Context: an optimization exercise on an open-source flow, tuned for small area. The choices shown serve that exercise and are no tape-out recipe.
Where RTL was checked, it was by simulation tests only, not by an equivalence proof against the original.
Not every run is shown, and edits may drop behaviour that the tests do not exercise.
Only the layout flow was run in runs 2, 4 and 8; the RTL was not checked for function there.
Power and IR drop assume default switching activity.

==> design.v <==
 module pong_main
#(
  parameter SCR_W = 1280,
  parameter SCR_H = 720,
  parameter SIM = 1'b0
)
(
	input wire        CLK,  
	input wire        RST,  
	input wire [10:0] H_CNT,  
	input wire [10:0] V_CNT,  
	input wire        EncA_QA, 
	input wire        EncA_QB,
	input wire        EncB_QA,
	input wire        EncB_QB,
	output wire [7:0] RED,
	output wire [7:0] GREEN,
	output wire [7:0] BLUE,
	output wire [3:0] LED
  );
	reg [5:0] state, next_state;				  					
	reg [10:0] posb_H;
	reg [10:0] posb_V;
	localparam bsize = 16;	   
reg [10:0] paddleL_H;
reg [10:0] paddleL_V;
reg [10:0] paddleR_H;
reg [10:0] paddleR_V;   
reg [25:0] C;
wire TR, TL, MR, ML, BR, BL;
localparam  paddlesize = (SCR_H/4);
	wire inside_ball_hu = (H_CNT > (posb_H-bsize/2)) ;
	wire inside_ball_hl = (H_CNT < (posb_H+bsize/2));
	wire inside_ball_vl = (V_CNT >(posb_V-bsize/2));
	wire inside_ball_vr = (V_CNT <(posb_V+bsize/2));
	wire inside_ball = inside_ball_hu && inside_ball_hl && inside_ball_vl && inside_ball_vr;  
 wire upper_touch = ((posb_V - (bsize/2))==2);
 wire lower_touch = ((posb_V + (bsize/2))==SCR_H-1);		
wire top = ((V_CNT == 0)||(V_CNT ==SCR_H-1));	 
wire paddlel=(V_CNT>=(paddleL_V - (paddlesize /2)))&&(V_CNT<=(paddleL_V + (paddlesize /2)))&&(H_CNT==paddleL_H||H_CNT==paddleL_H+8);
wire paddler=(V_CNT>=(paddleR_V - (paddlesize /2)))&&(V_CNT<=(paddleR_V + (paddlesize /2)))&&(H_CNT==paddleR_H||H_CNT==paddleR_H-8);
reg Apre,Bpre;
always@(posedge CLK or posedge RST)  
	if(RST) Apre <= 1'b0;
	else	Apre <= EncA_QA;
always@(posedge CLK or posedge RST)
	if(RST) 
		begin 
			paddleL_H <=(3);
           paddleR_H <=(SCR_W);			
	end	
always@(posedge CLK or posedge RST)
	if(RST) 
			paddleL_V <= (SCR_H/2);                    
	else if (Apre==1 && EncA_QA==0) 
		if (EncA_QB==0) begin if (paddleL_V+(paddlesize/2) >= ((SIM==1'b0)? (SCR_H-(paddlesize/2)): (19-(paddlesize/2))))
			                paddleL_V <= paddleL_V;
			            else paddleL_V <= paddleL_V + 5;	end  
		else if	(EncA_QB==1)  begin	if 	 (paddleL_V-(paddlesize/2) <= (1+ (paddlesize/2)))
						 paddleL_V <= paddleL_V;
			        else paddleL_V <= paddleL_V - 5; end 
	else  paddleL_V <= paddleL_V;
always@(posedge CLK or posedge RST)
	if(RST) Bpre <= 1'b0;
	else    Bpre <= EncB_QA;
always@(posedge RST or posedge CLK)
	if(RST) 
		begin 
			paddleR_V <= (SCR_H/2);
			end
	else if (Bpre==1 && EncB_QA==0)
		if (EncB_QB==0) begin	if (paddleR_V+(paddlesize/2) >= ((SIM==1'b0)? (SCR_H-(paddlesize/2)): (19-(paddlesize/2))))
						     paddleR_V <= paddleR_V;
			            else paddleR_V <= paddleR_V + 5;end
		else if (EncB_QB==1)        begin   if 	 (paddleR_V-(paddlesize/2) <= (1+(paddlesize/2)))
			                  paddleR_V <= paddleR_V;
			else paddleR_V <= paddleR_V - 5;
			   end
 	 else paddleR_V <= paddleR_V;
 assign TR = ((posb_H + (bsize/2)) == (paddleR_H-8))&& ( posb_V >= (paddleR_V-(paddlesize/2)) ) &&(posb_V < (paddleR_V)); 
 assign MR = ((posb_H + (bsize/2)) == (paddleL_H-8))&& ( posb_V < (paddleR_V+(paddlesize/2)) ) &&(posb_V > (paddleR_V-(paddlesize/2)));  
 assign BR = ((posb_H + (bsize/2)) == (paddleR_H-8))&& ( posb_V <= (paddleR_V+(paddlesize/2)) ) &&(posb_V > (paddleR_V)); 
assign TL = ((posb_H - (bsize/2)) == (paddleL_H+8))&& ( posb_V >= (paddleL_V-(paddlesize/2)) ) &&(posb_V < (paddleL_V));   
 assign ML = ((posb_H - (bsize/2)) == (paddleL_H+8))&& ( posb_V < (paddleL_V+(paddlesize/2)) ) &&(posb_V > (paddleL_V-(paddlesize/2))); 
assign BL = ((posb_H - (bsize/2)) == (paddleL_H+8))&& ( posb_V <= (paddleL_V+(paddlesize/2)) ) &&(posb_V > (paddleL_V));
	assign RED   = (inside_ball || top||paddlel||paddler)?8'hFF : 0;  
    assign GREEN = inside_ball || top?8'hFF : 0;   
    assign BLUE  =inside_ball || top?8'hFF : 0;  
  reg [31:0] heartbeat;
  always@(posedge CLK or posedge RST)
  if(RST) heartbeat <=             32'd0;
  else    heartbeat <= heartbeat + 32'd1;
  assign LED[3:0] = heartbeat[14:11];
  localparam start = 0, PRLM=1, DRLM=2,  RLM = 3,PLRM=4, DLRM=5, LRM = 6, PRLU=7, DRLU=8, RLU = 9, PRLL=10, DRLL=11, RLL =12, PLRU=13, DLRU=14, LRU =15,PLRL=16, DLRL=17, LRL =18, PBTR=19, DBTR=20, BTR =21, PTBR=22, DTBR=23, TBR =24 , PBTL=25, DBTL=26, BTL =27, PTBL=28, DTBL=29, TBL =30;
  always@(posedge CLK or posedge RST)
	if (RST) state <= start;
	else state <= next_state;
always@(*)															   																																																					
			begin 
				case (state)
				    start : next_state <= PRLM; 
					PRLM: next_state <= DRLM;
					DRLM:if	(C==0)next_state <= RLM;
					else next_state <= DRLM;  
				    RLM: 	if (((posb_H)==0)||(posb_H==SCR_W))next_state <= start;
							else if (BL) next_state <= PLRL; 
						else if (TL) next_state <= PLRU;
						else if (ML) next_state <= PLRM ;
						else next_state <= PRLM;	   
							PLRM: next_state <= DLRM;
					DLRM:if	(C==0)next_state <= LRM;
					else next_state <= DLRM;
					LRM: if (((posb_H-(bsize/2))==0)||(posb_H+(bsize/2)==SCR_W-1))next_state <= start;
						else if (TR) next_state <= PLRU ;
					     else if (BR) next_state <= PRLL;
	                     else if (MR) next_state <= PRLM;	  
						 else next_state <= PLRM; 
						PRLU: next_state <= DRLU;
					DRLU:if	(C==0)next_state <= RLU;
					else next_state <= DRLU;
					RLU:  if (((posb_H-(bsize/2))==0)||(posb_H+(bsize/2)==SCR_W-1))next_state <= start;
						  else if (upper_touch != 1) next_state <= PRLU;
						 else next_state <= PTBL; 
						PRLL: next_state <= DRLL;
					DRLL:if	(C==0)next_state <= RLL;
					else next_state <= DRLL;
					RLL : if (((posb_H-(bsize/2))==0)||(posb_H+(bsize/2)==SCR_W))next_state <= start;
						 else if (lower_touch != 1) next_state <= PRLL;
						 else next_state <= PBTL;
							 PLRU: next_state <= DLRU;
					DLRU:if	(C==0)next_state <= LRU;
					else next_state <= DLRU;
					LRU: if (((posb_H-(bsize/2))==0)||(posb_H+(bsize/2)==SCR_W))next_state <= start;
						 else if (upper_touch != 1) next_state <= PLRU;	
						 else next_state <= PTBR; 
							 PLRL: next_state <= DLRL;
					DLRL:if	(C==0)next_state <= LRL;
					else next_state <= DLRL;
					LRL:   if (((posb_H-(bsize/2))==0)||(posb_H+(bsize/2)==SCR_W))next_state <= start;
						   else if (lower_touch != 1) next_state <= PLRL;
						   else next_state <= PBTR; 
						PTBL: next_state <= DTBL;
					DTBL:if	(C==0)next_state <= TBL;
					else next_state <= DTBL;
					TBL:   if (((posb_H-(bsize/2))==0)||(posb_H+(bsize/2)==SCR_W))next_state <= start;
						   else if (TL) next_state <= PLRU;
						   else if (ML) next_state <= PLRM;
			   			   else if (BL) next_state <= PLRL;
						   else if ((posb_H + (bsize/2)) == 0) next_state <= start;
						   else next_state <= PTBL;
						 	PBTL: next_state <= DBTL;
					DBTL:if	(C==0)next_state <= BTL;
					else next_state <= DBTL;
					BTL:   if (((posb_H-(bsize/2))==0)||(posb_H+(bsize/2)==SCR_W))next_state <= start;
						   else if (TL) next_state <= PLRU;
							else if (ML)next_state <= PLRM;
						else if (BL) next_state <= PLRL;
							else if ((posb_H + (bsize/2)) == 0) next_state <= start;
								else next_state <= PBTL;
						PTBR: next_state <= DTBR;
					DTBR:if	(C==0)next_state <= TBR;
					else next_state <= DTBR;	  
					TBR: 		if (((posb_H-(bsize/2))==0)||(posb_H+(bsize/2)==SCR_W))next_state <= start;
								else if (TR)next_state <= PRLU;
			    		   else if (MR)next_state <= PRLM;
						   else if (BR)next_state <= PRLL;
					       else if ((posb_H + (bsize/2)) == 29)next_state <= start;
						   else next_state <= TBR; 
						PBTR: next_state <= DBTR;
					DBTR:if	(C==0)next_state <= BTR;
					else next_state <= DBTR;	 	 
					BTR :if (((posb_H-(bsize/2))==0)||(posb_H+(bsize/2)==SCR_W))next_state <= start; 
					else if (TR) next_state <= PRLU;
			                else if (MR)next_state <= PRLM;
						    else if (BR)next_state <= PRLL;
						   	else if ((posb_H + (bsize/2)) == 1280) next_state <= start;
							else  next_state <= PBTR;
					default : next_state <= start;
			    endcase
		    end 
always@( posedge CLK or posedge RST)
	 if (RST)
		begin
			C <=(SIM==1'b0)?25'h0001F  :32'h2A9 ;
			posb_H <= (SIM==1'b0)? SCR_W/2 :14	;posb_V <=(SIM==1'b0)? SCR_H/2 : 9;
		end
	 else if (next_state == start)
		begin
			C <=(SIM==1'b0)?25'h0001F   :32'h2A9 ;
			posb_H <= (SIM==1'b0)? SCR_W/2 :14	;posb_V <=(SIM==1'b0)? SCR_H/2 : 9;
			end
	else if (next_state == PRLM)C <=(SIM==1'b0)?25'h0001F   :32'h2A9 ;
	else if (next_state == DRLM)C <= C-25'b1;	
	else if (next_state == RLM)
		begin
			posb_H <= posb_H - 1;
			posb_V <= posb_V;
		end
	else if (next_state == PLRM)C <=(SIM==1'b0)?25'h0001F :32'h2A9 ;
	else if (next_state == DLRM)C <= C-25'b1;
	else if (next_state == LRM)
		begin
			posb_H <= posb_H + 1;
			posb_V <= posb_V;
		end								 
		else if (next_state == PRLU)C <=(SIM==1'b0)?25'h0001F   :32'h2A9 ;
	else if (next_state == DRLU)C <= C-25'b1;
	else if (next_state == RLU)
				begin
					posb_H <= posb_H - 1;
					posb_V <= posb_V - 1;
				end
			 else if (next_state == PRLL)C <=(SIM==1'b0)?25'h0001F   :32'h2A9 ;
			 else if (next_state == DRLL)C <= C-25'b1;
		 else if (next_state == RLL)
				begin
					posb_H <= posb_H - 1;
					posb_V <= posb_V + 1;
				end
		   else if (next_state == PLRU)C <=(SIM==1'b0)?25'h0001F :32'h2A9 ;
			 else if (next_state == DLRU)C <= C-25'b1;
	else if (next_state == LRU)
				begin
					posb_H <= posb_H + 1;
					posb_V <= posb_V - 1;
				end
		  	else if (next_state == PLRL)C <=(SIM==1'b0)?25'h0001F :32'h2A9 ;
			 else if (next_state == DLRL)C <= C-25'b1;	
	else if (next_state == LRL)
					begin
						posb_H <= posb_H + 1;
					posb_V <= posb_V + 1;
				end
		else if (next_state == PBTR)C <=(SIM==1'b0)?25'h0001F :32'h2A9 ;
			 else if (next_state == DBTR)C <= C-25'b1;	
	else if (next_state == BTR)
		begin
				posb_V <= posb_V - 1;
				posb_H <= posb_H + 1;
		end
		 else if (next_state == PTBR)C <=(SIM==1'b0)?25'h0001F   :32'h2A9 ;
			 else if (next_state == DTBR)C <= C-25'b1;	
	else if (next_state == TBR)
		begin
				posb_V <= posb_V + 1;
				posb_H <= posb_H + 1;
		end
	else if (next_state == PBTL)C <=(SIM==1'b0)?25'h0001F   :32'h2A9 ;
			 else if (next_state == DBTL)C <= C-25'b1;	
	else if (next_state == BTL)
		begin
				posb_V <= posb_V - 1;
				posb_H <= posb_H - 1;
		end
		else if (next_state == PTBL)C <=(SIM==1'b0)?25'h0001F   :32'h2A9 ;
		else if (next_state == DTBL)C <= C-25'b1;	
	else if (next_state == TBL)
		begin
				posb_V <= posb_V + 1;
				posb_H <= posb_H - 1;
		end
endmodule
==> run.sh <==
#!/bin/bash
# synth_recipe.tcl (not shown) runs the flow's synth.tcl, then flattens the netlist and writes it again
# the make line also repeats each setting of config.mk as NAME=value (left out here)
make -C /OpenROAD-flow-scripts/flow DESIGN_CONFIG=/design/flow/config.mk WORK_HOME=/design/flow/orfs CLKGATE_MAP_FILE= SYNTH_SCRIPT=/design/flow/synth_recipe.tcl finish
==> config.mk <==
export PLATFORM = sky130hd
export DESIGN_NAME = pong_main
export DESIGN_NICKNAME = pong_main
export VERILOG_FILES = /design/flow/design.v
export SDC_FILE = /design/flow/constraint.sdc
export NUM_CORES = 4
export LEC_CHECK = 0
export CAP_MARGIN = 20
export CORE_MARGIN = 2
export CORE_UTILIZATION = 40
export SLEW_MARGIN = 20
==> constraint.sdc <==
create_clock -name core_clock -period 10.0 [get_ports {CLK}]
set_input_delay 2.0000 -clock core_clock [delete_from_list [all_inputs] [get_ports {CLK}]]
set_output_delay 2.0000 -clock core_clock [all_outputs]
set_load 0.01 [all_outputs]
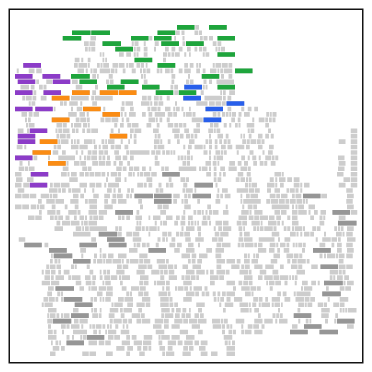
(run_1/registers.png)
(2 px per micron) Other sequential cells in the stronger gray, the rest of the logic in the fainter gray.
- blue: state (flops 5; where north)
- green: C (flops 26)
- purple: heartbeat (flops 15)
- orange: posb_H (flops 11)
sequential cell area share: 0.1830
seq pwr: 0.548 mW

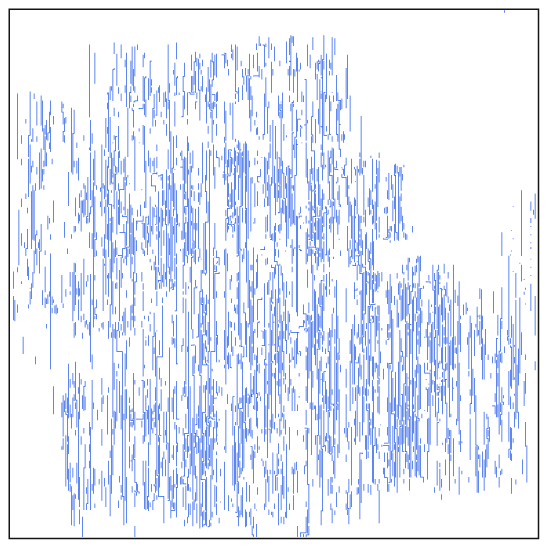
(run_1/met2.png)
(3 px per micron)
- share of all routed wire: 45%
- longest straight run: 67.3 microns
- wire length on this layer: 15100 microns
met2 Use GR: 0.3453
vias: 10990
drt total wl: 33460 microns

==> run summary, run 1 <==
P_int=approximately 1.2 mW; FF-to-FF End=C[5]; fraction of registers with async set/reset=1.000; Slew @ Worst Pin=roughly 1000 ps; area leader, netlist=ha_1; FF-to-FF path depth=19; final core utilization=0.4392; Die Span Y=176.0 microns; syn_area_per_cell=approximately 8.1 sq um; largest net degree at the start of global routing=50; largest cells by area after synthesis=ha_1 17%, dfrtp_1 15%, xnor2_1 5.6%; ys flop type=dfrtp_1; Cell variety after synth=a little under 100; Final period util=0.8141; Max rail drop VDD=around 0.088 mV; share of layout cells above drive strength 1=0.05911; nets=about 1600; Crit path largest cell delay=approximately 660 ps; most frequent cells in the layout=156 x ha_1, 108 x nand2_1, 76 x nor2_1; Initial Util=0.4088; worst path bufs/invs=2; post_cts resized=0; commonest non-fill, non-tap cell in the layout=ha_1; post-CTS setup buffer count=0; Comb power frac=0.583; DR DRC count=0; Synth-to-Final Area Change=7.447%; status=no timing/DRC/antenna violations; Ports=56; Reg clk slew, reported paths=roughly 80 ps; Crit path max-delay family=adder cells; Final Skew=~8.4 ps; worst-path cell chain=clkdlybuf4s50_1 > ha_1 > a21oi_1 > o22ai_1 > o21ai_0 > a21oi_1 > maj3_1 > a22o_1 > maj3_1 > maj3_1 > maj3_1 > a21oi_1 > a211o_1 > clkdlybuf4s50_1; Die Wd=176.0 microns; maximum clock path buffer count=2; H-tree depth=3; Via density=5.974; Worst EP arrival=approximately 6100 ps
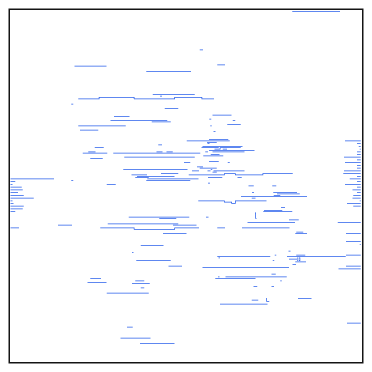
(run_1/met3.png)
(2 px per micron)
- nets with wire on the layer: 143
- wire length on this layer: 1630 microns
- share of all routed wire: 4.9%
met3 usage: 0.02821

==> run 1: routing by layer <==
| metal | part of all wire | global-route usage | wire (microns) | vias up |
|---|---|---|---|---|
| li1 | - | - | - | 5389 |
| met1 | 0.48 | 0.3207 | 16180 | 5265 |
| met2 | 0.45 | 0.3453 | 15070 | 292 |
| met3 | 0.049 | 0.02821 | 1628 | 40 |
| met4 | 0.018 | 0.05096 | 587 | 0 |
| met5 | 0 | 0 | 0 | - |
==> run 1: kinds of logic after synthesis <==
kind of cell / synth area share
fa+ha+maj: 0.1761
compound gates: 0.2172
mux: 0.02116
flops: 0.1967
simple gates: 0.2424
xor+xnor: 0.07892
buf+inv: 0.06760
==> run 1: worst max path at each step <==
stage	start	depth (start not counted)	endpoint
6_report	V_CNT[3]	14	RED[6]
5_1_grt	V_CNT[1]	17	RED[4]
4_1_cts	V_CNT[1]	17	RED[6]
3_5_place_dp	V_CNT[1]	17	RED[6]
3_3_place_gp	V_CNT[3]	14	RED[5]
2_1_floorplan	V_CNT[1]	13	RED[1]
==> run 1: power by group through the flow <==
stage	Sequential, mW	Clock [mW]	Combinational, mW
2_1_floorplan	0.481	0	1.02
3_3_place_gp	0.551	0	1.24
4_1_cts	0.544	0.376	1.27
6_report	0.548	0.365	1.27
5_1_grt	0.560	0.391	1.45
3_5_place_dp	0.551	0	1.26
==> run 1: registers in the layout, indices dropped and copies added (netlist names) <==
register and count:
paddleL_V 11, posb_H 11, Bpre 1, heartbeat 15, posb_V 11, paddleR_V 11
state 5, Apre 1, C 26
==> run 1: per-stage QoR <==
stage / instances / power, mW / setup slack (ps) / instance area (sq um)
global placement: 1823 / 1.793 / 1909 / 12400
detailed placement: 1823 / 1.814 / 1868 / 12400
floorplan: 1466 / 1.498 / 3125 / 11830
finish: 1839 / 2.188 / 1859 / 12710
global route: 1839 / 2.400 / 1550 / 12710
CTS: 1839 / 2.190 / 1855 / 12710
==> run 1: cell type report <==
cell class	count	area [sq um]	share of cell area
multi-input combinational	1206	8702	0.6848
sequential	92	2326	0.1830
timing repair buffer	60	588.1	0.04627
tap	384	480.5	0.03781
inverter	81	306.5	0.02412
clock buffer	9	225.2	0.01772
clock inverter	7	80.08	0.006301
--- run 2 (changed files replaced; the others as in run 1) ---
==> design.v <==
module pong_main
#(
  parameter SCR_W = 1280,
  parameter SCR_H = 720,
  parameter SIM = 1'b0
)
(
  input  wire        CLK,
  input  wire        RST,
  input  wire [10:0] H_CNT,
  input  wire [10:0] V_CNT,
  input  wire        EncA_QA,
  input  wire        EncA_QB,
  input  wire        EncB_QA,
  input  wire        EncB_QB,
  output wire [7:0]  RED,
  output wire [7:0]  GREEN,
  output wire [7:0]  BLUE,
  output wire [3:0]  LED
);
  function [11:0] sub11;             
    input [10:0] a, b;
    integer i;
    reg c;
    begin
      c = 1'b0;
      for (i = 0; i < 11; i = i + 1) begin
        sub11[i] = a[i] ^ b[i] ^ c;
        c = (~a[i] & b[i]) | (~(a[i] ^ b[i]) & c);
      end
      sub11[11] = c;
    end
  endfunction
  function [10:0] incdec11;          
    input [10:0] a;
    input        dn;
    integer i;
    reg c;
    begin
      c = 1'b1;
      for (i = 0; i < 11; i = i + 1) begin
        incdec11[i] = a[i] ^ c;
        c = c & (a[i] ^ dn);
      end
    end
  endfunction
  function [8:0] step5;              
    input [8:0] a;
    input       dn;
    integer i;
    reg c;
    reg [8:0] k;
    begin
      k = dn ? 9'h1FB : 9'd5;
      c = 1'b0;
      for (i = 0; i < 9; i = i + 1) begin
        step5[i] = a[i] ^ k[i] ^ c;
        c = (a[i] & k[i]) | ((a[i] ^ k[i]) & c);
      end
    end
  endfunction
  function gt8;                      
    input [7:0] x, k;
    integer i;
    begin
      gt8 = 1'b0;
      for (i = 0; i < 8; i = i + 1)
        gt8 = k[i] ? (x[i] & gt8) : (x[i] | gt8);
    end
  endfunction
  function [14:0] inc15;
    input [14:0] a;
    integer i;
    reg c;
    begin
      c = 1'b1;
      for (i = 0; i < 15; i = i + 1) begin
        inc15[i] = a[i] ^ c;
        c = c & a[i];
      end
    end
  endfunction
  function [5:0] inc6;
    input [5:0] a;
    integer i;
    reg c;
    begin
      c = 1'b1;
      for (i = 0; i < 6; i = i + 1) begin
        inc6[i] = a[i] ^ c;
        c = c & a[i];
      end
    end
  endfunction
  localparam [3:0] RLM = 4'b0000, RLU = 4'b0001, RLL = 4'b0010,
                   TBL = 4'b0101, BTL = 4'b0110,
                   LRM = 4'b1000, LRU = 4'b1001, LRL = 4'b1010,
                   TBR = 4'b1101, BTR = 4'b1110,
                   START = 4'b0111;
  reg [14:0] hb;           
  reg [10:0] bh, bv;       
  reg [8:0]  tl, tr;       
  reg        apre, bpre;
  reg [3:0]  dir;
  reg [5:0]  u;            
  wire mv    = u[5];
  wire start = (dir == START);
  wire [11:0] dh = sub11(H_CNT, bh);
  wire [11:0] dv = sub11(V_CNT, bv);
  wire in_h = (dh[11:3] == 9'h000) | ((dh[11:3] == 9'h1FF) & (dh[2:0] != 3'd0));
  wire in_v = (dv[11:3] == 9'h000) | ((dv[11:3] == 9'h1FF) & (dv[2:0] != 3'd0));
  wire ball = in_h & in_v & (bh[10:3] != 8'd0) & (bv[10:3] != 8'd0);
  wire top  = (V_CNT == 11'd0) | (V_CNT == 11'd719);
  wire [8:0]  tp = H_CNT[10] ? tr : tl;
  wire [11:0] dp = sub11(V_CNT, {2'b00, tp});
  wire pcol = (H_CNT == 11'd3) | (H_CNT == 11'd11) | (H_CNT == 11'd1272) | (H_CNT == 11'd1280);
  wire pad  = pcol & (dp[11:8] == 4'd0) & ~gt8(dp[7:0], 8'd180);   
  wire white = ball | top;
  assign RED   = {8{white | pad}};
  assign GREEN = {8{white}};
  assign BLUE  = {8{white}};
  always @(posedge CLK or posedge RST)
    if (RST) hb <= 15'd0;
    else     hb <= inc15(hb);
  assign LED = hb[14:11];
  wire a_fall = apre & ~EncA_QA;
  wire b_fall = bpre & ~EncB_QA;
  wire tl_max = tl[8] & tl[7] & tl[6];                 
  wire tl_min = ~tl[8] & ~tl[7] & ~tl[5] & ~tl[0];     
  wire tr_max = tr[8] & tr[7] & tr[6];
  wire tr_min = ~tr[8] & ~tr[7] & ~tr[5] & ~tr[0];
  always @(posedge CLK or posedge RST)
    if (RST) begin
      apre <= 1'b0;
      bpre <= 1'b0;
      tl   <= 9'd270;
      tr   <= 9'd270;
    end else begin
      apre <= EncA_QA;
      bpre <= EncB_QA;
      if (a_fall & ~(EncA_QB ? tl_min : tl_max)) tl <= step5(tl, EncA_QB);
      if (b_fall & ~(EncB_QB ? tr_min : tr_max)) tr <= step5(tr, EncB_QB);
    end
  wire [8:0]  th = bh[10] ? tr : tl;
  wire [11:0] dd = sub11(bv, {2'b00, th});
  wire at_l  = (bh == 11'd19);
  wire at_r  = (bh == 11'd1264);
  wire       d_hi0 = (dd[11:8] == 4'd0);
  wire [7:0] dl    = dd[7:0];
  wire lt90  = ~gt8(dl, 8'd89);
  wire le180 = ~gt8(dl, 8'd180);
  wire e90   = (dl == 8'd90);
  wire e180  = (dl == 8'd180);
  wire d_top = d_hi0 & lt90;                    
  wire d_bot = d_hi0 & ~lt90 & ~e90 & le180;    
  wire d_90  = d_hi0 & e90;
  wire d_mid = d_hi0 & ~lt90 & le180 & ~e180;   
  wire d_180 = d_hi0 & e180;
  wire ex_a  = (bh == 11'd8) | (bh == 11'd1271);
  wire ex_b  = (bh == 11'd8) | (bh == 11'd1272);
  wire v_up  = (bv == 11'd10);
  wire v_lo  = (bv == 11'd711);
  reg       go_start, stay;
  reg [3:0] ndir;
  always @(*) begin
    go_start = 1'b0;
    stay     = 1'b0;
    ndir     = dir;
    case (dir)
      RLM: if ((bh == 11'd0) | (bh == 11'd1280)) go_start = 1'b1;
           else if (at_l & d_bot) ndir = LRL;
           else if (at_l & d_top) ndir = LRU;
           else if (at_l & d_90)  ndir = LRM;
      LRM: if (ex_a) go_start = 1'b1;
           else if (at_r & d_top) ndir = LRU;
           else if (at_r & d_bot) ndir = RLL;
      RLU: if (ex_a) go_start = 1'b1;
           else if (v_up) ndir = TBL;
      RLL: if (ex_b) go_start = 1'b1;
           else if (v_lo) ndir = BTL;
      LRU: if (ex_b) go_start = 1'b1;
           else if (v_up) ndir = TBR;
      LRL: if (ex_b) go_start = 1'b1;
           else if (v_lo) ndir = BTR;
      TBL, BTL:
           if (ex_b) go_start = 1'b1;
           else if (at_l & d_top) ndir = LRU;
           else if (at_l & d_mid) ndir = LRM;
           else if (at_l & d_180) ndir = LRL;
      TBR: if (ex_b) go_start = 1'b1;
           else if (at_r & d_top) ndir = RLU;
           else if (at_r & d_bot) ndir = RLL;
           else if (bh == 11'd21) go_start = 1'b1;
           else stay = 1'b1;
      BTR: if (ex_b) go_start = 1'b1;
           else if (at_r & d_top) ndir = RLU;
           else if (at_r & d_bot) ndir = RLL;
      default: ;
    endcase
  end
  wire do_move = (~start & ~mv & (u[4:0] == 5'd31)) | (mv & stay);
  wire left    = ~dir[3];
  wire up      = (dir[1:0] == 2'b01) ^ dir[2];
  wire vmove   = (dir[1:0] != 2'b00);
  wire down    = vmove & ~up;
  always @(posedge CLK or posedge RST)
    if (RST) begin
      dir <= START;
      u   <= 6'd0;
      bh  <= 11'd640;
      bv  <= 11'd360;
    end else if (start) begin
      dir <= RLM;
    end else if (mv) begin
      if (go_start) begin
        dir <= START;
        u   <= 6'd0;
        bh  <= 11'd640;
        bv  <= 11'd360;
      end else if (stay) begin
        bh <= incdec11(bh, 1'b0);
        bv <= incdec11(bv, 1'b0);
      end else begin
        dir <= ndir;
        u   <= 6'd0;
      end
    end else begin
      u <= inc6(u);
      if (do_move) begin
        bh <= incdec11(bh, left);
        if (vmove) bv <= incdec11(bv, up);
      end
    end
endmodule
==> run 2 against run 1 <==
Effect of this change:
- critical path type unchanged
- critical endpoint is now BLUE[4]
- clock skew hardly changed
- sequential cell count is 25 lower
- synthesized cell count is 54% lower
- largest power group is now sequential cells
==> run summary, run 2 <==
status=no timing/DRC/antenna violations; Final Skew=8.584 ps (+0.1644 ps); Cell variety after synth=84 (-13%); Multi-input gate area=4164 sq um (-52%); largest net degree at the start of global routing=68 (+36%); Placed Area=6963 sq um (-44%); fraction of registers with async set/reset=1.000 (unchanged); largest cells by area after synthesis=dfrtp_1 19%, fa_1 15%, ha_1 8.5%; nets=813 (-50%); Die Wd=131.1 microns (-25%); maximum clock path buffer count=2 (unchanged); Crit path largest cell delay=430 ps (-230 ps); P_int=0.7163 mW (-38%); Ports=56 (unchanged); Via density=5.615 (-6.0%); final setup margin=212.3 ps (-1647 ps); Max rail drop VDD=0.1138 mV (+29%); Comb power frac=0.337 (-0.246); Final period util=0.9788 (+0.1647); Die Span Y=131.1 microns (-25%); ys flop type=dfrtp_1; Largest Register=hb; H-tree depth=3 (unchanged); Setup WS pre-CTS=-113.8 ps (-1982 ps); Final Non-Filler Cells=912 (-50%); max FFs per register=15 (-42%); commonest non-fill, non-tap cell in the layout=inv_1; Design Area, Final=7300 sq um (-43%); share of layout cells above drive strength 1=0.1279 (+0.06877); Largest regs=hb (15), bh (11), bv (11); placed cells=894 (-51%)
run 2: cell types whose count changed after synthesis, moves of 23 or more:
cell     previous run  this run
a21o_1             37         1
a21oi_1            75        23
dfrtp_1            73        50
fa_1                2        50
ha_1              156        44
nand2_1           108        41
nand3_1            67        26
nand4_1            34        11
nor2_1             76        36
nor3_1             57        19
o21ai_0            70        31
xnor2_1            75        13
run 2: path summary, 6_finish.rpt:
check,from,to,slack (ps),cells past startpoint
setup reg to reg,tl[0],bv[1],3970,20
min in group asynchronous,RST,hb[3],2240,3
max in group asynchronous,RST,tr[0],7190,3
hold / removal,hb[0],hb[0],430,1
hold reg to reg,hb[0],hb[0],430,1
setup / recovery,H_CNT[0],BLUE[4],210,26
run 2: cells by family (layout without fill, tap and decap cells):
| group | count (synthesis) | in the layout | synth area share |
|---|---|---|---|
| muxes | 34 | 34 | 0.05634 |
| and+or+nand+nor | 201 | 201 | 0.1682 |
| adders and majority gates | 94 | 94 | 0.2401 |
| DFF | 67 | 67 | 0.2627 |
| buffers and inverters | 118 | 142 | 0.09564 |
| xor gates and xnor gates | 21 | 21 | 0.02846 |
| AOI/OAI and AO/OA | 137 | 137 | 0.1485 |
run 2: power by group through the flow:
stage / registers [mW] / logic (mW) / clock network, mW
after floorplan: 0.363 / 0.272 / 0
after global placement: 0.381 / 0.354 / 0
after detailed placement: 0.384 / 0.374 / 0
after CTS: 0.379 / 0.376 / 0.362
after global routing: 0.386 / 0.430 / 0.373
final: 0.378 / 0.371 / 0.353
run 2: timing repair:
action | in CTS | in global routing
endpoints found under the setup margin | 24 | 24
hold endpoints to repair | 0 | 0
setup buffers | 1 | 1
resized for setup | 24 | 6
pin swaps | 3 | 2
run 2: metal layers:
metal	vias up	global-route usage	share of wire
met3	20	0.02662	0.041
met2	138	0.3175	0.47
met1	2546	0.2757	0.47
met5	-	0	0
met4	0	0.06461	0.019
li1	2417	-	-
run 2: cell type report:
type                       instances  area share
multi-input combinational        487      0.5704
sequential                        67      0.2326
timing repair buffer              64     0.08348
tap                              216     0.03702
inverter                          62     0.03188
clock buffer                       9     0.03085
clock inverter                     7     0.01371
run 2: critical path, delay by kind of cell:
kind / cells / cell delay, ps
compound gates: 2 / 300
fa+ha+maj: 11 / 3680
buf+inv: 9 / 1300
simple gates: 4 / 500
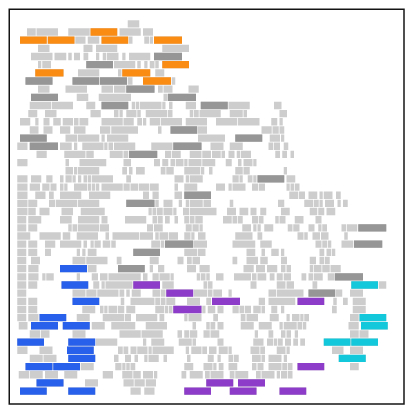
(run_2/registers.png)
(3 px per micron) Other sequential cells in the stronger gray, the rest of the logic in the fainter gray.
- blue: hb (flops 15; where south-west)
- cyan: u (flops 6; where south-east)
- orange: tr (flops 9)
- purple: bh (flops 11; where south)
Seq. cell area: 1698 sq um
final core utilization: 0.4612

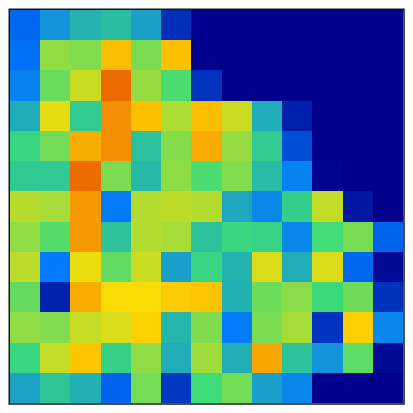
(run_2/density.png)
(3 px per micron) 13 x 13 tiles, from dark blue (low) to red (high), 0 to 100% covered.
- emptiest ninth of the die: north-east
- tiles over 75% full: 11%
- mean over tiles: 41%
- densest ninth of the die: west
- fullest tile: 88%
- nearly empty tiles: 20%
Core Footprint: 15830 sq um
Initial Util: 0.4083

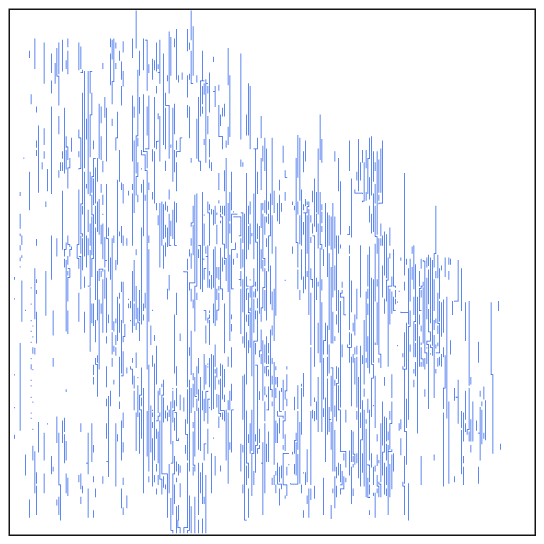
(run_2/met2.png)
(4 px per micron)
- main direction: vertical
- nets with wire on the layer: 685
drt total wl: 16170 microns
vias: 5121

## Run 3: files that changed since run 2, shown whole
==> design.v <==
module pong_main
#(
  parameter SCR_W = 1280,
  parameter SCR_H = 720,
  parameter SIM = 1'b0
)
(
  input  wire        CLK,
  input  wire        RST,
  input  wire [10:0] H_CNT,
  input  wire [10:0] V_CNT,
  input  wire        EncA_QA,
  input  wire        EncA_QB,
  input  wire        EncB_QA,
  input  wire        EncB_QB,
  output wire [7:0]  RED,
  output wire [7:0]  GREEN,
  output wire [7:0]  BLUE,
  output wire [3:0]  LED
);
  function [11:0] add11;             
    input [10:0] a, b;
    integer i;
    reg c;
    begin
      c = 1'b0;
      for (i = 0; i < 11; i = i + 1) begin
        add11[i] = a[i] ^ b[i] ^ c;
        c = (a[i] & b[i]) | ((a[i] ^ b[i]) & c);
      end
      add11[11] = c;
    end
  endfunction
  function [10:0] addk11;            
    input [10:0] a;
    input        en, dn;
    integer i;
    reg c, k;
    begin
      c = 1'b0;
      for (i = 0; i < 11; i = i + 1) begin
        k = (i == 0) ? en : (en & dn);
        addk11[i] = a[i] ^ k ^ c;
        c = (a[i] & k) | ((a[i] ^ k) & c);
      end
    end
  endfunction
  function [8:0] addk9;              
    input [8:0] a;
    input       en, dn;
    integer i;
    reg c;
    reg [8:0] k;
    begin
      k = {{6{en & dn}}, en & ~dn, en & dn, en};
      c = 1'b0;
      for (i = 0; i < 9; i = i + 1) begin
        addk9[i] = a[i] ^ k[i] ^ c;
        c = (a[i] & k[i]) | ((a[i] ^ k[i]) & c);
      end
    end
  endfunction
  function [14:0] inc15;
    input [14:0] a;
    integer i;
    reg c;
    begin
      c = 1'b1;
      for (i = 0; i < 15; i = i + 1) begin
        inc15[i] = a[i] ^ c;
        c = c & a[i];
      end
    end
  endfunction
  function [5:0] inc6;
    input [5:0] a;
    integer i;
    reg c;
    begin
      c = 1'b1;
      for (i = 0; i < 6; i = i + 1) begin
        inc6[i] = a[i] ^ c;
        c = c & a[i];
      end
    end
  endfunction
  function gec12;                    
    input [11:0] x, k;
    integer i;
    reg ge;
    begin
      ge = 1'b1;
      for (i = 0; i < 12; i = i + 1)
        ge = k[i] ? (x[i] & ge) : (x[i] | ge);
      gec12 = ge;
    end
  endfunction
  localparam [3:0] RLM = 4'b0000, RLU = 4'b0001, RLL = 4'b0010,
                   TBL = 4'b0101, BTL = 4'b0110,
                   LRM = 4'b1000, LRU = 4'b1001, LRL = 4'b1010,
                   TBR = 4'b1101, BTR = 4'b1110,
                   START = 4'b0111;
  reg [14:0] hb;           
  reg [10:0] bhn, bvn;     
  reg [8:0]  tl, tr;       
  reg        apre, bpre;
  reg [3:0]  dir;
  reg [5:0]  u;            
  wire [10:0] bh = ~bhn;
  wire [10:0] bv = ~bvn;
  wire mv    = u[5];
  wire start = (dir == START);
  wire [11:0] sh = add11(H_CNT, bhn);
  wire [11:0] sv = add11(V_CNT, bvn);
  wire in_h = gec12(sh, 12'd2040) & ~gec12(sh, 12'd2055);
  wire in_v = gec12(sv, 12'd2040) & ~gec12(sv, 12'd2055);
  wire ball = in_h & in_v & (bhn[10:3] != 8'hFF) & (bvn[10:3] != 8'hFF);
  wire top  = (V_CNT == 11'd0) | (V_CNT == 11'd719);
  wire [8:0]  tpn = H_CNT[10] ? ~tr : ~tl;
  wire [11:0] sp  = add11(V_CNT, {2'b00, tpn});
  wire pcol = (H_CNT == 11'd3) | (H_CNT == 11'd11) | (H_CNT == 11'd1272) | (H_CNT == 11'd1280);
  wire pad  = pcol & gec12(sp, 12'd511) & ~gec12(sp, 12'd692);
  wire white = ball | top;
  assign RED   = {8{white | pad}};
  assign GREEN = {8{white}};
  assign BLUE  = {8{white}};
  always @(posedge CLK or posedge RST)
    if (RST) hb <= 15'd0;
    else     hb <= inc15(hb);
  assign LED = hb[14:11];
  wire a_fall = apre & ~EncA_QA;
  wire b_fall = bpre & ~EncB_QA;
  wire tl_max = tl[8] & tl[7] & tl[6];                 
  wire tl_min = ~tl[8] & ~tl[7] & ~tl[5] & ~tl[0];     
  wire tr_max = tr[8] & tr[7] & tr[6];
  wire tr_min = ~tr[8] & ~tr[7] & ~tr[5] & ~tr[0];
  wire a_en = a_fall & ~(EncA_QB ? tl_min : tl_max);
  wire b_en = b_fall & ~(EncB_QB ? tr_min : tr_max);
  always @(posedge CLK or posedge RST)
    if (RST) begin
      apre <= 1'b0;
      bpre <= 1'b0;
      tl   <= 9'd270;
      tr   <= 9'd270;
    end else begin
      apre <= EncA_QA;
      bpre <= EncB_QA;
      tl   <= addk9(tl, a_en, EncA_QB);
      tr   <= addk9(tr, b_en, EncB_QB);
    end
  wire [8:0]  th = bh[10] ? tr : tl;
  wire [11:0] sd = add11(bvn, {2'b00, th});
  wire d_top = gec12(sd, 12'd1958) & ~gec12(sd, 12'd2048);    
  wire d_bot = gec12(sd, 12'd1867) & ~gec12(sd, 12'd1957);    
  wire d_90  = (sd == 12'd1957);
  wire d_mid = gec12(sd, 12'd1868) & ~gec12(sd, 12'd1958);    
  wire d_180 = (sd == 12'd1867);
  wire at_l  = (bh == 11'd19);
  wire at_r  = (bh == 11'd1264);
  wire ex_a  = (bh == 11'd8) | (bh == 11'd1271);
  wire ex_b  = (bh == 11'd8) | (bh == 11'd1272);
  wire v_up  = (bv == 11'd10);
  wire v_lo  = (bv == 11'd711);
  reg       go_start, stay;
  reg [3:0] ndir;
  always @(*) begin
    go_start = 1'b0;
    stay     = 1'b0;
    ndir     = dir;
    case (dir)
      RLM: if ((bh == 11'd0) | (bh == 11'd1280)) go_start = 1'b1;
           else if (at_l & d_bot) ndir = LRL;
           else if (at_l & d_top) ndir = LRU;
           else if (at_l & d_90)  ndir = LRM;
      LRM: if (ex_a) go_start = 1'b1;
           else if (at_r & d_top) ndir = LRU;
           else if (at_r & d_bot) ndir = RLL;
      RLU: if (ex_a) go_start = 1'b1;
           else if (v_up) ndir = TBL;
      RLL: if (ex_b) go_start = 1'b1;
           else if (v_lo) ndir = BTL;
      LRU: if (ex_b) go_start = 1'b1;
           else if (v_up) ndir = TBR;
      LRL: if (ex_b) go_start = 1'b1;
           else if (v_lo) ndir = BTR;
      TBL, BTL:
           if (ex_b) go_start = 1'b1;
           else if (at_l & d_top) ndir = LRU;
           else if (at_l & d_mid) ndir = LRM;
           else if (at_l & d_180) ndir = LRL;
      TBR: if (ex_b) go_start = 1'b1;
           else if (at_r & d_top) ndir = RLU;
           else if (at_r & d_bot) ndir = RLL;
           else if (bh == 11'd21) go_start = 1'b1;
           else stay = 1'b1;
      BTR: if (ex_b) go_start = 1'b1;
           else if (at_r & d_top) ndir = RLU;
           else if (at_r & d_bot) ndir = RLL;
      default: ;
    endcase
  end
  wire step  = ~start & ~mv & (u[4:0] == 5'd31);
  wire left  = ~dir[3];
  wire up    = (dir[1:0] == 2'b01) ^ dir[2];
  wire vmove = (dir[1:0] != 2'b00);
  wire h_en  = step | (mv & stay);
  wire v_en  = (step & vmove) | (mv & stay);
  wire h_dn  = mv | ~left;
  wire v_dn  = mv | ~up;
  wire [10:0] bhn_step = addk11(bhn, h_en, h_dn);
  wire [10:0] bvn_step = addk11(bvn, v_en, v_dn);
  wire reload = mv & go_start;
  always @(posedge CLK or posedge RST)
    if (RST) begin
      dir <= START;
      u   <= 6'd0;
      bhn <= ~11'd640;
      bvn <= ~11'd360;
    end else begin
      bhn <= reload ? ~11'd640 : bhn_step;
      bvn <= reload ? ~11'd360 : bvn_step;
      if (start)
        dir <= RLM;
      else if (mv) begin
        if (go_start) begin
          dir <= START;
          u   <= 6'd0;
        end else if (!stay) begin
          dir <= ndir;
          u   <= 6'd0;
        end
      end else
        u <= inc6(u);
    end
endmodule
==> run 3 against run 2 <==
Effect of this change:
- still clean
- final cell count decreased by 18%
- wire length decreased by 21%
- sequential share of layout area increased by 2.3 points
- synthesized area decreased by 12%
- sequential cell count unchanged
- non-clock buffer count increased by 7
- synthesized cell count decreased by 23%
- power decreased by 8.0%
- clock-buffer cell count increased by 2
- critical path type unchanged
- largest cell class unchanged
==> run summary, run 3 <==
status=no timing/DRC/antenna violations; fraction of registers with async set/reset=1.000 (unchanged); H-tree depth=3 (unchanged); maximum clock path buffer count=2 (unchanged); Via density=5.266 (-6.2%); Die Wd=123.4 microns (-5.9%); post-synthesis cell count=520; share of layout cells above drive strength 1=0.1429 (+0.01498); total grt overflow=0; Final period util=0.9773 (-0.001485); Crit path max-delay family=adder cells; CP Max Fanout=8; largest net degree at the start of global routing=68 (unchanged); largest cells by area after synthesis=fa_1 24%, dfrtp_1 18%, dfstp_2 12%; Die Span Y=123.4 microns (-5.9%); Placed Area=6317 sq um (-9.3%); nets=687 (-15%); sequential cell area fraction in the yosys report=0.3001; Final Non-Filler Cells=747 (-18%); Largest Register=hb; commonest non-fill, non-tap cell in the layout=inv_1; die footprint=15220 sq um; DR DRC count=0; crit-path most repeated cell=fa_1; Comb power frac=0.278 (-0.059); placed cells=728 (-19%); max cap viols=0; # fillers=1284; vias=3934 (-23%); max FFs per register=15 (unchanged); ys flop type=dfrtp_1; Core Footprint=13880 sq um (-12%); Final Skew=5.929 ps (-2.655 ps); leakage power=3.091 nW; worst path bufs/invs=5 (-4); Ports=56 (unchanged); P_int=0.6771 mW (-5.5%); Cell variety after synth=63 (-25%); worst-path cell chain=clkdlybuf4s50_1 > ha_1 > fa_1 > fa_1 > inv_1 > fa_1 > fa_1 > fa_1 > fa_1 > fa_2 > fa_2 > fa_1 > fa_1 > or4_1 > o21ai_2 > o31ai_1 > o41ai_2 > buf_4 > buf_4 > nand2b_2 > dlygate4sd2_1; Design Area, Final=6681 sq um (-8.5%); Synth top area share=0.2389; Max rail drop VDD=0.1438 mV (+26%); TritonRoute pass-1 iters=4; Largest regs=hb (15), bhn (11), bvn (11); Crit path largest cell delay=480 ps (+50 ps)
-- run 3: cell count changes after synthesis, sizes merged, moves of 15 or more --
cell,change
o21ai,-24
nand2,-22
nand3,-20
fa,+18
nand2b,+17
mux2,-16
a21oi,-15
clkbuf,-15
ha,-15
-- run 3: final timing paths --
check	slack, ps	cells after the start	from	endpoint
setup / recovery	230	21	V_CNT[0]	RED[4]
hold / removal	430	1	hb[0]	hb[0]
setup reg to reg	550	35	bhn[10]	bhn[10]
hold reg to reg	430	1	hb[0]	hb[0]
max in group asynchronous	7210	3	RST	bhn[7]
min in group asynchronous	2240	3	RST	bvn[8]
-- run 3: final cells by class --
type / count / area, sq um / area share
Multi-Input combinational cell: 343 / 3483 / 0.5213
Sequential cell: 67 / 1710 / 0.2560
Timing Repair Buffer: 71 / 671.9 / 0.1006
Inverter: 70 / 262.8 / 0.03933
Clock buffer: 11 / 242.7 / 0.03633
Tap cell: 180 / 225.2 / 0.03371
Clock inverter: 5 / 85.08 / 0.01273
-- run 3: cells by family (layout without fill, tap and decap cells) --
group | count (synthesis) | after routing | synth area share
simple gates | 154 | 154 | 0.1695
buf+inv | 110 | 157 | 0.09221
fa+ha+maj | 97 | 97 | 0.3025
flops | 67 | 67 | 0.3001
compound gates | 60 | 60 | 0.08035
mux | 19 | 19 | 0.03535
xor+xnor | 13 | 13 | 0.01998
-- run 3: what timing repair did --
item	4_1_cts	5_1_grt
pin swaps	0	1
resized for setup	18	14
endpoints found under the setup margin	18	17
setup buffers	2	1
-- run 3: routing by layer --
| layer | routed length (microns) | vias up | global-route usage |
|---|---|---|---|
| met5 | 0 | - | 0 |
| met3 | 512 | 19 | 0.04935 |
| met4 | 204 | 0 | 0.05824 |
| li1 | - | 1859 | - |
| met1 | 5690 | 1994 | 0.2469 |
| met2 | 6361 | 62 | 0.3173 |
-- run 3: power groups by stage --
stage                     Clock [mW]  Combinational [mW]  Sequential, mW
after floorplan                    0               0.206           0.365
after global placement             0               0.272           0.386
after detailed placement           0               0.281           0.387
after global routing           0.373               0.327           0.391
final                          0.350               0.282           0.382
after CTS                      0.360               0.285           0.383
-- run 3: through the flow --
step             util  setup TNS (ps)  worst slack (ps)
3_5_place_dp   0.4551           -2305            -211.4
3_3_place_gp   0.4551          -189.4            -25.20
5_1_grt        0.4813          -31.58            -8.179
4_1_cts        0.4785               0            0.4814
6_report       0.4813               0             227.1
2_1_floorplan       -               0             239.1
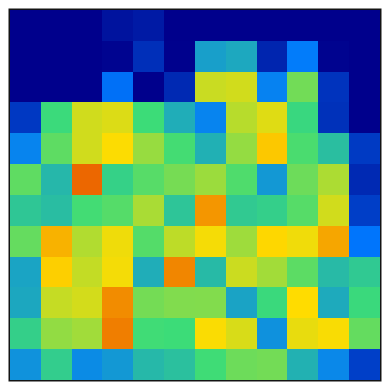
(run_3/density.png)
(3 px per micron) 12 x 12 tiles, from dark blue (low) to red (high), 0 to 100% covered.
- nearly empty tiles: 16%
- fullest tile: 88%
- tiles over 75% full: 6.9%
Initial Util: 0.4106
final core utilization: 0.4813

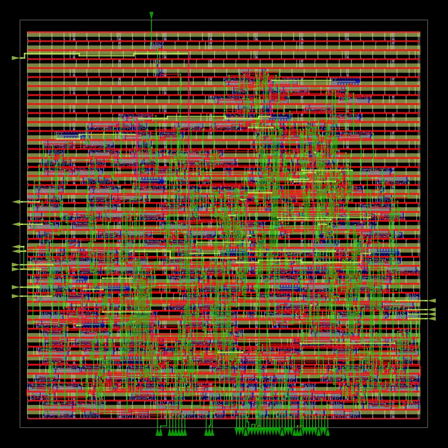
(run_3/final_routing.png)
Total GRT Usage: 0.1917
Routed WL per cell: 17.09 microns
Met1 Routed Length: 5690 microns
drt total wl: 12770 microns

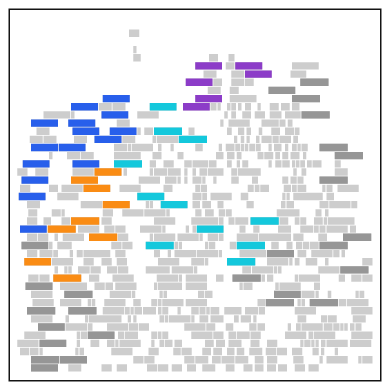
(run_3/registers.png)
(3 px per micron) Other sequential cells in the stronger gray, the rest of the logic in the fainter gray.
- purple: u (flops 6; where north)
- blue: hb (flops 15)
- orange: tr (flops 9; where west)
- cyan: bvn (flops 11; where center)
sequential cell area share: 0.2560
Seq. cell area: 1710 sq um
seq pwr: 0.382 mW

==> run_3/met3.png <==
(3 px per micron)
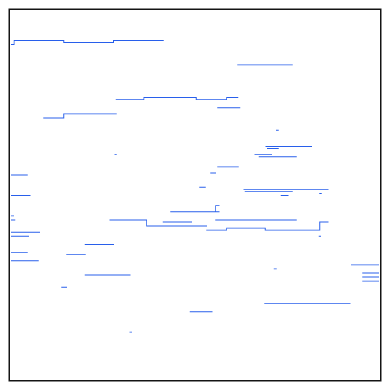

==> run 4: a larger rewrite; changed files in full <==
==> design.v <==
module pong_main
#(
  parameter SCR_W = 1280,
  parameter SCR_H = 720,
  parameter SIM = 1'b0
)
(
  input  wire        CLK,
  input  wire        RST,
  input  wire [10:0] H_CNT,
  input  wire [10:0] V_CNT,
  input  wire        EncA_QA,
  input  wire        EncA_QB,
  input  wire        EncB_QA,
  input  wire        EncB_QB,
  output wire [7:0]  RED,
  output wire [7:0]  GREEN,
  output wire [7:0]  BLUE,
  output wire [3:0]  LED
);
  function [11:0] add11;             
    input [10:0] a, b;
    integer i;
    reg c;
    begin
      c = 1'b0;
      for (i = 0; i < 11; i = i + 1) begin
        add11[i] = a[i] ^ b[i] ^ c;
        c = (a[i] & b[i]) | ((a[i] ^ b[i]) & c);
      end
      add11[11] = c;
    end
  endfunction
  function [10:0] addk11;            
    input [10:0] a;
    input        en, dn;
    integer i;
    reg c, k;
    begin
      c = 1'b0;
      for (i = 0; i < 11; i = i + 1) begin
        k = (i == 0) ? en : (en & dn);
        addk11[i] = a[i] ^ k ^ c;
        c = (a[i] & k) | ((a[i] ^ k) & c);
      end
    end
  endfunction
  function [8:0] addk9;              
    input [8:0] a;
    input       en, dn;
    integer i;
    reg c;
    reg [8:0] k;
    begin
      k = {{6{en & dn}}, en & ~dn, en & dn, en};
      c = 1'b0;
      for (i = 0; i < 9; i = i + 1) begin
        addk9[i] = a[i] ^ k[i] ^ c;
        c = (a[i] & k[i]) | ((a[i] ^ k[i]) & c);
      end
    end
  endfunction
  function [14:0] inc15;
    input [14:0] a;
    integer i;
    reg c;
    begin
      c = 1'b1;
      for (i = 0; i < 15; i = i + 1) begin
        inc15[i] = a[i] ^ c;
        c = c & a[i];
      end
    end
  endfunction
  function [5:0] inc6;
    input [5:0] a;
    integer i;
    reg c;
    begin
      c = 1'b1;
      for (i = 0; i < 6; i = i + 1) begin
        inc6[i] = a[i] ^ c;
        c = c & a[i];
      end
    end
  endfunction
  function gec12;                    
    input [11:0] x, k;
    integer i;
    reg ge;
    begin
      ge = 1'b1;
      for (i = 0; i < 12; i = i + 1)
        ge = k[i] ? (x[i] & ge) : (x[i] | ge);
      gec12 = ge;
    end
  endfunction
  localparam [3:0] START = 4'd0, RLM = 4'd1, LRM = 4'd2, LRUL = 4'd3,
                   LRUR = 4'd4, LRL = 4'd5, TBR = 4'd6, BTR = 4'd7,
                   RLL = 4'd8, BTL = 4'd9;
  reg [14:0] hb;           
  reg [10:0] bhn;          
  reg [8:0]  tl, tr;       
  reg        apre, bpre;
  reg [3:0]  seg;
  reg [5:0]  u;            
  wire [10:0] bh = ~bhn;
  wire mv    = u[5];
  wire start = (seg == START);
  reg        cm, cinv;
  reg [10:0] A;
  always @(*) begin
    case (seg)
      LRUL:    begin cm = 1'b1; cinv = 1'b1; A = 11'd1668; end   
      LRUR:    begin cm = 1'b1; cinv = 1'b1; A = 11'd423;  end   
      RLL:     begin cm = 1'b1; cinv = 1'b1; A = 11'd423;  end   
      BTR:     begin cm = 1'b1; cinv = 1'b1; A = 11'd966;  end   
      LRL:     begin cm = 1'b1; cinv = 1'b0; A = 11'd1707; end   
      TBR:     begin cm = 1'b1; cinv = 1'b0; A = 11'd359;  end   
      BTL:     begin cm = 1'b1; cinv = 1'b0; A = 11'd202;  end   
      default: begin cm = 1'b0; cinv = 1'b0; A = 11'd1687; end   
    endcase
  end
  wire [10:0] bvx = {11{cm}} & (bhn ^ {11{cinv}});
  wire [11:0] bvs = add11(A, bvx);
  wire [10:0] bvn = bvs[10:0];
  wire [11:0] sh = add11(H_CNT, bhn);
  wire [11:0] sv = add11(V_CNT, bvn);
  wire in_h = gec12(sh, 12'd2040) & ~gec12(sh, 12'd2055);
  wire in_v = gec12(sv, 12'd2040) & ~gec12(sv, 12'd2055);
  wire ball = in_h & in_v & (bhn[10:3] != 8'hFF) & (bvn[10:3] != 8'hFF);
  wire top  = (V_CNT == 11'd0) | (V_CNT == 11'd719);
  wire [8:0]  tpn = H_CNT[10] ? ~tr : ~tl;
  wire [11:0] sp  = add11(V_CNT, {2'b00, tpn});
  wire pcol = (H_CNT == 11'd3) | (H_CNT == 11'd11) | (H_CNT == 11'd1272) | (H_CNT == 11'd1280);
  wire pad  = pcol & gec12(sp, 12'd511) & ~gec12(sp, 12'd692);
  wire white = ball | top;
  assign RED   = {8{white | pad}};
  assign GREEN = {8{white}};
  assign BLUE  = {8{white}};
  always @(posedge CLK or posedge RST)
    if (RST) hb <= 15'd0;
    else     hb <= inc15(hb);
  assign LED = hb[14:11];
  wire a_fall = apre & ~EncA_QA;
  wire b_fall = bpre & ~EncB_QA;
  wire tl_max = tl[8] & tl[7] & tl[6];                 
  wire tl_min = ~tl[8] & ~tl[7] & ~tl[5] & ~tl[0];     
  wire tr_max = tr[8] & tr[7] & tr[6];
  wire tr_min = ~tr[8] & ~tr[7] & ~tr[5] & ~tr[0];
  wire a_en = a_fall & ~(EncA_QB ? tl_min : tl_max);
  wire b_en = b_fall & ~(EncB_QB ? tr_min : tr_max);
  always @(posedge CLK or posedge RST)
    if (RST) begin
      apre <= 1'b0;
      bpre <= 1'b0;
      tl   <= 9'd270;
      tr   <= 9'd270;
    end else begin
      apre <= EncA_QA;
      bpre <= EncB_QA;
      tl   <= addk9(tl, a_en, EncA_QB);
      tr   <= addk9(tr, b_en, EncB_QB);
    end
  wire l_top = gec12({3'd0, tl}, 12'd271) & ~gec12({3'd0, tl}, 12'd361);
  wire l_bot = gec12({3'd0, tl}, 12'd180) & ~gec12({3'd0, tl}, 12'd270);
  wire l_mid = (tl == 9'd270);
  wire r_top = gec12({3'd0, tr}, 12'd271) & ~gec12({3'd0, tr}, 12'd361);
  wire r_bot = gec12({3'd0, tr}, 12'd180) & ~gec12({3'd0, tr}, 12'd270);
  reg       go_start, stay;
  reg [3:0] nseg;
  always @(*) begin
    go_start = 1'b0;
    stay     = 1'b0;
    nseg     = seg;
    case (seg)
      RLM:  if (bh == 11'd0) go_start = 1'b1;
            else if (bh == 11'd19) begin
              if (l_bot)      nseg = LRL;
              else if (l_top) nseg = LRUL;
              else if (l_mid) nseg = LRM;
            end
      LRM:  if (bh == 11'd1271) go_start = 1'b1;
            else if (bh == 11'd1264) begin
              if (r_top)      nseg = LRUR;
              else if (r_bot) nseg = RLL;
            end
      LRUL: if (bh == 11'd369) nseg = TBR;
      LRL:  if (bh == 11'd370) nseg = BTR;
      RLL:  if (bh == 11'd913) nseg = BTL;
      BTL:  if (bh == 11'd8) go_start = 1'b1;
      TBR:  if (bh == 11'd1272) go_start = 1'b1;
            else stay = 1'b1;
      default:                        
            if (bh == 11'd1272) go_start = 1'b1;
    endcase
  end
  wire step  = ~start & ~mv & (u[4:0] == 5'd31);
  wire left  = (seg == RLM) | (seg == RLL) | (seg == BTL);
  wire h_en  = step | (mv & stay);
  wire [10:0] bhn_step = addk11(bhn, h_en, ~left);
  always @(posedge CLK or posedge RST)
    if (RST) begin
      seg <= START;
      u   <= 6'd0;
      bhn <= ~11'd640;
    end else begin
      bhn <= (mv & go_start) ? ~11'd640 : bhn_step;
      if (start)
        seg <= RLM;
      else if (mv) begin
        if (go_start) begin
          seg <= START;
          u   <= 6'd0;
        end else if (!stay) begin
          seg <= nseg;
          u   <= 6'd0;
        end
      end else
        u <= inc6(u);
    end
endmodule
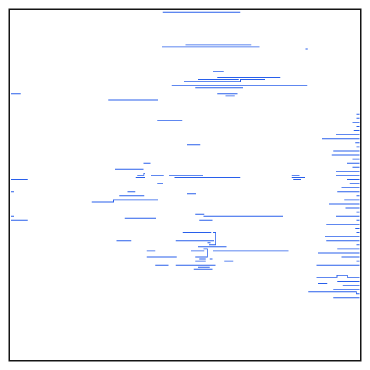
(run_4/met3.png)
(3 px per micron)
- main direction: horizontal
- longest straight run: 44.9 microns
- share of all routed wire: 6.9%
drt total wl: 11460 microns
met3 usage: 0.02854

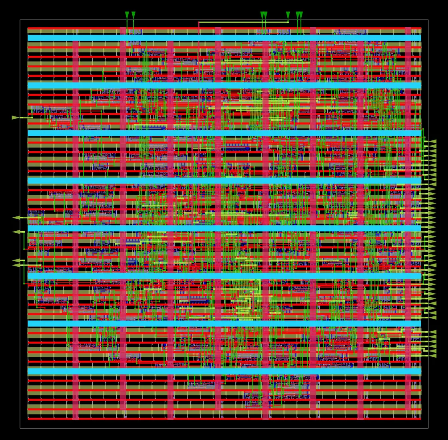
(run_4/layout.png)
final core utilization: 0.4761
die footprint: 13610 sq um
Ports: 56
Die Wd: 116.7 microns

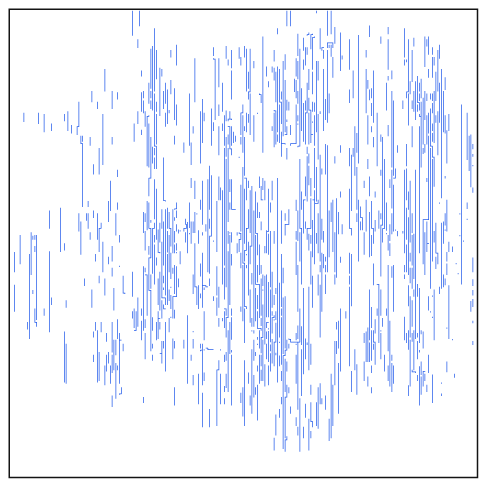
(run_4/met2.png)
(4 px per micron)
- nets with wire on the layer: 589
- share of all routed wire: 48%
- wire length on this layer: 5460 microns
- longest straight run: 51.0 microns
met2 Use GR: 0.2975
vias: 3839

==> run 4 against run 3 <==
Effect of this change:
- critical path depth increased by 2
- worst hold slack lost 3.7 ps
- clock skew up 0.92 ps
- critical path type unchanged
- highest routed layer unchanged
==> run summary, run 4 <==
Crit path largest cell delay=550 ps (+70 ps); Via density=5.369 (+2.0%); Total GRT Usage=0.1802 (-0.01144); CTS tree=yes; DR DRC count=0 (unchanged); beginning of the worst hold path=hb[0]; total clock buffers created by CTS=5; Largest Register=hb; max cap viols=0 (unchanged); worst-path cell chain=clkdlybuf4s50_1 > ha_2 > fa_1 > fa_1 > inv_1 > fa_1 > fa_1 > fa_1 > fa_1 > fa_1 > fa_1 > fa_2 > fa_1 > nand4b_1 > a311oi_1 > nand2_1 > o21ai_0 > o211ai_1 > o21ai_4 > buf_4 > buf_4 > nand2b_4 > clkbuf_2; setup TNS=0 ps (unchanged); flop-to-flop setup slack=4680 ps (+4130 ps); Synth top area share=0.2365 (-0.002347); worst hold stages=1 (unchanged); Crit path max-delay family=adder cells; max FFs per register=15 (unchanged); leakage power=2.733 nW (-12%); post-synthesis cell count=492 (-5.4%); H-tree depth=2 (-1); largest net degree at the start of global routing=57 (-16%); fraction of registers with async set/reset=1.000 (unchanged); maximum clock path buffer count=2 (unchanged); Tmin final=9655 ps; worst path bufs/invs=5 (unchanged); CP Max Fanout=8 (unchanged); ys flop type=dfrtp_1; Cell variety after synth=69 (+9.5%); YS warnings=1; share of layout cells above drive strength 1=0.1676 (+0.02473); hold endpoint=hb[0]; commonest non-fill, non-tap cell in the layout=inv_1; nets=656 (-4.5%); total grt overflow=0 (unchanged); Placed Area=5778 sq um (-8.5%); Final period util=0.9655 (-0.01180); R2R Path Start=bhn[4]; Largest regs=hb (15), bhn (11); FF-to-FF End=bhn[10]; clock tree root buffer cell=clkbuf_16; Final Non-Filler Cells=715 (-4.3%); status=no timing/DRC/antenna violations; Max rail drop VDD=0.07530 mV (-48%); largest cells by area after synthesis=fa_1 24%, dfrtp_1 19%, dfstp_2 8.8%; sequential cell area fraction in the yosys report=0.2801 (-0.01999); Final Skew=6.850 ps (+0.9209 ps); Design Area, Final=5959 sq um (-11%); Core Footprint=12520 sq um (-9.8%); FF-to-FF path depth=20 (-43%); crit-path most repeated cell=fa_1
run 4: how the worst max path moves through the flow:
stage | end | startpoint | slack [ps] | cells past startpoint
2_1_floorplan | RED[1] | seg[2] | 30 | 29
5_1_grt | RED[5] | H_CNT[0] | 10 | 23
3_3_place_gp | RED[7] | V_CNT[0] | -20 | 21
3_5_place_dp | RED[1] | seg[2] | -160 | 25
6_report | RED[1] | H_CNT[0] | 350 | 23
4_1_cts | GREEN[2] | seg[2] | 0.8 | 25
run 4: kinds of logic (layout without fill, tap and decap cells):
family | Yosys count | count (layout) | synth area share
simple gates | 140 | 140 | 0.1601
compound gates | 74 | 74 | 0.1067
flops | 56 | 56 | 0.2801
fa+ha+maj | 86 | 86 | 0.3006
xor+xnor | 19 | 19 | 0.03277
mux | 10 | 10 | 0.01971
buf+inv | 107 | 158 | 0.1000
run 4: routing by layer:
| layer | vias up | GRT usage | wire, microns |
|---|---|---|---|
| li1 | 1774 | - | - |
| met1 | 1902 | 0.2518 | 5077 |
| met2 | 150 | 0.2975 | 5458 |
| met3 | 13 | 0.02854 | 785 |
| met4 | 0 | 0.04157 | 134 |
| met5 | - | 0 | 0 |
run 4: report_power, final:
group / internal [mW] / switching (mW) / total (mW)
Sequential: 0.280 / 0.0789 / 0.359
Clock: 0.0989 / 0.0771 / 0.176
Combinational: 0.128 / 0.144 / 0.271
Total: 0.507 / 0.300 / 0.807
run 4: through the flow:
step / util / hold slack [ps] / setup slack, ps
global route: 0.4761 / 434.9 / 14.90
global placement: 0.4616 / 413.1 / -19.95
CTS: 0.4752 / 428.8 / 0.8225
floorplan: - / 400.6 / 29.26
finish: 0.4761 / 422.3 / 345.2
detailed placement: 0.4616 / 418.1 / -156.7
run 4: cell type report:
cell class	instances	area (sq um)
flip-flops and latches	56	1423
fillers	1194	6558
multi-input cells	329	3211
repair buffers	82	706.9
clock inverters	2	10.01
clock buffers	6	138.9
well taps	172	215.2
inverters	68	255.2
run 4: what timing repair did:
action / in CTS / in global routing
buffers inserted: 2 / 2
endpoints found under the setup margin: 24 / 24
gates resized for setup: 30 / 32
pin swaps: 3 / 5
--- run 5 (diff from run 4) ---
--- a/design.v
+++ b/design.v
@@ -61,24 +61,13 @@
     end
   endfunction
-  function [14:0] inc15;
-    input [14:0] a;
+  function [3:0] addk4;              
+    input [3:0] a;
+    input       en;
     integer i;
     reg c;
     begin
-      c = 1'b1;
-      for (i = 0; i < 15; i = i + 1) begin
-        inc15[i] = a[i] ^ c;
-        c = c & a[i];
-      end
-    end
-  endfunction
-  function [5:0] inc6;
-    input [5:0] a;
-    integer i;
-    reg c;
-    begin
-      c = 1'b1;
-      for (i = 0; i < 6; i = i + 1) begin
-        inc6[i] = a[i] ^ c;
+      c = en;
+      for (i = 0; i < 4; i = i + 1) begin
+        addk4[i] = a[i] ^ c;
         c = c & a[i];
       end
@@ -99,12 +88,13 @@
                    LRUR = 4'd4, LRL = 4'd5, TBR = 4'd6, BTR = 4'd7,
                    RLL = 4'd8, BTL = 4'd9;
-  reg [14:0] hb;           
+  reg [10:0] lf;           
+  reg [3:0]  hb;           
   reg [10:0] bhn;          
   reg [8:0]  tl, tr;       
   reg        apre, bpre;
   reg [3:0]  seg;
-  reg [5:0]  u;            
+  reg [4:0]  u;            
+  reg        mv;           
   wire [10:0] bh = ~bhn;
-  wire mv    = u[5];
   wire start = (seg == START);
   reg        cm, cinv;
@@ -139,8 +129,15 @@
   assign GREEN = {8{white}};
   assign BLUE  = {8{white}};
+  wire lf_z    = (lf[9:0] == 10'd0);
+  wire lf_wrap = lf[10] & lf_z;
   always @(posedge CLK or posedge RST)
-    if (RST) hb <= 15'd0;
-    else     hb <= inc15(hb);
-  assign LED = hb[14:11];
+    if (RST) begin
+      lf <= 11'd0;
+      hb <= 4'd0;
+    end else begin
+      lf <= {lf[9:0], lf[10] ^ lf[8] ^ lf_z};
+      hb <= addk4(hb, lf_wrap);
+    end
+  assign LED = hb;
   wire a_fall = apre & ~EncA_QA;
   wire b_fall = bpre & ~EncB_QA;
@@ -196,5 +193,6 @@
     endcase
   end
-  wire step  = ~start & ~mv & (u[4:0] == 5'd31);
+  wire u_z   = (u[3:0] == 4'd0);
+  wire step  = ~start & ~mv & u[4] & u_z;
   wire left  = (seg == RLM) | (seg == RLL) | (seg == BTL);
   wire h_en  = step | (mv & stay);
@@ -203,5 +201,6 @@
     if (RST) begin
       seg <= START;
-      u   <= 6'd0;
+      u   <= 5'd0;
+      mv  <= 1'b0;
       bhn <= ~11'd640;
     end else begin
@@ -212,11 +211,13 @@
         if (go_start) begin
           seg <= START;
-          u   <= 6'd0;
+          mv  <= 1'b0;
         end else if (!stay) begin
           seg <= nseg;
-          u   <= 6'd0;
+          mv  <= 1'b0;
         end
-      end else
-        u <= inc6(u);
+      end else begin
+        u  <= {u[3:0], u[4] ^ u[2] ^ u_z};
+        mv <= step;
+      end
     end
 endmodule
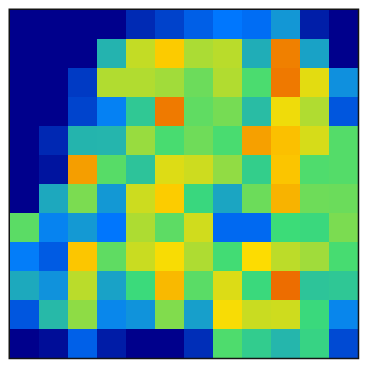
(run_5/density.png)
(3 px per micron) 12 x 12 tiles, from dark blue (low) to red (high), 0 to 100% covered.
- mean over tiles: 43%
- tiles over 75% full: 9.0%
- nearly empty tiles: 13%
- fullest tile: 88%
- emptiest ninth of the die: north-west
final core utilization: 0.4901
Initial Util: 0.4138
Core Footprint: 12110 sq um

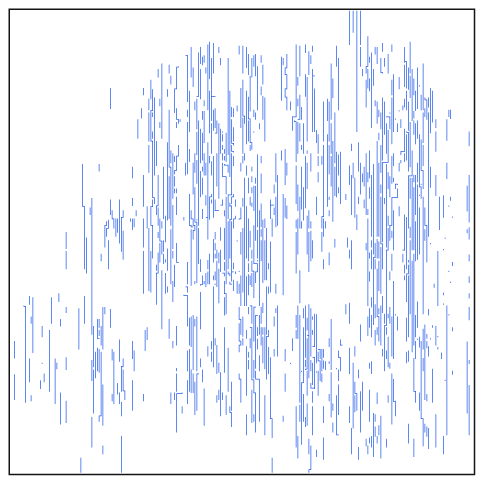
(run_5/met2.png)
(4 px per micron)
- nets with wire on the layer: 577
- share of all routed wire: 47%
drt total wl: 11460 microns
met2 Use GR: 0.3021
vias: 3821

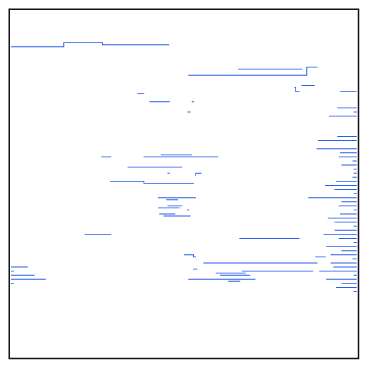
(run_5/met3.png)
(3 px per micron)
- nets with wire on the layer: 73
- share of all routed wire: 5.9%
- longest straight run: 39.3 microns
- wire length on this layer: 682 microns
met3 usage: 0.03138

==> run 5 against run 4 <==
Effect of this change:
- sequential share of layout area increased by 0.16 points
- register-to-register slack worse by 580 ps
- worst hold slack got worse by 39 ps
- sequential cell count unchanged
- synthesized area decreased by 1.3%
- clock skew barely moved
- clock power about the same
- wire length is essentially flat
- highest routed layer unchanged
- still clean
- largest cell class unchanged
- clock-buffer cell count unchanged
==> run summary, run 5 <==
Design Area, Final=5936 sq um (-0.40%); Ports=56 (unchanged); FF-to-FF path depth=18 (-10%); worst hold stages=0 (-1); Placed Area=5655 sq um (-2.1%); worst path bufs/invs=3 (-2); Largest regs=bhn (11), lf (11); CTS tree=yes; Final Skew=6.719 ps (-0.1310 ps); H-tree depth=2 (unchanged); crit-path most repeated cell=fa_1; Max rail drop VDD=0.08613 mV (+14%); Crit path max-delay family=adder cells; max cap viols=0 (unchanged); clock tree root buffer cell=clkbuf_16; post-synthesis cell count=497 (+1.0%); YS warnings=1 (unchanged); Synth top area share=0.2396 (+0.003129); Tmin final=9799 ps (+144.6 ps); share of layout cells above drive strength 1=0.1326 (-0.03499); sequential cell area fraction in the yosys report=0.2838 (+0.003706); WHS=382.9 ps (-39.40 ps); die footprint=13440 sq um (-1.3%); hold endpoint=lf[1]; fraction of registers with async set/reset=1.000 (unchanged); Via density=5.374 (about the same); Total GRT Usage=0.1861 (+0.005824); Setup WS pre-CTS=-56.14 ps (+100.5 ps); maximum clock path buffer count=2 (unchanged); CP Max Fanout=5 (-3); status=no timing/DRC/antenna violations; flop-to-flop setup slack=4100 ps (-580 ps); worst-path cell chain=clkdlybuf4s50_1 > ha_1 > fa_1 > fa_1 > inv_1 > fa_1 > fa_1 > fa_1 > fa_1 > fa_1 > fa_1 > fa_1 > fa_1 > nand4b_1 > a311o_1 > a21oi_1 > o2111ai_2 > nand3_2 > clkdlybuf4s50_1; total clock buffers created by CTS=5 (unchanged)
==> run 5: changes by cell type after synthesis, moves of 4 or more <==
cell | previous run | this run
ha_1 | 26 | 12
nand2_1 | 30 | 26
mux2_2 | 0 | 5
nor2_1 | 24 | 29
nor2b_1 | 4 | 12
a22o_1 | 5 | 1
nand2b_1 | 3 | 7
a21oi_1 | 13 | 21
inv_1 | 67 | 61
nor4bb_1 | 4 | 0
==> run 5: final cells by class <==
| class | instances | area [sq um] |
|---|---|---|
| inverter | 62 | 232.7 |
| clock buffer | 6 | 128.9 |
| fill | 1144 | 6176 |
| multi-input combinational | 344 | 3153 |
| timing repair buffer | 73 | 768.2 |
| clock inverter | 2 | 16.27 |
| sequential | 56 | 1426 |
| tap | 168 | 210.2 |
==> run 5: stage by stage <==
stage,TNS (ps),util
after CTS,0,0.4793
after global placement,0,0.4669
final,0,0.4901
after detailed placement,-386.8,0.4669
after floorplan,0,-
after global routing,-61.56,0.4901
==> run 5: per-layer routing <==
metal	global-route usage	vias up	share of wire
met3	0.03138	12	0.059
met4	0.06508	0	0.016
li1	-	1782	-
met1	0.2538	1920	0.46
met5	0	-	0
met2	0.3021	107	0.47
==> run 5: cells by family after synthesis <==
family / share of synthesized area
AOI/OAI and AO/OA: 0.1073
muxes: 0.02921
buffers and inverters: 0.09336
xor gates and xnor gates: 0.03670
and+or+nand+nor: 0.1800
DFF: 0.2838
adders and majority gates: 0.2696
==> run 5: worst max path at each step <==
stage	start	to	slack, ps	depth (start not counted)
after floorplan	H_CNT[10]	RED[1]	640	19
after global placement	H_CNT[10]	RED[0]	20	19
after detailed placement	H_CNT[10]	RED[4]	-60	19
after CTS	H_CNT[10]	RED[4]	9	19
after global routing	seg[2]	RED[0]	-30	27
final	H_CNT[0]	RED[0]	200	19
==> run 5: repair_timing <==
action                     CTS  global route
setup endpoints to repair    8            24
cloned                       0             0
setup buffers                0             4
pin swaps                    0             3
resized for setup            1            32
==> run 5: where the power goes <==
| group | total [mW] | leakage, nW | internal [mW] | switching [mW] |
|---|---|---|---|---|
| clock network | 0.178 | 0.0671 | 0.0936 | 0.0841 |
| registers | 0.357 | 0.651 | 0.280 | 0.0773 |
| logic | 0.278 | 2.08 | 0.130 | 0.148 |
| total | 0.813 | 2.80 | 0.504 | 0.309 |
--- run 6 (diff from run 5) ---
--- a/config.mk
+++ b/config.mk
@@ -9,3 +9,6 @@
 export CORE_MARGIN = 2
 export CORE_UTILIZATION = 40
+export CTS_BUF_LIST = sky130_fd_sc_hd__clkbuf_4 sky130_fd_sc_hd__clkbuf_8
+export CTS_CLUSTER_DIAMETER = 100
+export CTS_CLUSTER_SIZE = 16
 export SLEW_MARGIN = 20
==> run 6 against run 5 <==
Effect of this change:
- via count increased by 0.92%
- design area decreased by 0.55%
- clock-buffer cell count unchanged
- global-route usage increased by 0.056 points
- sequential power about the same
- sequential cell count unchanged
- critical endpoint unchanged
==> run summary, run 6 <==
post-synthesis cell count=497 (unchanged); Initial Util=0.4138 (unchanged); maximum clock path buffer count=2 (unchanged); H-tree depth=2 (unchanged); first-pass GRT wire length=roughly 20000 microns; largest net degree at the start of global routing=between 50 and 60; die footprint=13440 sq um (unchanged); Crit path max-delay family=adder cells; Synth Register Bits=56; Critical Path Sink Type=primary output; setup TNS=0 ps (unchanged); Largest regs=bhn (11), lf (11); clock tree root buffer cell=clkbuf_8; CTS tree=yes; max cap viols=0 (unchanged); CP Max Fanout=5 (unchanged); syn_nets=between 500 and 600; Ports=56 (unchanged); power per cell area=roughly 130 nW/um^2; synth cell count leaders=61 x inv_1, 60 x fa_1, 39 x dfrtp_1; Tmin final=9825 ps (+25.91 ps); Core Footprint=12110 sq um (unchanged); Clock Latency Late Sink=330 ps; drt total wl=11510 microns (+0.40%); share of layout cells above drive strength 1=0.1379 (+0.005271); Max rail drop VDD=0.07725 mV (-10%); Via density=5.416 (+0.77%); YS warnings=1 (unchanged); fraction of registers with async set/reset=1.000 (unchanged); WHS=389.6 ps (+6.715 ps); Multi-input gate area=3166 sq um (+0.40%); Design Area, Final=5903 sq um (-0.55%); status=no timing/DRC/antenna violations; # fillers=1146 (+0.17%); Synth top area share=0.2396 (unchanged); Placed Area=5655 sq um (unchanged); worst-path cell chain=clkdlybuf4s50_1 > ha_1 > fa_1 > fa_1 > inv_1 > fa_1 > fa_1 > fa_1 > fa_1 > fa_1 > fa_1 > fa_1 > fa_1 > nand4b_1 > a311o_1 > a21oi_1 > o2111ai_2 > nand3_2 > clkdlybuf4s50_1; area leader, netlist=fa_1; Setup WS pre-CTS=-56.14 ps (unchanged); largest cells by area after synthesis=fa_1 24%, dfrtp_1 19%, dfstp_2 8.9%; placed cells=699; TritonRoute pass-1 iters=5; worst path bufs/invs=3 (unchanged); total clock buffers created by CTS=5 (unchanged); Final Skew=9.542 ps (+2.823 ps); vias=3856 (+0.92%); Crit path largest cell delay=approximately 550 ps; crit-path most repeated cell=fa_1; sequential cell area fraction in the yosys report=0.2838 (unchanged); Total GRT Usage=0.1866 (+0.0005574)
run 6: cell counts after synthesis:
Identical to the previous run, type by type.
run 6: repair_timing:
| item | CTS | global route |
|---|---|---|
| setup buffers | 0 | 5 |
| pin swaps | 0 | 3 |
| setup endpoints to repair | 8 | 24 |
| gates resized for setup | 1 | 34 |
run 6: worst reg2reg max path, stage by stage (launching register included):
cell and delay, ps:
dfstp_2 420, nor3_1 440, and4_1 350, o31ai_1 130, and2_1 330, inv_1 130
fa_1 180, inv_1 70, fa_1 410, fa_1 430, fa_1 420, fa_1 430
fa_1 430, fa_1 430, fa_1 430, fa_1 410, xor2_1 170, xnor2_1 130
o21ai_0 100
run 6: worst paths after layout:
check / from / endpoint / slack (ps) / cells past startpoint
max: H_CNT[0] / RED[0] / 170 / 19
min: lf[0] / lf[1] / 390 / 0
max reg2reg: bhn[4] / bhn[10] / 4090 / 18
min reg2reg: lf[0] / lf[1] / 390 / 0
max in group asynchronous: RST / seg[1] / 7310 / 3
min in group asynchronous: RST / lf[6] / 2170 / 3
run 6: power by group:
part | switching (mW) | internal, mW | total (mW) | leakage (nW)
clock network | 0.0790 | 0.0528 | 0.132 | 0.0448
registers | 0.0783 | 0.280 | 0.358 | 0.651
logic | 0.149 | 0.130 | 0.279 | 2.09
run 6: area by class of cell:
type                            count  area share
Sequential cell                    56      0.2416
Clock inverter                      2    0.002755
Timing Repair Buffer               74      0.1314
Clock buffer                        6     0.01293
Inverter                           62     0.03942
Multi-Input combinational cell    344      0.5362
Tap cell                          168     0.03561
run 6: routing by layer:
| layer | up-vias | track usage | wire length (microns) |
|---|---|---|---|
| met1 | 1931 | 0.2511 | 5216 |
| met5 | - | 0 | 0 |
| met4 | 0 | 0.06984 | 230 |
| met2 | 125 | 0.3002 | 5353 |
| met3 | 16 | 0.03766 | 705 |
| li1 | 1784 | - | - |
run 6: cell families after synthesis:
logic type,Yosys count,share of synthesized area
AND/OR/NAND/NOR,161,0.1800
buffers and inverters,97,0.09336
multiplexers,14,0.02921
flip-flops,56,0.2838
adder cells (fa/ha/maj),72,0.2696
XOR/XNOR,21,0.03670
AO/OA/AOI/OAI,76,0.1073
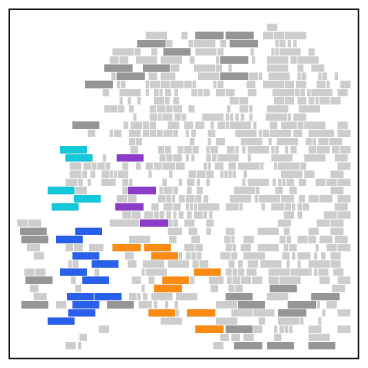
(run_6/registers.png)
(3 px per micron) Other sequential cells in the stronger gray, the rest of the logic in the fainter gray.
- orange: tr (flops 9; where south)
- cyan: u (flops 5; where west)
- blue: lf (flops 11; where south-west)
- purple: seg (flops 4)
- not colored: 27
seq pwr: 0.358 mW
Seq. cell area: 1426 sq um

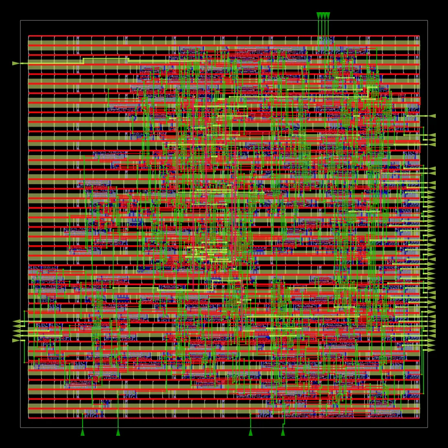
(run_6/final_routing.png)
Routed WL per cell: 16.16 microns
Met1 Routed Length: 5216 microns
WL met2: 5353 microns

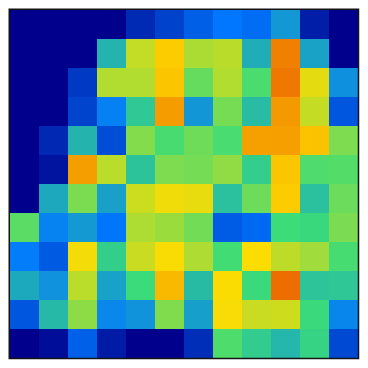
(run_6/density.png)
(3 px per micron) 12 x 12 tiles, from dark blue (low) to red (high), 0 to 100% covered.
- nearly empty tiles: 13%
- tiles over 75% full: 9.7%
- emptiest ninth of the die: north-west
- fullest tile: 88%
- mean over tiles: 42%
final core utilization: 0.4874

--- run 7 (diff from run 6) ---
==> flow/run.sh (new file) <==
#!/bin/bash
set -euo pipefail
export BUFFER_PORTS_ARGS="-buffer_cell sky130_fd_sc_hd__buf_1"
bash standard.sh > standard.log 2>&1
==> standard.sh (new file) <==
#!/bin/bash
# synth_recipe.tcl (not shown) runs the flow's synth.tcl, then flattens the netlist and writes it again
# the make line also repeats each setting of config.mk as NAME=value (left out here)
make -C /OpenROAD-flow-scripts/flow DESIGN_CONFIG=/design/flow/config.mk WORK_HOME=/design/flow/orfs CLKGATE_MAP_FILE= SYNTH_SCRIPT=/design/flow/synth_recipe.tcl "${@:-finish}"
removed: run.sh
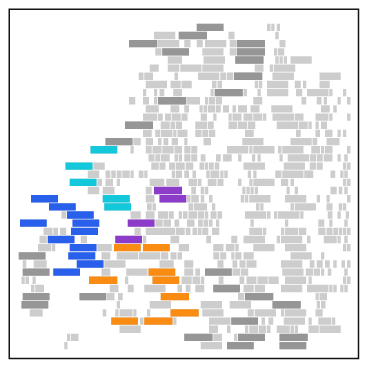
(run_7/registers.png)
(3 px per micron) Other sequential cells in the stronger gray, the rest of the logic in the fainter gray.
- orange: tr (flops 9; where south)
- cyan: u (flops 5; where west)
- purple: seg (flops 4; where center)
- blue: lf (flops 11)
- not colored: 27
Seq. cell area: 1424 sq um
sequential cell area share: 0.2660
final core utilization: 0.4419

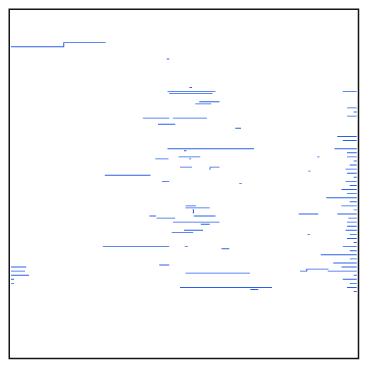
(run_7/met3.png)
(3 px per micron)
- main direction: horizontal
- nets with wire on the layer: 78
- longest straight run: 30.4 microns
- share of all routed wire: 4.5%
vias: 3760
met3 usage: 0.01674

==> run 7 against run 6 <==
Effect of this change:
- still clean on timing, DRC and antenna
- worst hold slack worse by 4.7 ps
- utilization decreased by 4.5 points
- via count shrank 2.5%
- non-clock buffer count shrank 12
- highest routed layer unchanged
==> run summary, run 7 <==
Initial Util=0.4138 (unchanged); multiplexer share of the synthesized area=0.02921 (unchanged); Synth top area share=0.2396 (unchanged); die footprint=13440 sq um (unchanged); synth cell count leaders=61 x inv_1, 60 x fa_1, 39 x dfrtp_1; status=no timing/DRC/antenna violations; TritonRoute pass-1 iters=5 (unchanged); clock tree root buffer cell=clkbuf_8; drt total wl=10940 microns (-4.9%); CP Max Fanout=9 (+4); Via density=5.371 (-0.82%); largest net degree at the start of global routing=57 (unchanged); post-synthesis cell count=497 (unchanged); YS warnings=1 (unchanged); maximum clock path buffer count=2 (unchanged); Synth Register Bits=56 (unchanged); post-CTS setup buffer count=0 (unchanged); max cap viols=0 (unchanged); Core Footprint=12110 sq um (unchanged); Adder-Cell Fraction of Synth Area=0.2696 (unchanged); area leader, netlist=fa_1; Ports=56 (unchanged); compound-gate portion of the synthesized area=0.1073 (unchanged); final setup margin=around 470 ps; syn_nets=597 (unchanged); DRT iter0 DRCs=about 230; Tmin final=9528 ps (-297.0 ps); setup TNS=0 ps (unchanged); total clock buffers created by CTS=5 (unchanged); CTS tree=yes; H-tree depth=2 (unchanged); largest cells by area after synthesis=fa_1 24%, dfrtp_1 19%, dfstp_2 8.9%; most frequent cells in the layout=60 x inv_1, 60 x fa_1, 55 x buf_1; largest family of logic cells by synthesized area=adder cells; Largest regs=bhn (11), lf (11); Setup WS pre-CTS=538.4 ps (+594.5 ps); share of layout cells above drive strength 1=0.1034 (-0.03448); xor and xnor area share after synthesis=0.03669 (unchanged); first-pass GRT wire length=18260 microns (-7.5%); Synth Area in Simple Gates=0.1800 (unchanged); Total GRT Usage=0.1740 (-0.01267); fraction of registers with async set/reset=1.000 (unchanged); Clock Latency Late Sink=320 ps (about the same); worst setup path start=seg[1]
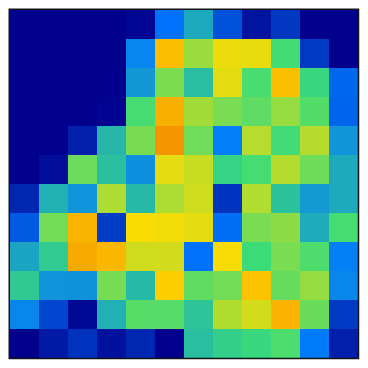
(run_7/density.png)
(3 px per micron) 12 x 12 tiles, from dark blue (low) to red (high), 0 to 100% covered.
- emptiest ninth of the die: north-west
- fullest tile: 83%
- tiles over 75% full: 6.9%
- mean over tiles: 38%

==> run 7: worst paths after layout <==
check                                to  slack [ps]  cells past startpoint
worst max-delay path             RED[6]         470                     26
worst min-delay path              lf[2]         380                      0
worst max register to register  bhn[10]        4070                     20
worst min register to register    lf[2]         380                      0
max in group asynchronous        seg[3]        7650                      3
min in group asynchronous         hb[3]        1840                      3
==> run 7: per-layer routing <==
metal,routed length [microns],global-route usage,vias to the layer above
li1,-,-,1764
met1,4961,0.2381,1857
met2,5258,0.2932,122
met3,491,0.01674,17
met4,227,0.05635,0
met5,0,0,-
==> run 7: worst max-delay path, stage by stage (launching register included) <==
cell	delay (ps)
dfrtp_1	500
clkinv_1	280
nor2_1	230
a22o_1	260
xnor2_1	110
nor2_1	100
ha_1	140
inv_1	40
fa_1	370
fa_1	390
fa_1	370
inv_1	70
fa_1	160
inv_1	50
fa_1	390
fa_1	500
fa_1	430
fa_1	390
fa_1	390
fa_1	390
fa_1	510
nor4b_1	250
a31oi_1	140
a21oi_1	150
o2111ai_1	160
nand3_1	250
buf_1	180
==> run 7: what timing repair did <==
action / 4_1_cts / 5_1_grt
resized for setup: 0 / 3
setup endpoints to repair: 0 / 24
hold endpoints to repair: 0 / 0
==> run 7: per-stage QoR <==
step	total power [mW]	hold slack (ps)	utilization	instance area [sq um]	cells
finish	0.7585	384.9	0.4419	5353	700
floorplan	0.5406	354.0	-	5012	497
global route	0.8266	406.1	0.4419	5353	700
CTS	0.7682	390.7	0.4411	5343	700
detailed placement	0.6308	363.8	0.4332	5246	692
global placement	0.6137	360.4	0.4332	5246	692
==> run 7: cells by family after synthesis <==
logic type,after synthesis
multiplexers,14
adder cells (fa/ha/maj),72
AO/OA/AOI/OAI,76
AND/OR/NAND/NOR,161
XOR/XNOR,21
flip-flops,56
buffers and inverters,97
==> run 7: cell type report <==
type	instances	area [sq um]	share of cell area
clock buffer	5	68.82	0.01286
inverter	62	232.7	0.04348
clock inverter	3	27.53	0.005143
sequential	56	1424	0.2660
timing repair buffer	62	259.0	0.04839
tap	168	210.2	0.03927
multi-input combinational	344	3131	0.5849
==> run 7: power breakdown <==
part	total, mW	switching [mW]	internal [mW]
Clock	0.133	0.0813	0.0516
Sequential	0.358	0.0776	0.280
Combinational	0.268	0.148	0.120
--- run 8 (diff from run 7) ---
--- a/design.v
+++ b/design.v
@@ -102,27 +102,28 @@
   always @(*) begin
     case (seg)
-      LRUL:    begin cm = 1'b1; cinv = 1'b1; A = 11'd1668; end   
-      LRUR:    begin cm = 1'b1; cinv = 1'b1; A = 11'd423;  end   
-      RLL:     begin cm = 1'b1; cinv = 1'b1; A = 11'd423;  end   
-      BTR:     begin cm = 1'b1; cinv = 1'b1; A = 11'd966;  end   
-      LRL:     begin cm = 1'b1; cinv = 1'b0; A = 11'd1707; end   
-      TBR:     begin cm = 1'b1; cinv = 1'b0; A = 11'd359;  end   
-      BTL:     begin cm = 1'b1; cinv = 1'b0; A = 11'd202;  end   
-      default: begin cm = 1'b0; cinv = 1'b0; A = 11'd1687; end   
+      LRUL:    begin cm = 1'b1; cinv = 1'b1; A = 11'd380;  end   
+      LRUR:    begin cm = 1'b1; cinv = 1'b1; A = 11'd1625; end   
+      RLL:     begin cm = 1'b1; cinv = 1'b1; A = 11'd1625; end   
+      BTR:     begin cm = 1'b1; cinv = 1'b1; A = 11'd1082; end   
+      LRL:     begin cm = 1'b1; cinv = 1'b0; A = 11'd341;  end   
+      TBR:     begin cm = 1'b1; cinv = 1'b0; A = 11'd1689; end   
+      BTL:     begin cm = 1'b1; cinv = 1'b0; A = 11'd1846; end   
+      default: begin cm = 1'b0; cinv = 1'b0; A = 11'd360;  end   
     endcase
   end
-  wire [10:0] bvx = {11{cm}} & (bhn ^ {11{cinv}});
+  wire [10:0] bvx = {11{cm}} & (bh ^ {11{cinv}});
   wire [11:0] bvs = add11(A, bvx);
-  wire [10:0] bvn = bvs[10:0];
-  wire [11:0] sh = add11(H_CNT, bhn);
-  wire [11:0] sv = add11(V_CNT, bvn);
-  wire in_h = gec12(sh, 12'd2040) & ~gec12(sh, 12'd2055);
-  wire in_v = gec12(sv, 12'd2040) & ~gec12(sv, 12'd2055);
+  wire [10:0] bv  = bvs[10:0];
+  wire [10:0] bvn = ~bv;
+  wire [11:0] sh = ~add11(~H_CNT, bh);
+  wire [11:0] sv = ~add11(~V_CNT, bv);
+  wire in_h = gec12(sh, 12'd2041) & ~gec12(sh, 12'd2056);
+  wire in_v = gec12(sv, 12'd2041) & ~gec12(sv, 12'd2056);
   wire ball = in_h & in_v & (bhn[10:3] != 8'hFF) & (bvn[10:3] != 8'hFF);
   wire top  = (V_CNT == 11'd0) | (V_CNT == 11'd719);
-  wire [8:0]  tpn = H_CNT[10] ? ~tr : ~tl;
-  wire [11:0] sp  = add11(V_CNT, {2'b00, tpn});
+  wire [8:0]  tp = H_CNT[10] ? tr : tl;
+  wire [11:0] sp  = ~add11(~V_CNT, {2'b00, tp});
   wire pcol = (H_CNT == 11'd3) | (H_CNT == 11'd11) | (H_CNT == 11'd1272) | (H_CNT == 11'd1280);
-  wire pad  = pcol & gec12(sp, 12'd511) & ~gec12(sp, 12'd692);
+  wire pad  = pcol & gec12(sp, 12'd2048) & ~gec12(sp, 12'd2229);
   wire white = ball | top;
   assign RED   = {8{white | pad}};
==> flow/run.sh (replaced) <==
#!/bin/bash
set -euo pipefail
export BUFFER_PORTS_ARGS="-buffer_cell sky130_fd_sc_hd__buf_1"
export CTS_ARGS="-sink_clustering_enable -repair_clock_nets -dont_use_dummy_load -buf_list sky130_fd_sc_hd__clkbuf_8 -sink_clustering_size 16 -sink_clustering_max_diameter 100"
bash standard.sh > standard.log 2>&1
--- a/config.mk
+++ b/config.mk
@@ -9,6 +9,3 @@
 export CORE_MARGIN = 2
 export CORE_UTILIZATION = 40
-export CTS_BUF_LIST = sky130_fd_sc_hd__clkbuf_4 sky130_fd_sc_hd__clkbuf_8
-export CTS_CLUSTER_DIAMETER = 100
-export CTS_CLUSTER_SIZE = 16
 export SLEW_MARGIN = 20
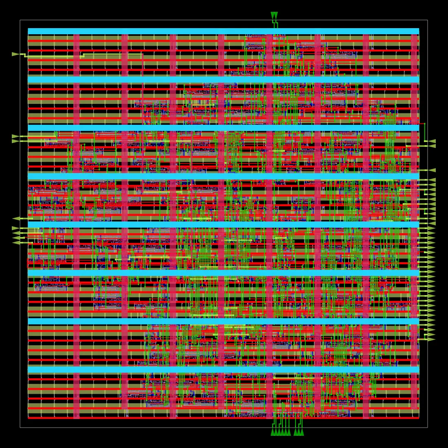
(run_8/layout.png)
drt total wl: 10420 microns
Die Wd: 114.7 microns
Die Span Y: 114.7 microns
die footprint: 13150 sq um

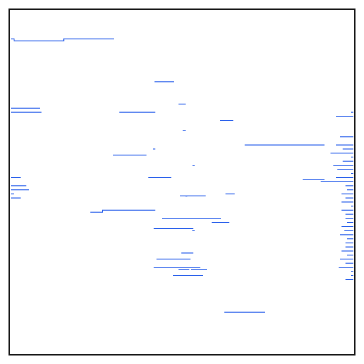
(run_8/met3.png)
(3 px per micron)
- share of all routed wire: 3.8%
- main direction: horizontal
vias: 3568
met3 usage: 0.02065

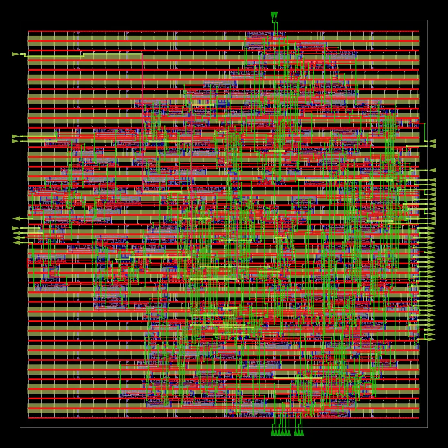
(run_8/final_routing.png)
Total GRT Usage: 0.1718
Met1 Routed Length: 4964 microns
WL met2: 4948 microns
Routed WL per cell: 15.68 microns

==> run 8 against run 7 <==
Effect of this change:
- still clean on timing, DRC and antenna
- worst hold slack better by 2.7 ps
- critical path depth is 2 higher
- sequential cell count unchanged
- clock-buffer cell count unchanged
- synthesized cell count decreased by 3.0%
- design area is 2.2% lower
- sequential share of layout area rose by 0.60 points
- global-route usage fell by 0.21 points
- register-to-register slack improved by 280 ps
- clock power is 16% lower
- die area shrank 2.2%
- clock skew rose by 16 ps
- largest cell class unchanged
==> run summary, run 8 <==
status=no timing/DRC/antenna violations; first-pass GRT wire length=17910 microns (-1.9%); Synth Register Bits=56 (unchanged); P_int=0.4341 mW (-3.8%); share of layout cells above drive strength 1=0.1120 (+0.008586); largest cells by area after synthesis=fa_1 25%, dfrtp_1 20%, dfstp_2 9.1%; Setup WS pre-CTS=608.5 ps (+70.13 ps); setup TNS=0 ps (unchanged); final setup margin=567.1 ps (+95.48 ps); clock tree root buffer cell=clkbuf_8; Core Footprint=11960 sq um (-1.2%); Switch Pwr=0.2534 mW (-18%); Design Area, Final=5234 sq um (-2.2%); Placed Area=5141 sq um (-2.0%); placed cells=658 (-4.9%); H-tree depth=2 (unchanged); TritonRoute pass-1 iters=4 (-1); most frequent cells in the layout=63 x inv_1, 60 x fa_1, 55 x buf_1; WHS=387.6 ps (+2.672 ps); max cap viols=0 (unchanged); Synth top area share=0.2451 (+0.005508); Critical Path Slowest Stage Cell=dfrtp_1; Initial Util=0.4096 (-0.004220); Comb power frac=0.328 (-0.025); YS warnings=1 (unchanged); synth cell count leaders=64 x inv_1, 60 x fa_1, 39 x dfrtp_1; fraction of registers with async set/reset=1.000 (unchanged); Crit path largest cell delay=540 ps (+30 ps); DRT iter0 DRCs=193 (-15%); Via density=5.365 (-0.11%); Clock Power Share=0.163 (-0.012); Tmin final=9433 ps (-95.48 ps)
==> run 8: cell families (layout without fill, tap and decap cells) <==
kind of cell,count (synthesis),after routing,share of synthesized area
muxes,12,12,0.02681
and+or+nand+nor,149,149,0.1724
buffers and inverters,100,136,0.09474
adders and majority gates,72,72,0.2758
DFF,56,56,0.2903
AOI/OAI and AO/OA,72,72,0.1024
xor gates and xnor gates,21,21,0.03754
==> run 8: how the worst min path moves through the flow <==
stage,cells after the start,start,slack (ps),end
floorplan,0,lf[2],350,lf[3]
global placement,0,lf[0],360,lf[1]
detailed placement,0,lf[0],360,lf[1]
CTS,0,lf[0],390,lf[1]
global route,0,lf[4],400,lf[5]
finish,0,lf[0],390,lf[1]
==> run 8: layout make-up <==
cell class / instances / area [sq um]
Tap cell: 147 / 183.9
Sequential cell: 56 / 1424
Clock buffer: 5 / 68.82
Timing Repair Buffer: 67 / 296.5
Fill cell: 1133 / 6728
Inverter: 64 / 240.2
Multi-Input combinational cell: 326 / 3020
==> run 8: repair_timing <==
item / 4_1_cts / 5_1_grt
endpoints found under the setup margin: 0 / 24
hold endpoints to repair: 0 / 0
gates resized for setup: 0 / 3
setup buffers: 0 / 2
==> run 8: per-layer routing <==
metal	vias to the layer above	GRT usage	share of wire
met2	88	0.2856	0.47
met4	0	0.03659	0.011
met3	10	0.02065	0.038
li1	1702	-	-
met5	-	0	0
met1	1768	0.2428	0.48
==> run 8: critical path, delay by kind of cell, from the launching register on <==
| family | cells | cell delay (ps) |
|---|---|---|
| AO/OA/AOI/OAI | 6 | 1020 |
| AND/OR/NAND/NOR | 5 | 710 |
| buffers and inverters | 5 | 460 |
| adder cells (fa/ha/maj) | 12 | 4400 |
| flip-flops | 1 | 540 |
==> run 8: power by group through the flow <==
| stage | clock, mW | combinational (mW) | sequential [mW] |
|---|---|---|---|
| 2_1_floorplan | 0 | 0.178 | 0.330 |
| 5_1_grt | 0.127 | 0.273 | 0.362 |
| 3_3_place_gp | 0 | 0.217 | 0.354 |
| 3_5_place_dp | 0 | 0.229 | 0.355 |
| 6_report | 0.112 | 0.226 | 0.350 |
| 4_1_cts | 0.117 | 0.232 | 0.350 |
--- run 9 (diff from run 8) ---
--- a/design.v
+++ b/design.v
@@ -46,16 +46,30 @@
     end
   endfunction
-  function [8:0] addk9;              
-    input [8:0] a;
+  function [6:0] addk7;              
+    input [6:0] a;
     input       en, dn;
     integer i;
+    reg c, k;
+    begin
+      c = 1'b0;
+      for (i = 0; i < 7; i = i + 1) begin
+        k = (i == 0) ? en : (en & dn);
+        addk7[i] = a[i] ^ k ^ c;
+        c = (a[i] & k) | ((a[i] ^ k) & c);
+      end
+    end
+  endfunction
+  function [8:0] mul5;               
+    input [6:0] a;
+    integer i;
     reg c;
-    reg [8:0] k;
-    begin
-      k = {{6{en & dn}}, en & ~dn, en & dn, en};
+    reg [8:0] x, y;
+    begin
+      x = {2'b00, a};
+      y = {a, 2'b00};
       c = 1'b0;
       for (i = 0; i < 9; i = i + 1) begin
-        addk9[i] = a[i] ^ k[i] ^ c;
-        c = (a[i] & k[i]) | ((a[i] ^ k[i]) & c);
+        mul5[i] = x[i] ^ y[i] ^ c;
+        c = (x[i] & y[i]) | ((x[i] ^ y[i]) & c);
       end
     end
@@ -91,5 +105,5 @@
   reg [3:0]  hb;           
   reg [10:0] bhn;          
-  reg [8:0]  tl, tr;       
+  reg [6:0]  jl, jr;       
   reg        apre, bpre;
   reg [3:0]  seg;
@@ -122,8 +136,9 @@
   wire ball = in_h & in_v & (bhn[10:3] != 8'hFF) & (bvn[10:3] != 8'hFF);
   wire top  = (V_CNT == 11'd0) | (V_CNT == 11'd719);
-  wire [8:0]  tp = H_CNT[10] ? tr : tl;
-  wire [11:0] sp  = ~add11(~V_CNT, {2'b00, tp});
+  wire [6:0]  jp = H_CNT[10] ? jr : jl;
+  wire [8:0]  t5 = mul5(jp);
+  wire [11:0] sp = ~add11(~V_CNT, {2'b00, t5});
   wire pcol = (H_CNT == 11'd3) | (H_CNT == 11'd11) | (H_CNT == 11'd1272) | (H_CNT == 11'd1280);
-  wire pad  = pcol & gec12(sp, 12'd2048) & ~gec12(sp, 12'd2229);
+  wire pad  = pcol & gec12(sp, 12'd2138) & ~gec12(sp, 12'd2319);
   wire white = ball | top;
   assign RED   = {8{white | pad}};
@@ -143,27 +158,27 @@
   wire a_fall = apre & ~EncA_QA;
   wire b_fall = bpre & ~EncB_QA;
-  wire tl_max = tl[8] & tl[7] & tl[6];                 
-  wire tl_min = ~tl[8] & ~tl[7] & ~tl[5] & ~tl[0];     
-  wire tr_max = tr[8] & tr[7] & tr[6];
-  wire tr_min = ~tr[8] & ~tr[7] & ~tr[5] & ~tr[0];
-  wire a_en = a_fall & ~(EncA_QB ? tl_min : tl_max);
-  wire b_en = b_fall & ~(EncB_QB ? tr_min : tr_max);
+  wire jl_max = jl[6] & jl[3];                        
+  wire jl_min = (jl == 7'd0);
+  wire jr_max = jr[6] & jr[3];
+  wire jr_min = (jr == 7'd0);
+  wire a_en = a_fall & ~(EncA_QB ? jl_min : jl_max);
+  wire b_en = b_fall & ~(EncB_QB ? jr_min : jr_max);
   always @(posedge CLK or posedge RST)
     if (RST) begin
       apre <= 1'b0;
       bpre <= 1'b0;
-      tl   <= 9'd270;
-      tr   <= 9'd270;
+      jl   <= 7'd36;
+      jr   <= 7'd36;
     end else begin
       apre <= EncA_QA;
       bpre <= EncB_QA;
-      tl   <= addk9(tl, a_en, EncA_QB);
-      tr   <= addk9(tr, b_en, EncB_QB);
-    end
-  wire l_top = gec12({3'd0, tl}, 12'd271) & ~gec12({3'd0, tl}, 12'd361);
-  wire l_bot = gec12({3'd0, tl}, 12'd180) & ~gec12({3'd0, tl}, 12'd270);
-  wire l_mid = (tl == 9'd270);
-  wire r_top = gec12({3'd0, tr}, 12'd271) & ~gec12({3'd0, tr}, 12'd361);
-  wire r_bot = gec12({3'd0, tr}, 12'd180) & ~gec12({3'd0, tr}, 12'd270);
+      jl   <= addk7(jl, a_en, EncA_QB);
+      jr   <= addk7(jr, b_en, EncB_QB);
+    end
+  wire l_top = gec12({5'd0, jl}, 12'd37) & ~gec12({5'd0, jl}, 12'd55);
+  wire l_bot = gec12({5'd0, jl}, 12'd18) & ~gec12({5'd0, jl}, 12'd36);
+  wire l_mid = (jl == 7'd36);
+  wire r_top = gec12({5'd0, jr}, 12'd37) & ~gec12({5'd0, jr}, 12'd55);
+  wire r_bot = gec12({5'd0, jr}, 12'd18) & ~gec12({5'd0, jr}, 12'd36);
   reg       go_start, stay;
   reg [3:0] nseg;
==> run 9 against run 8 <==
Effect of this change:
- still clean on timing, DRC and antenna
- clock-buffer cell count unchanged
- wire length down 3.9%
- clock skew up 4.6 ps
- die area up 0.20%
- non-clock buffer count down 4
- register-to-register slack worse by 130 ps
- final cell count down 1.7%
- sequential power down 12%
- setup slack worse by 63 ps
- synthesized cell count down 1.2%
- critical path type unchanged
- critical endpoint is now RED[1]
- highest routed layer unchanged
==> run summary, run 9 <==
Critical Path Slowest Stage Cell=fa_1; placed cells=649 (-1.4%); cell with the most instances after synthesis=inv_1; P_int=0.5005 mW (+15%); Clock Power Share=0.124 (-0.039); post_cts resized=0 (unchanged); Crit path largest cell delay=510 ps (-30 ps); DRT iter0 DRCs=181 (-6.2%); Core Footprint=12010 sq um (+0.42%); crit start category=flip-flop; CTS sink cnt=52; beginning of the worst hold path=lf[0]; Multi-input gate area=3094 sq um (+2.4%); # fillers=1153 (+1.8%); TritonRoute pass-1 iters=4 (unchanged); status=no timing/DRC/antenna violations; Total GRT Usage=0.1617 (-0.01009); Synth Register Bits=52 (-7.1%); die footprint=13180 sq um (+0.20%); H-tree depth=2 (unchanged); Adder-Cell Fraction of Synth Area=0.2803 (+0.004535); share of layout cells above drive strength 1=0.1026 (-0.009405); Tmin final=9496 ps (+63.17 ps); YS warnings=1 (unchanged); largest family of logic cells by synthesized area=adder cells; Via density=5.306 (-1.1%); setup TNS=0 ps (unchanged); synth cell count leaders=66 x inv_1, 60 x fa_1, 39 x dfrtp_1; Ports=56; Initial Util=0.4088 (-0.0008734); Synth top area share=0.2446 (-0.0004998); Synth Area in Simple Gates=0.1769 (+0.004491); first-pass GRT wire length=16970 microns (-5.2%); Crit path max-delay family=adder cells; largest cells by area after synthesis=fa_1 24%, dfrtp_1 20%, dfstp_2 7.0%; multiplexer share of the synthesized area=0.03236 (+0.005552); CP Class=flip-flop to primary output; Comb power frac=0.517 (+0.189); Switch Pwr=0.3617 mW (+43%); Rel. slew slack=0.5708; max cap viols=0 (unchanged); compound-gate portion of the synthesized area=0.09659 (-0.005815); port bufs=between 50 and 60; Routed WL per cell=15.32 microns (-2.3%); clock tree root buffer cell=clkbuf_8; post-CTS setup buffer count=0 (unchanged); xor and xnor area share after synthesis=0.04281 (+0.005275)
-- run 9: cell types whose count changed in the layout (fill, tap and decap cells not counted), sizes merged, moves of 4 or more --
cell	before	now
buf	67	63
nand2b	11	16
mux2i	3	8
xor2	4	10
or3	9	1
nand2	29	20
dfstp	17	13
a21oi	16	10
-- run 9: path summary, 6_finish.rpt --
path / endpoint / slack (ps) / cells past startpoint
min in group asynchronous: hb[3] / 1820 / 3
setup reg to reg: bhn[10] / 4220 / 22
max in group asynchronous: seg[2] / 7700 / 3
hold reg to reg: lf[1] / 390 / 0
setup / recovery: RED[1] / 500 / 28
hold / removal: lf[1] / 390 / 0
-- run 9: power groups by stage --
| stage | clock (mW) | combinational [mW] | sequential, mW |
|---|---|---|---|
| 5_1_grt | 0.120 | 0.520 | 0.318 |
| 3_5_place_dp | 0 | 0.451 | 0.312 |
| 2_1_floorplan | 0 | 0.349 | 0.293 |
| 6_report | 0.107 | 0.446 | 0.309 |
| 3_3_place_gp | 0 | 0.431 | 0.312 |
| 4_1_cts | 0.114 | 0.453 | 0.309 |
-- run 9: final cells by class --
class	count	share of cell area
clock buffer	5	0.01328
inverter	67	0.04852
multi-input combinational	320	0.5969
sequential	52	0.2544
tap	147	0.03548
timing repair buffer	63	0.05141
-- run 9: logic make-up (layout without fill, tap and decap cells) --
logic type                 Yosys count  count (layout)
AOI/OAI and AO/OA                   62              62
xor gates and xnor gates            24              24
adders and majority gates           74              74
buffers and inverters              104             135
DFF                                 52              52
muxes                               15              15
and+or+nand+nor                    145             145
-- run 9: metrics by stage --
| step | cell area (sq um) | setup WS [ps] | hold slack (ps) | power (mW) |
|---|---|---|---|---|
| finish | 5184 | 504.0 | 386.5 | 0.8622 |
| global placement | 5107 | 649.0 | 361.7 | 0.7439 |
| global route | 5184 | 24.78 | 395.7 | 0.9577 |
| detailed placement | 5107 | 533.4 | 364.6 | 0.7636 |
| CTS | 5176 | 334.6 | 391.8 | 0.8761 |
| floorplan | 4910 | 0.1661 | 354.0 | 0.6418 |
-- run 9: routing by layer --
| layer | global-route usage | vias up | part of all wire |
|---|---|---|---|
| met3 | 0.02214 | 16 | 0.032 |
| li1 | - | 1655 | - |
| met2 | 0.2659 | 86 | 0.49 |
| met4 | 0.05703 | 0 | 0.024 |
| met1 | 0.2214 | 1713 | 0.46 |
| met5 | 0 | - | 0 |
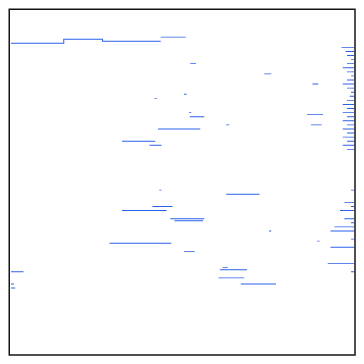
(run_9/met3.png)
(3 px per micron)
- share of all routed wire: 3.3%
- main direction: horizontal
- nets with wire on the layer: 61
- longest straight run: 20.2 microns
- wire length on this layer: 325 microns
met3 usage: 0.02214
vias: 3470
drt total wl: 10020 microns

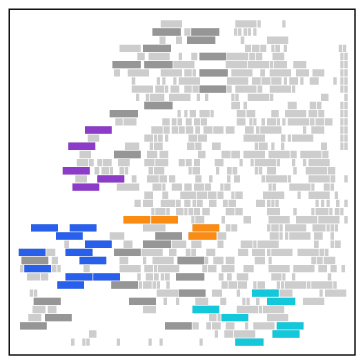
(run_9/registers.png)
(3 px per micron) Other sequential cells in the stronger gray, the rest of the logic in the fainter gray.
- orange: seg (flops 4)
- cyan: jl (flops 7; where south-east)
- blue: lf (flops 11)
- purple: u (flops 5; where west)
- not colored: 25
sequential cell area share: 0.2544
Seq. cell area: 1319 sq um
seq pwr: 0.309 mW
final core utilization: 0.4316

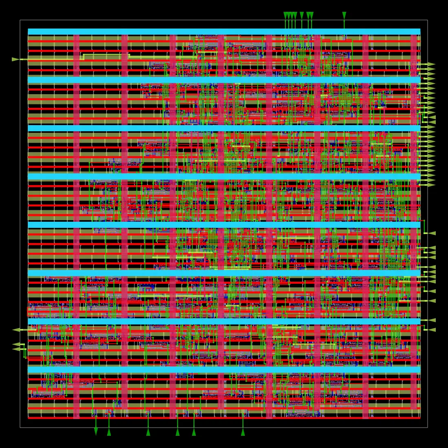
(run_9/layout.png)
# rows: 40
Die Wd: 114.8 microns
Die Span Y: 114.8 microns

--- run 10 (diff from run 9) ---
--- a/design.v
+++ b/design.v
@@ -32,4 +32,18 @@
     end
   endfunction
+  function [11:0] add11c;            
+    input [10:0] a, b;
+    input        ci;
+    integer i;
+    reg c;
+    begin
+      c = ci;
+      for (i = 0; i < 11; i = i + 1) begin
+        add11c[i] = a[i] ^ b[i] ^ c;
+        c = (a[i] & b[i]) | ((a[i] ^ b[i]) & c);
+      end
+      add11c[11] = c;
+    end
+  endfunction
   function [10:0] addk11;            
     input [10:0] a;
@@ -98,4 +112,9 @@
       gec12 = ge;
     end
+  endfunction
+  function win;                      
+    input [10:0] y;
+    input [11:0] a;
+    win = gec12({1'b0, y}, a - 12'd7) & ~gec12({1'b0, y}, a + 12'd8);
   endfunction
   localparam [3:0] START = 4'd0, RLM = 4'd1, LRM = 4'd2, LRUL = 4'd3,
@@ -112,27 +131,33 @@
   wire [10:0] bh = ~bhn;
   wire start = (seg == START);
-  reg        cm, cinv;
-  reg [10:0] A;
+  wire [11:0] sh = ~add11(~H_CNT, bh);
+  wire in_h = gec12(sh, 12'd2041) & ~gec12(sh, 12'd2056);
+  wire cp   = (seg == LRL) | (seg == TBR) | (seg == BTL);              
+  wire [11:0] y2s = add11c(V_CNT, bh ^ {11{cp}}, cp);
+  wire [10:0] y2 = y2s[10:0];
+  wire w_lrul = win(y2, 12'd379);
+  wire w_r    = win(y2, 12'd1624);
+  wire w_btr  = win(y2, 12'd1081);
+  wire w_lrl  = win(y2, 12'd341);
+  wire w_tbr  = win(y2, 12'd1689);
+  wire w_btl  = win(y2, 12'd1846);
+  wire bh_btr_lo = gec12({1'b0, bh}, 12'd1074) & ~gec12({1'b0, bh}, 12'd1082);   
+  wire bh_btr_hi = gec12({1'b0, bh}, 12'd1082) & ~gec12({1'b0, bh}, 12'd1089);   
+  wire bh_btl_lo = gec12({1'b0, bh}, 12'd202) & ~gec12({1'b0, bh}, 12'd210);
+  wire bh_btl_hi = gec12({1'b0, bh}, 12'd195) & ~gec12({1'b0, bh}, 12'd202);
+  wire vsmall = (V_CNT[10:3] == 8'd0);
+  reg in_v;
   always @(*) begin
     case (seg)
-      LRUL:    begin cm = 1'b1; cinv = 1'b1; A = 11'd380;  end   
-      LRUR:    begin cm = 1'b1; cinv = 1'b1; A = 11'd1625; end   
-      RLL:     begin cm = 1'b1; cinv = 1'b1; A = 11'd1625; end   
-      BTR:     begin cm = 1'b1; cinv = 1'b1; A = 11'd1082; end   
-      LRL:     begin cm = 1'b1; cinv = 1'b0; A = 11'd341;  end   
-      TBR:     begin cm = 1'b1; cinv = 1'b0; A = 11'd1689; end   
-      BTL:     begin cm = 1'b1; cinv = 1'b0; A = 11'd1846; end   
-      default: begin cm = 1'b0; cinv = 1'b0; A = 11'd360;  end   
+      LRUL:       in_v = w_lrul;
+      LRUR, RLL:  in_v = w_r;
+      BTR:        in_v = w_btr & ~bh_btr_lo & ~(bh_btr_hi & vsmall);
+      LRL:        in_v = w_lrl;
+      TBR:        in_v = w_tbr;
+      BTL:        in_v = w_btl & ~bh_btl_lo & ~(bh_btl_hi & vsmall);
+      default:    in_v = gec12({1'b0, V_CNT}, 12'd353) & ~gec12({1'b0, V_CNT}, 12'd368);
     endcase
   end
-  wire [10:0] bvx = {11{cm}} & (bh ^ {11{cinv}});
-  wire [11:0] bvs = add11(A, bvx);
-  wire [10:0] bv  = bvs[10:0];
-  wire [10:0] bvn = ~bv;
-  wire [11:0] sh = ~add11(~H_CNT, bh);
-  wire [11:0] sv = ~add11(~V_CNT, bv);
-  wire in_h = gec12(sh, 12'd2041) & ~gec12(sh, 12'd2056);
-  wire in_v = gec12(sv, 12'd2041) & ~gec12(sv, 12'd2056);
-  wire ball = in_h & in_v & (bhn[10:3] != 8'hFF) & (bvn[10:3] != 8'hFF);
+  wire ball = in_h & in_v & (bhn[10:3] != 8'hFF);
   wire top  = (V_CNT == 11'd0) | (V_CNT == 11'd719);
   wire [6:0]  jp = H_CNT[10] ? jr : jl;
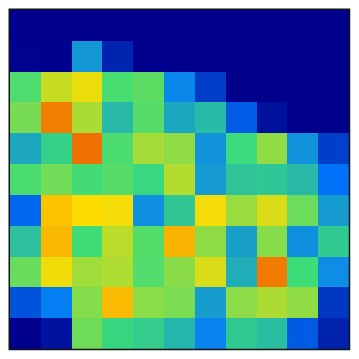
(run_10/density.png)
(3 px per micron) 11 x 11 tiles, from dark blue (low) to red (high), 0 to 100% covered.
- densest ninth of the die: west
- fullest tile: 87%
- nearly empty tiles: 22%
- mean over tiles: 38%
- emptiest ninth of the die: north-east
- tiles over 75% full: 5.8%
Initial Util: 0.4121
Core Footprint: 11520 sq um
final core utilization: 0.4334

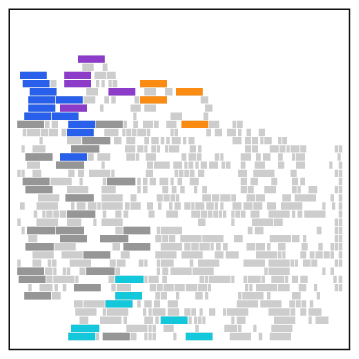
(run_10/registers.png)
(3 px per micron) Other sequential cells in the stronger gray, the rest of the logic in the fainter gray.
- blue: lf (flops 11)
- purple: u (flops 5; where north-west)
- cyan: jl (flops 7)
- orange: seg (flops 4; where north)
sequential cell area share: 0.2640
Seq. cell area: 1318 sq um
seq pwr: 0.310 mW

==> run 10 against run 9 <==
Effect of this change:
- first-iteration DRC count up 100%
- clock power about the same
- global-route usage up 2.1 points
- via count up 4.4%
- clock skew up 2.4 ps
- worst hold slack better by 5.3 ps
- synthesized area down 3.3%
- non-clock buffer count down 4
- final cell count up 0.15%
- utilization up 0.18 points
- combinational power up 0.9%
- setup slack worse by 20 ps
- largest cell class unchanged
- largest power group unchanged
- highest routed layer unchanged
==> run summary, run 10 <==
Critical Path Slowest Stage Cell=fa_1; Die Span Y=112.9 microns (-1.6%); Post-DRT Antenna Nets=0; final hold violations=0; Tmin final=9516 ps (+20.10 ps); Ports=56 (unchanged); worst-path cell chain=buf_1 > nor2_1 > a21oi_1 > fa_1 > fa_1 > fa_1 > fa_1 > fa_1 > inv_1 > fa_1 > inv_1 > fa_1 > fa_1 > fa_1 > nor3_1 > and4_1 > o31ai_1 > a311o_1 > a31oi_1 > o21ai_1 > nand2_1 > buf_1; setup violators final=0; H-tree depth=2 (unchanged); worst hold stages=0 (unchanged); setup TNS=0 ps (unchanged); vias=3623 (+4.4%); Via density=5.531 (+4.2%); # fillers=1148 (-0.43%); Synth Register Bits=52 (unchanged); post-CTS setup buffer count=0 (unchanged); most frequent cells in the layout=55 x inv_1, 55 x buf_1, 50 x fa_1; CTS tree=yes; Multi-input gate area=2978 sq um (-3.8%); TritonRoute pass-1 iters=23 (+19); DRT iter0 DRCs=368 (+100%); CP Class=input pin to primary output; DR DRC count=0; Rel. slew slack=0.4202 (-0.1506); status=no timing/DRC/antenna violations; Crit path largest cell delay=520 ps (about the same); cell with the most instances after synthesis=inv_1; crit start category=input pin; die footprint=12750 sq um (-3.2%); total power=0.8688 mW (+0.76%); share of layout cells above drive strength 1=0.07227 (-0.03030); Routed WL per cell=16.43 microns (+7.3%); clock tree root buffer cell=clkbuf_8; synth cell count leaders=56 x inv_1, 50 x fa_1, 39 x dfrtp_1; Total GRT Usage=0.1829 (+0.02114); YS warnings=1 (unchanged); max cap viols=0 (unchanged); FF-to-FF path depth=20 (-9.1%); post_cts resized=0 (unchanged); first-pass GRT wire length=18680 microns (+10%); Die Wd=112.9 microns (-1.6%)
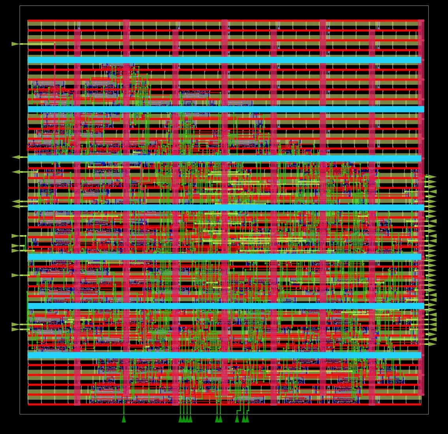
(run_10/layout.png)
drt total wl: 10760 microns
# rows: 39
Final Non-Filler Cells: 655

-- run 10: cell types whose count changed in the layout (fill, tap and decap cells not counted), moves of 5 or more --
cell and change:
nand3_1 +5, inv_1 -10, fa_1 -10, nand2_1 +5
a21oi_1 +11, nor3_1 +7
-- run 10: path summary, 6_finish.rpt --
| kind | startpoint | end | slack [ps] |
|---|---|---|---|
| min in group asynchronous | RST | hb[3] | 1820 |
| max | V_CNT[0] | BLUE[3] | 480 |
| min | lf[1] | lf[2] | 390 |
| max reg2reg | bhn[4] | bhn[9] | 4380 |
| min reg2reg | lf[1] | lf[2] | 390 |
| max in group asynchronous | RST | jr[6] | 7650 |
-- run 10: report_power, final --
group	total, mW	internal, mW	switching (mW)	leakage (nW)
logic	0.450	0.208	0.242	1.41
registers	0.310	0.248	0.0621	0.613
clock network	0.109	0.0453	0.0637	0.0359
-- run 10: kinds of logic after synthesis --
family | count (synthesis) | share of synthesized area
AND/OR/NAND/NOR | 162 | 0.1946
buffers and inverters | 96 | 0.09491
AO/OA/AOI/OAI | 75 | 0.1081
adder cells (fa/ha/maj) | 63 | 0.2447
flip-flops | 52 | 0.2776
XOR/XNOR | 25 | 0.04614
multiplexers | 15 | 0.03401
-- run 10: final cells by class --
type / count / share of cell area
Inverter: 56 / 0.04237
Timing Repair Buffer: 59 / 0.04738
Sequential cell: 52 / 0.2640
Tap cell: 143 / 0.03585
Multi-Input combinational cell: 340 / 0.5966
Clock buffer: 5 / 0.01379
-- run 10: worst max-delay path, delay by kind of cell --
| kind | cells | cell delay [ps] |
|---|---|---|
| AND/OR/NAND/NOR | 4 | 880 |
| buffers and inverters | 4 | 470 |
| adder cells (fa/ha/maj) | 9 | 3380 |
| AO/OA/AOI/OAI | 5 | 770 |
-- run 10: through the flow --
stage,cell area (sq um),hold WS [ps],cells,worst slack (ps)
final,4991,391.9,655,483.9
after global routing,4991,411.7,655,76.61
after CTS,4990,392.3,655,459.1
after detailed placement,4921,365.9,650,489.4
after global placement,4921,363.6,650,553.5
after floorplan,4746,354.0,488,981.5
-- run 10: per-layer routing --
layer,global-route usage,vias to the layer above,wire length [microns]
li1,-,1729,-
met1,0.2799,1770,5239
met2,0.2803,115,4855
met3,0.01982,9,544
met4,0.04390,0,124
met5,0,-,0
==> run_10/met2.png <==
(4 px per micron)
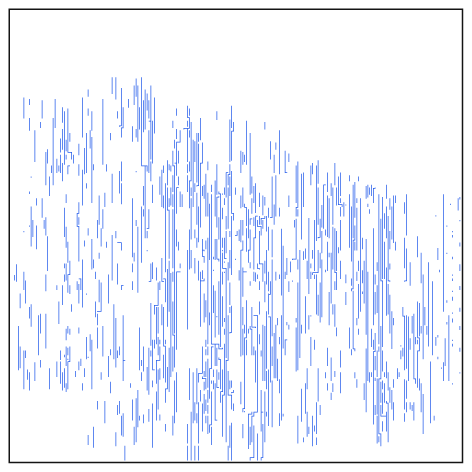

--- run 11 (diff from run 10) ---
==> flow/run.sh (replaced) <==
#!/bin/bash
# Layout flow: the standard flow (standard.sh), with three changes.
#  1. After the standard synthesis, its combinational logic is optimised
#     further; flip-flops (names and cells), full adders and half adders are
#     kept.  polarity.py picks the polarity of each full adder so that fewer
#     inverters sit between adders, ports and flip-flops; remap.sh re-maps the
#     remaining gates with ABC for area.  The result is proven equivalent to
#     the standard netlist (flip-flops cut, SAT on a miter) before it replaces
#     it; if anything fails the standard netlist is kept.
#  2. The port buffers are the smallest buffer (buf_1) instead of the default
#     choice (a delay cell).
#  3. Clock tree synthesis uses clkbuf_8 buffers and no dummy loads.
# Each tool writes its full output to its own log file in this folder.
set -euo pipefail
export BUFFER_PORTS_ARGS="-buffer_cell sky130_fd_sc_hd__buf_1"
export CTS_ARGS="-sink_clustering_enable -repair_clock_nets -dont_use_dummy_load -buf_list sky130_fd_sc_hd__clkbuf_8 -sink_clustering_size 16 -sink_clustering_max_diameter 100"

bash standard.sh synth > standard_synth.log 2>&1

R=orfs/results/${FLOW_PLATFORM}/pong_main/base
LIB=${FLOW_HOME}/platforms/${FLOW_PLATFORM}/lib/sky130_fd_sc_hd__tt_025C_1v80.lib
YOSYS=$(dirname "${FLOW_HOME}")/tools/install/yosys/bin/yosys
mkdir -p opt
cp "$R/1_2_yosys.v" opt/standard.v

optimise() {
  python3 flow/polarity.py opt/standard.v opt/polarity.v > opt/polarity.log 2>&1
  bash flow/remap.sh opt/polarity.v opt/remap.v "$LIB" "$YOSYS" > opt/remap_sh.log 2>&1
  python3 flow/cutff.py opt/standard.v opt/standard_cut.v > opt/cutff.log 2>&1
  python3 flow/cutff.py opt/remap.v opt/remap_cut.v >> opt/cutff.log 2>&1
  cat > opt/equiv.ys <<EOT
read_liberty -ignore_miss_func $LIB
read_verilog opt/standard_cut.v
rename pong_main gold
read_verilog opt/remap_cut.v
rename pong_main gate
flatten gold gate
miter -equiv -flatten -make_outputs gold gate miter
hierarchy -top miter
sat -verify -prove trigger 0 miter
EOT
  "$YOSYS" -l opt/equiv.log opt/equiv.ys > /dev/null 2>&1
  grep -q 'SUCCESS' opt/equiv.log
  # same flip-flops, by name and cell
  diff <(grep -o 'sky130_fd_sc_hd__df[a-z0-9_]* *[^ (]*' opt/standard.v | sort) \
       <(grep -o 'sky130_fd_sc_hd__df[a-z0-9_]* *[^ (]*' opt/remap.v | sort) > opt/ff_diff.log
}

if optimise; then
  cp opt/remap.v "$R/1_2_yosys.v"
  rm -f "$R/1_synth.odb" "$R/1_synth.sdc"
  echo "optimised netlist used" > opt/status.txt
else
  echo "optimisation failed; standard netlist kept" > opt/status.txt
fi

bash standard.sh > standard.log 2>&1
==> flow/cutff.py (new file) <==
#!/usr/bin/env python3
"""Cut every flip-flop out of a mapped netlist: its outputs become inputs of
the module and its inputs outputs of it, named after the flip-flop, so that
two netlists with the same flip-flops can be checked for combinational
equivalence.  usage: cutff.py IN.v OUT.v"""
import re, sys
src = open(sys.argv[1]).read()
inst_re = re.compile(r'^(\s*)(sky130_fd_sc_hd__df\w+)\s+(\\\S+\s|\S+)\s*\((.*?)\);', re.S | re.M)
pin_re = re.compile(r'\.(\w+)\(([^()]*)\)')
ports, decls, assigns = [], [], []
def esc(x): return x + ' ' if x.startswith('\\') else x
def rep(m):
    name = re.sub(r'[^A-Za-z0-9_]', '_', m.group(3).strip().lstrip('\\'))
    for pin, net in pin_re.findall(m.group(4)):
        net = net.strip()
        p = 'ff_%s_%s' % (name, pin)
        ports.append(p)
        if pin in ('Q', 'Q_N'):
            decls.append('  input %s;' % p); assigns.append('  assign %s = %s;' % (esc(net), p))
        else:
            decls.append('  output %s;' % p); assigns.append('  assign %s = %s;' % (p, esc(net)))
    return ''
src = inst_re.sub(rep, src)
m = re.search(r'module\s+(\S+)\s*\((.*?)\);', src, re.S)
src = src[:m.end(2)] + ', ' + ', '.join(ports) + src[m.end(2):]
i = src.index(';', src.index('module')) + 1
src = src[:i] + '\n' + '\n'.join(decls) + '\n' + src[i:]
j = src.rindex('endmodule')
src = src[:j] + '\n'.join(assigns) + '\n' + src[j:]
open(sys.argv[2], 'w').write(src)
==> flow/polarity.py (new file) <==
#!/usr/bin/env python3
"""Choose a polarity for each full adder cell of a mapped netlist.

A full adder is self-dual: fa(~a, ~b, ~c) = ~fa(a, b, c).  Synthesis leaves
inverters between adder cells, and between adders and ports or flip-flops,
where the chosen polarity of neighbouring adders disagrees.  This script
picks, per adder, whether to use the inverted form so that as few such
"hard" inverters as possible are needed, then writes the netlist with the
flipped adders wrapped in inverters; a following logic re-mapping removes
the inverter pairs this creates.

usage: polarity.py IN.v OUT.v
"""
import re, sys, random

src = open(sys.argv[1]).read()
m = re.search(r'^(\s*)(sky130_fd_sc_hd__\w+)\s+(\S+)\s*\(', src, re.M)
head = src[:m.start()]
tail = src[src.rindex('endmodule'):]
body = src[m.start():src.rindex('endmodule')]
inst_re = re.compile(r'\s*(sky130_fd_sc_hd__\w+)\s+(\S+)\s*\((.*?)\);', re.S)
pin_re = re.compile(r'\.(\w+)\(([^()]*)\)')
insts = []
pos = 0
for mm in inst_re.finditer(body):
    assert body[pos:mm.start()].strip() == '', body[pos:mm.start()][:200]
    pos = mm.end()
    pins = {k: v.strip() for k, v in pin_re.findall(mm.group(3))}
    insts.append([mm.group(1), mm.group(2), pins])
assert body[pos:].strip() == ''

OUTS = {'X', 'Y', 'Q', 'Q_N', 'SUM', 'COUT'}
def is_inv(c): return re.search(r'__(inv|clkinv)_\d+$', c) is not None
def is_fa(c): return re.search(r'__fa_\d+$', c) is not None
def is_hard(c): return re.search(r'__(df\w*|fa_\d+|ha_\d+|conb_\d+)$', c) is not None

drv = {}
loads = {}
for i, (c, n, p) in enumerate(insts):
    for k, v in p.items():
        if k in OUTS: drv[v] = (i, k)
        else: loads.setdefault(v, []).append((i, k))

# ports
ports_out = set()
for mm in re.finditer(r'^\s*output\s+(\[(\d+):(\d+)\]\s*)?(\S+);', head, re.M):
    if mm.group(1):
        for b in range(int(mm.group(3)), int(mm.group(2)) + 1): ports_out.add('%s[%d]' % (mm.group(4), b))
    else: ports_out.add(mm.group(4))

def source(net):
    """(root net, parity) following inverters back."""
    par = 0
    while net in drv and is_inv(insts[drv[net][0]][0]):
        net = insts[drv[net][0]][2]['A']; par ^= 1
    return net, par

def root_kind(net):
    if net not in drv: return ('port', None)
    i, k = drv[net]
    c = insts[i][0]
    if is_fa(c): return ('fa', i)
    if is_hard(c): return ('hard', None)
    return ('soft', None)

fas = [i for i, (c, n, p) in enumerate(insts) if is_fa(c)]
# hard sinks: fa inputs, other hard cell inputs, output ports
# constraints: for each hard root net r (kind port/hard/fa), list of (sink fa or None, parity)
groups = {}
for i, (c, n, p) in enumerate(insts):
    if is_inv(c): continue
    if not is_hard(c): continue
    for k, v in p.items():
        if k in OUTS: continue
        r, par = source(v)
        kind, a = root_kind(r)
        if kind == 'soft': continue
        groups.setdefault(r, []).append((a, i if is_fa(c) else None, par))
for po in ports_out:
    r, par = source(po)
    kind, a = root_kind(r)
    if kind == 'soft' or r == po and par == 0: continue
    groups.setdefault(r, []).append((a, None, par))

fl = {i: 0 for i in fas}
def cost(fl):
    t = 0
    for r, lst in groups.items():
        if any(par ^ (fl[a] if a is not None else 0) ^ (fl[b] if b is not None else 0) for a, b, par in lst):
            t += 1
    return t
best = cost(fl)
start = best
improved = True
random.seed(1)
while improved:
    improved = False
    for i in fas:
        fl[i] ^= 1
        c = cost(fl)
        if c < best: best = c; improved = True
        else: fl[i] ^= 1
print('hard inverted nets: %d -> %d, flipped %d of %d adders' % (start, best, sum(fl.values()), len(fas)), file=sys.stderr)

# rewrite
def esc(x):
    return x + ' ' if x.startswith('\\') else x
out = []
k = [0]
def newnet():
    k[0] += 1
    return '_pol%d_' % k[0]
for i, (c, n, p) in enumerate(insts):
    if is_fa(c) and fl[i]:
        newp = {}
        for pin, v in p.items():
            w = newnet()
            if pin in OUTS:
                out.append('  sky130_fd_sc_hd__inv_1 %s_po%s (.A(%s), .Y(%s));' % (n, pin, w, esc(v)))
            else:
                out.append('  sky130_fd_sc_hd__inv_1 %s_pi%s (.A(%s), .Y(%s));' % (n, pin, esc(v), w))
            newp[pin] = w
        p = newp
    out.append('  %s %s (%s);' % (c, esc(n), ', '.join('.%s(%s)' % (a, esc(b)) for a, b in p.items())))
wires = ''.join('  wire _pol%d_;\n' % j for j in range(1, k[0] + 1))
open(sys.argv[2], 'w').write(head + wires + '\n'.join(out) + '\n' + tail)
==> flow/remap.sh (new file) <==
#!/bin/bash
# remap.sh IN.v OUT.v LIB YOSYS
# Re-maps the combinational logic of a mapped netlist with ABC, keeping the
# flip-flops, full adders and half adders as they are.
set -euo pipefail
in=$1; out=$2; lib=$3; yosys=$4
ys=$out.ys
{
  echo "read_liberty -ignore_miss_func $lib"
  echo "read_verilog $in"
  echo "hierarchy -top pong_main"
  for c in $(grep -o 'sky130_fd_sc_hd__\(df\|fa_\|ha_\|conb_\)[a-z0-9_]*' "$in" | sort -u); do echo "blackbox $c"; done
  echo "flatten"
  echo "opt_clean -purge"
  echo "abc -liberty $lib -dont_use *lpflow* -dont_use *probe* -script +strash;&get,-n;&deepsyn,-T,20;&put;dch;map,-a;topo"
  echo "opt_clean -purge"
  echo "splitnets"
  echo "opt_clean -purge"
  echo "hilomap -singleton -hicell sky130_fd_sc_hd__conb_1 HI -locell sky130_fd_sc_hd__conb_1 LO"
  echo "insbuf -buf sky130_fd_sc_hd__buf_4 A X"
  echo "opt_clean -purge"
  echo "stat -liberty $lib"
  echo "write_verilog -noattr -noexpr $out"
} > "$ys"
"$yosys" -q -l "$out.log" "$ys" > /dev/null
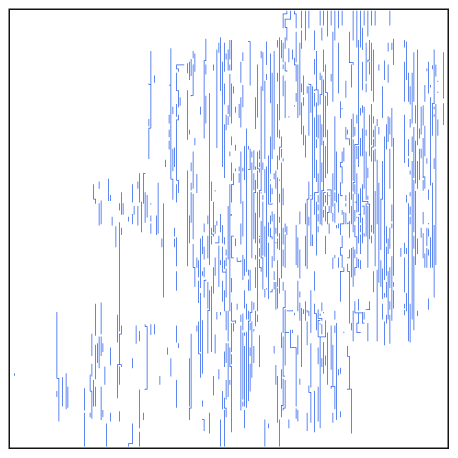
(run_11/met2.png)
(4 px per micron)
- nets with wire on the layer: 512
- wire length on this layer: 4800 microns
- longest straight run: 42.8 microns
- main direction: vertical
- share of all routed wire: 49%
met2 Use GR: 0.2981
drt total wl: 9732 microns
vias: 3304

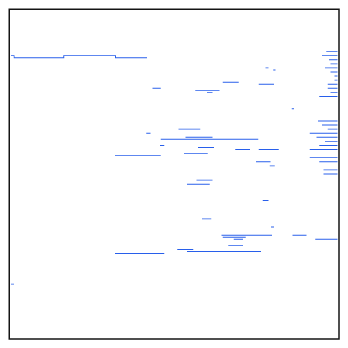
(run_11/met3.png)
(3 px per micron)
- main direction: horizontal
- longest straight run: 32.2 microns
- share of all routed wire: 3.9%
met3 usage: 0.02905

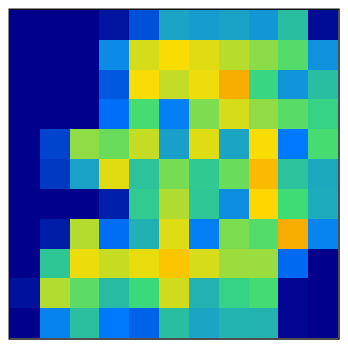
(run_11/density.png)
(3 px per micron) 11 x 11 tiles, from dark blue (low) to red (high), 0 to 100% covered.
- fullest tile: 80%
- mean over tiles: 37%
- nearly empty tiles: 21%
- emptiest ninth of the die: north-west
Core Footprint: 10840 sq um
Initial Util: 0.4100
final core utilization: 0.4277

==> run 11 against run 10 <==
Effect of this change:
- still clean
- power shrank 10%
- setup slack worse by 110 ps
- wire length is 9.6% lower
- clock skew down 2.9 ps
- combinational power fell by 16%
- synthesized cell count grew 2.7%
- critical endpoint is now RED[5]
==> run summary, run 11 <==
status=no timing/DRC/antenna violations; setup violators final=0 (unchanged); CP Class=input pin to primary output; YS warnings=1 (unchanged); Total GRT Usage=0.1785 (-0.004408); Design Area, Final=4637 sq um (-7.1%); crit start category=input pin; # fillers=1068 (-7.0%); highest routed metal layer=met4; WHS=381.8 ps (-10.09 ps); Post-DRT Antenna Nets=0 (unchanged); FF-to-FF path depth=20 (unchanged); clock tree root buffer cell=clkbuf_8; max cap viols=0 (unchanged); FF-to-FF End=bhn[9]; H-tree depth=2 (unchanged); Switch Pwr=0.3226 mW (-12%); Die Wd=109.4 microns (-3.1%); Tmin final=9628 ps (+111.9 ps); Comb power frac=0.484 (-0.034); Crit path largest cell delay=530 ps (about the same); Ports=56 (unchanged); R2R Path Start=bhn[8]; final hold violations=0 (unchanged); CP endpoint=RED[5]; sequential share of power=0.378 (+0.021); post-CTS setup buffer count=0 (unchanged); Critical Path Slowest Stage Cell=fa_1
-- run 11: repair_timing --
action | CTS | global route
setup endpoints to repair | 0 | 20
hold buffers | 0 | 0
gates resized for setup | 0 | 16
-- run 11: per-stage QoR --
| step | util | std cells | setup WS, ps |
|---|---|---|---|
| finish | 0.4277 | 639 | 371.9 |
| global route | 0.4277 | 639 | 18.23 |
| CTS | 0.4238 | 639 | 239.5 |
| detailed placement | 0.4175 | 634 | 252.6 |
| global placement | 0.4175 | 634 | 462.4 |
| floorplan | - | 501 | 191.0 |
-- run 11: worst min path at each step --
stage	startpoint	to	slack, ps	cells after the start
detailed placement	lf[9]	lf[10]	370	0
floorplan	lf[4]	lf[5]	350	0
global route	lf[3]	lf[4]	400	0
finish	lf[2]	lf[3]	380	0
global placement	lf[9]	lf[10]	360	0
CTS	lf[7]	lf[8]	390	0
-- run 11: cell type report --
cell class / instances / area, sq um / area share
multi-input combinational: 310 / 2545 / 0.5488
timing repair buffer: 59 / 250.2 / 0.05397
clock buffer: 5 / 68.82 / 0.01484
sequential: 52 / 1319 / 0.2844
inverter: 73 / 279.0 / 0.06017
tap: 140 / 175.2 / 0.03778
-- run 11: power by group through the flow --
stage	registers, mW	clock network (mW)	logic [mW]
after global routing	0.303	0.122	0.434
after floorplan	0.282	0	0.296
final	0.294	0.108	0.377
after global placement	0.299	0	0.367
after CTS	0.295	0.114	0.387
after detailed placement	0.299	0	0.385

Re-timed with assumed drivers on the ports (clkbuf_16 on the clock, buf_2 on other inputs), run 11 has 0.351 ns of setup slack against 0.372 ns with ideal ports, and 0.351 ns once port delays also move by the mid clock arrival of 0.328 ns.
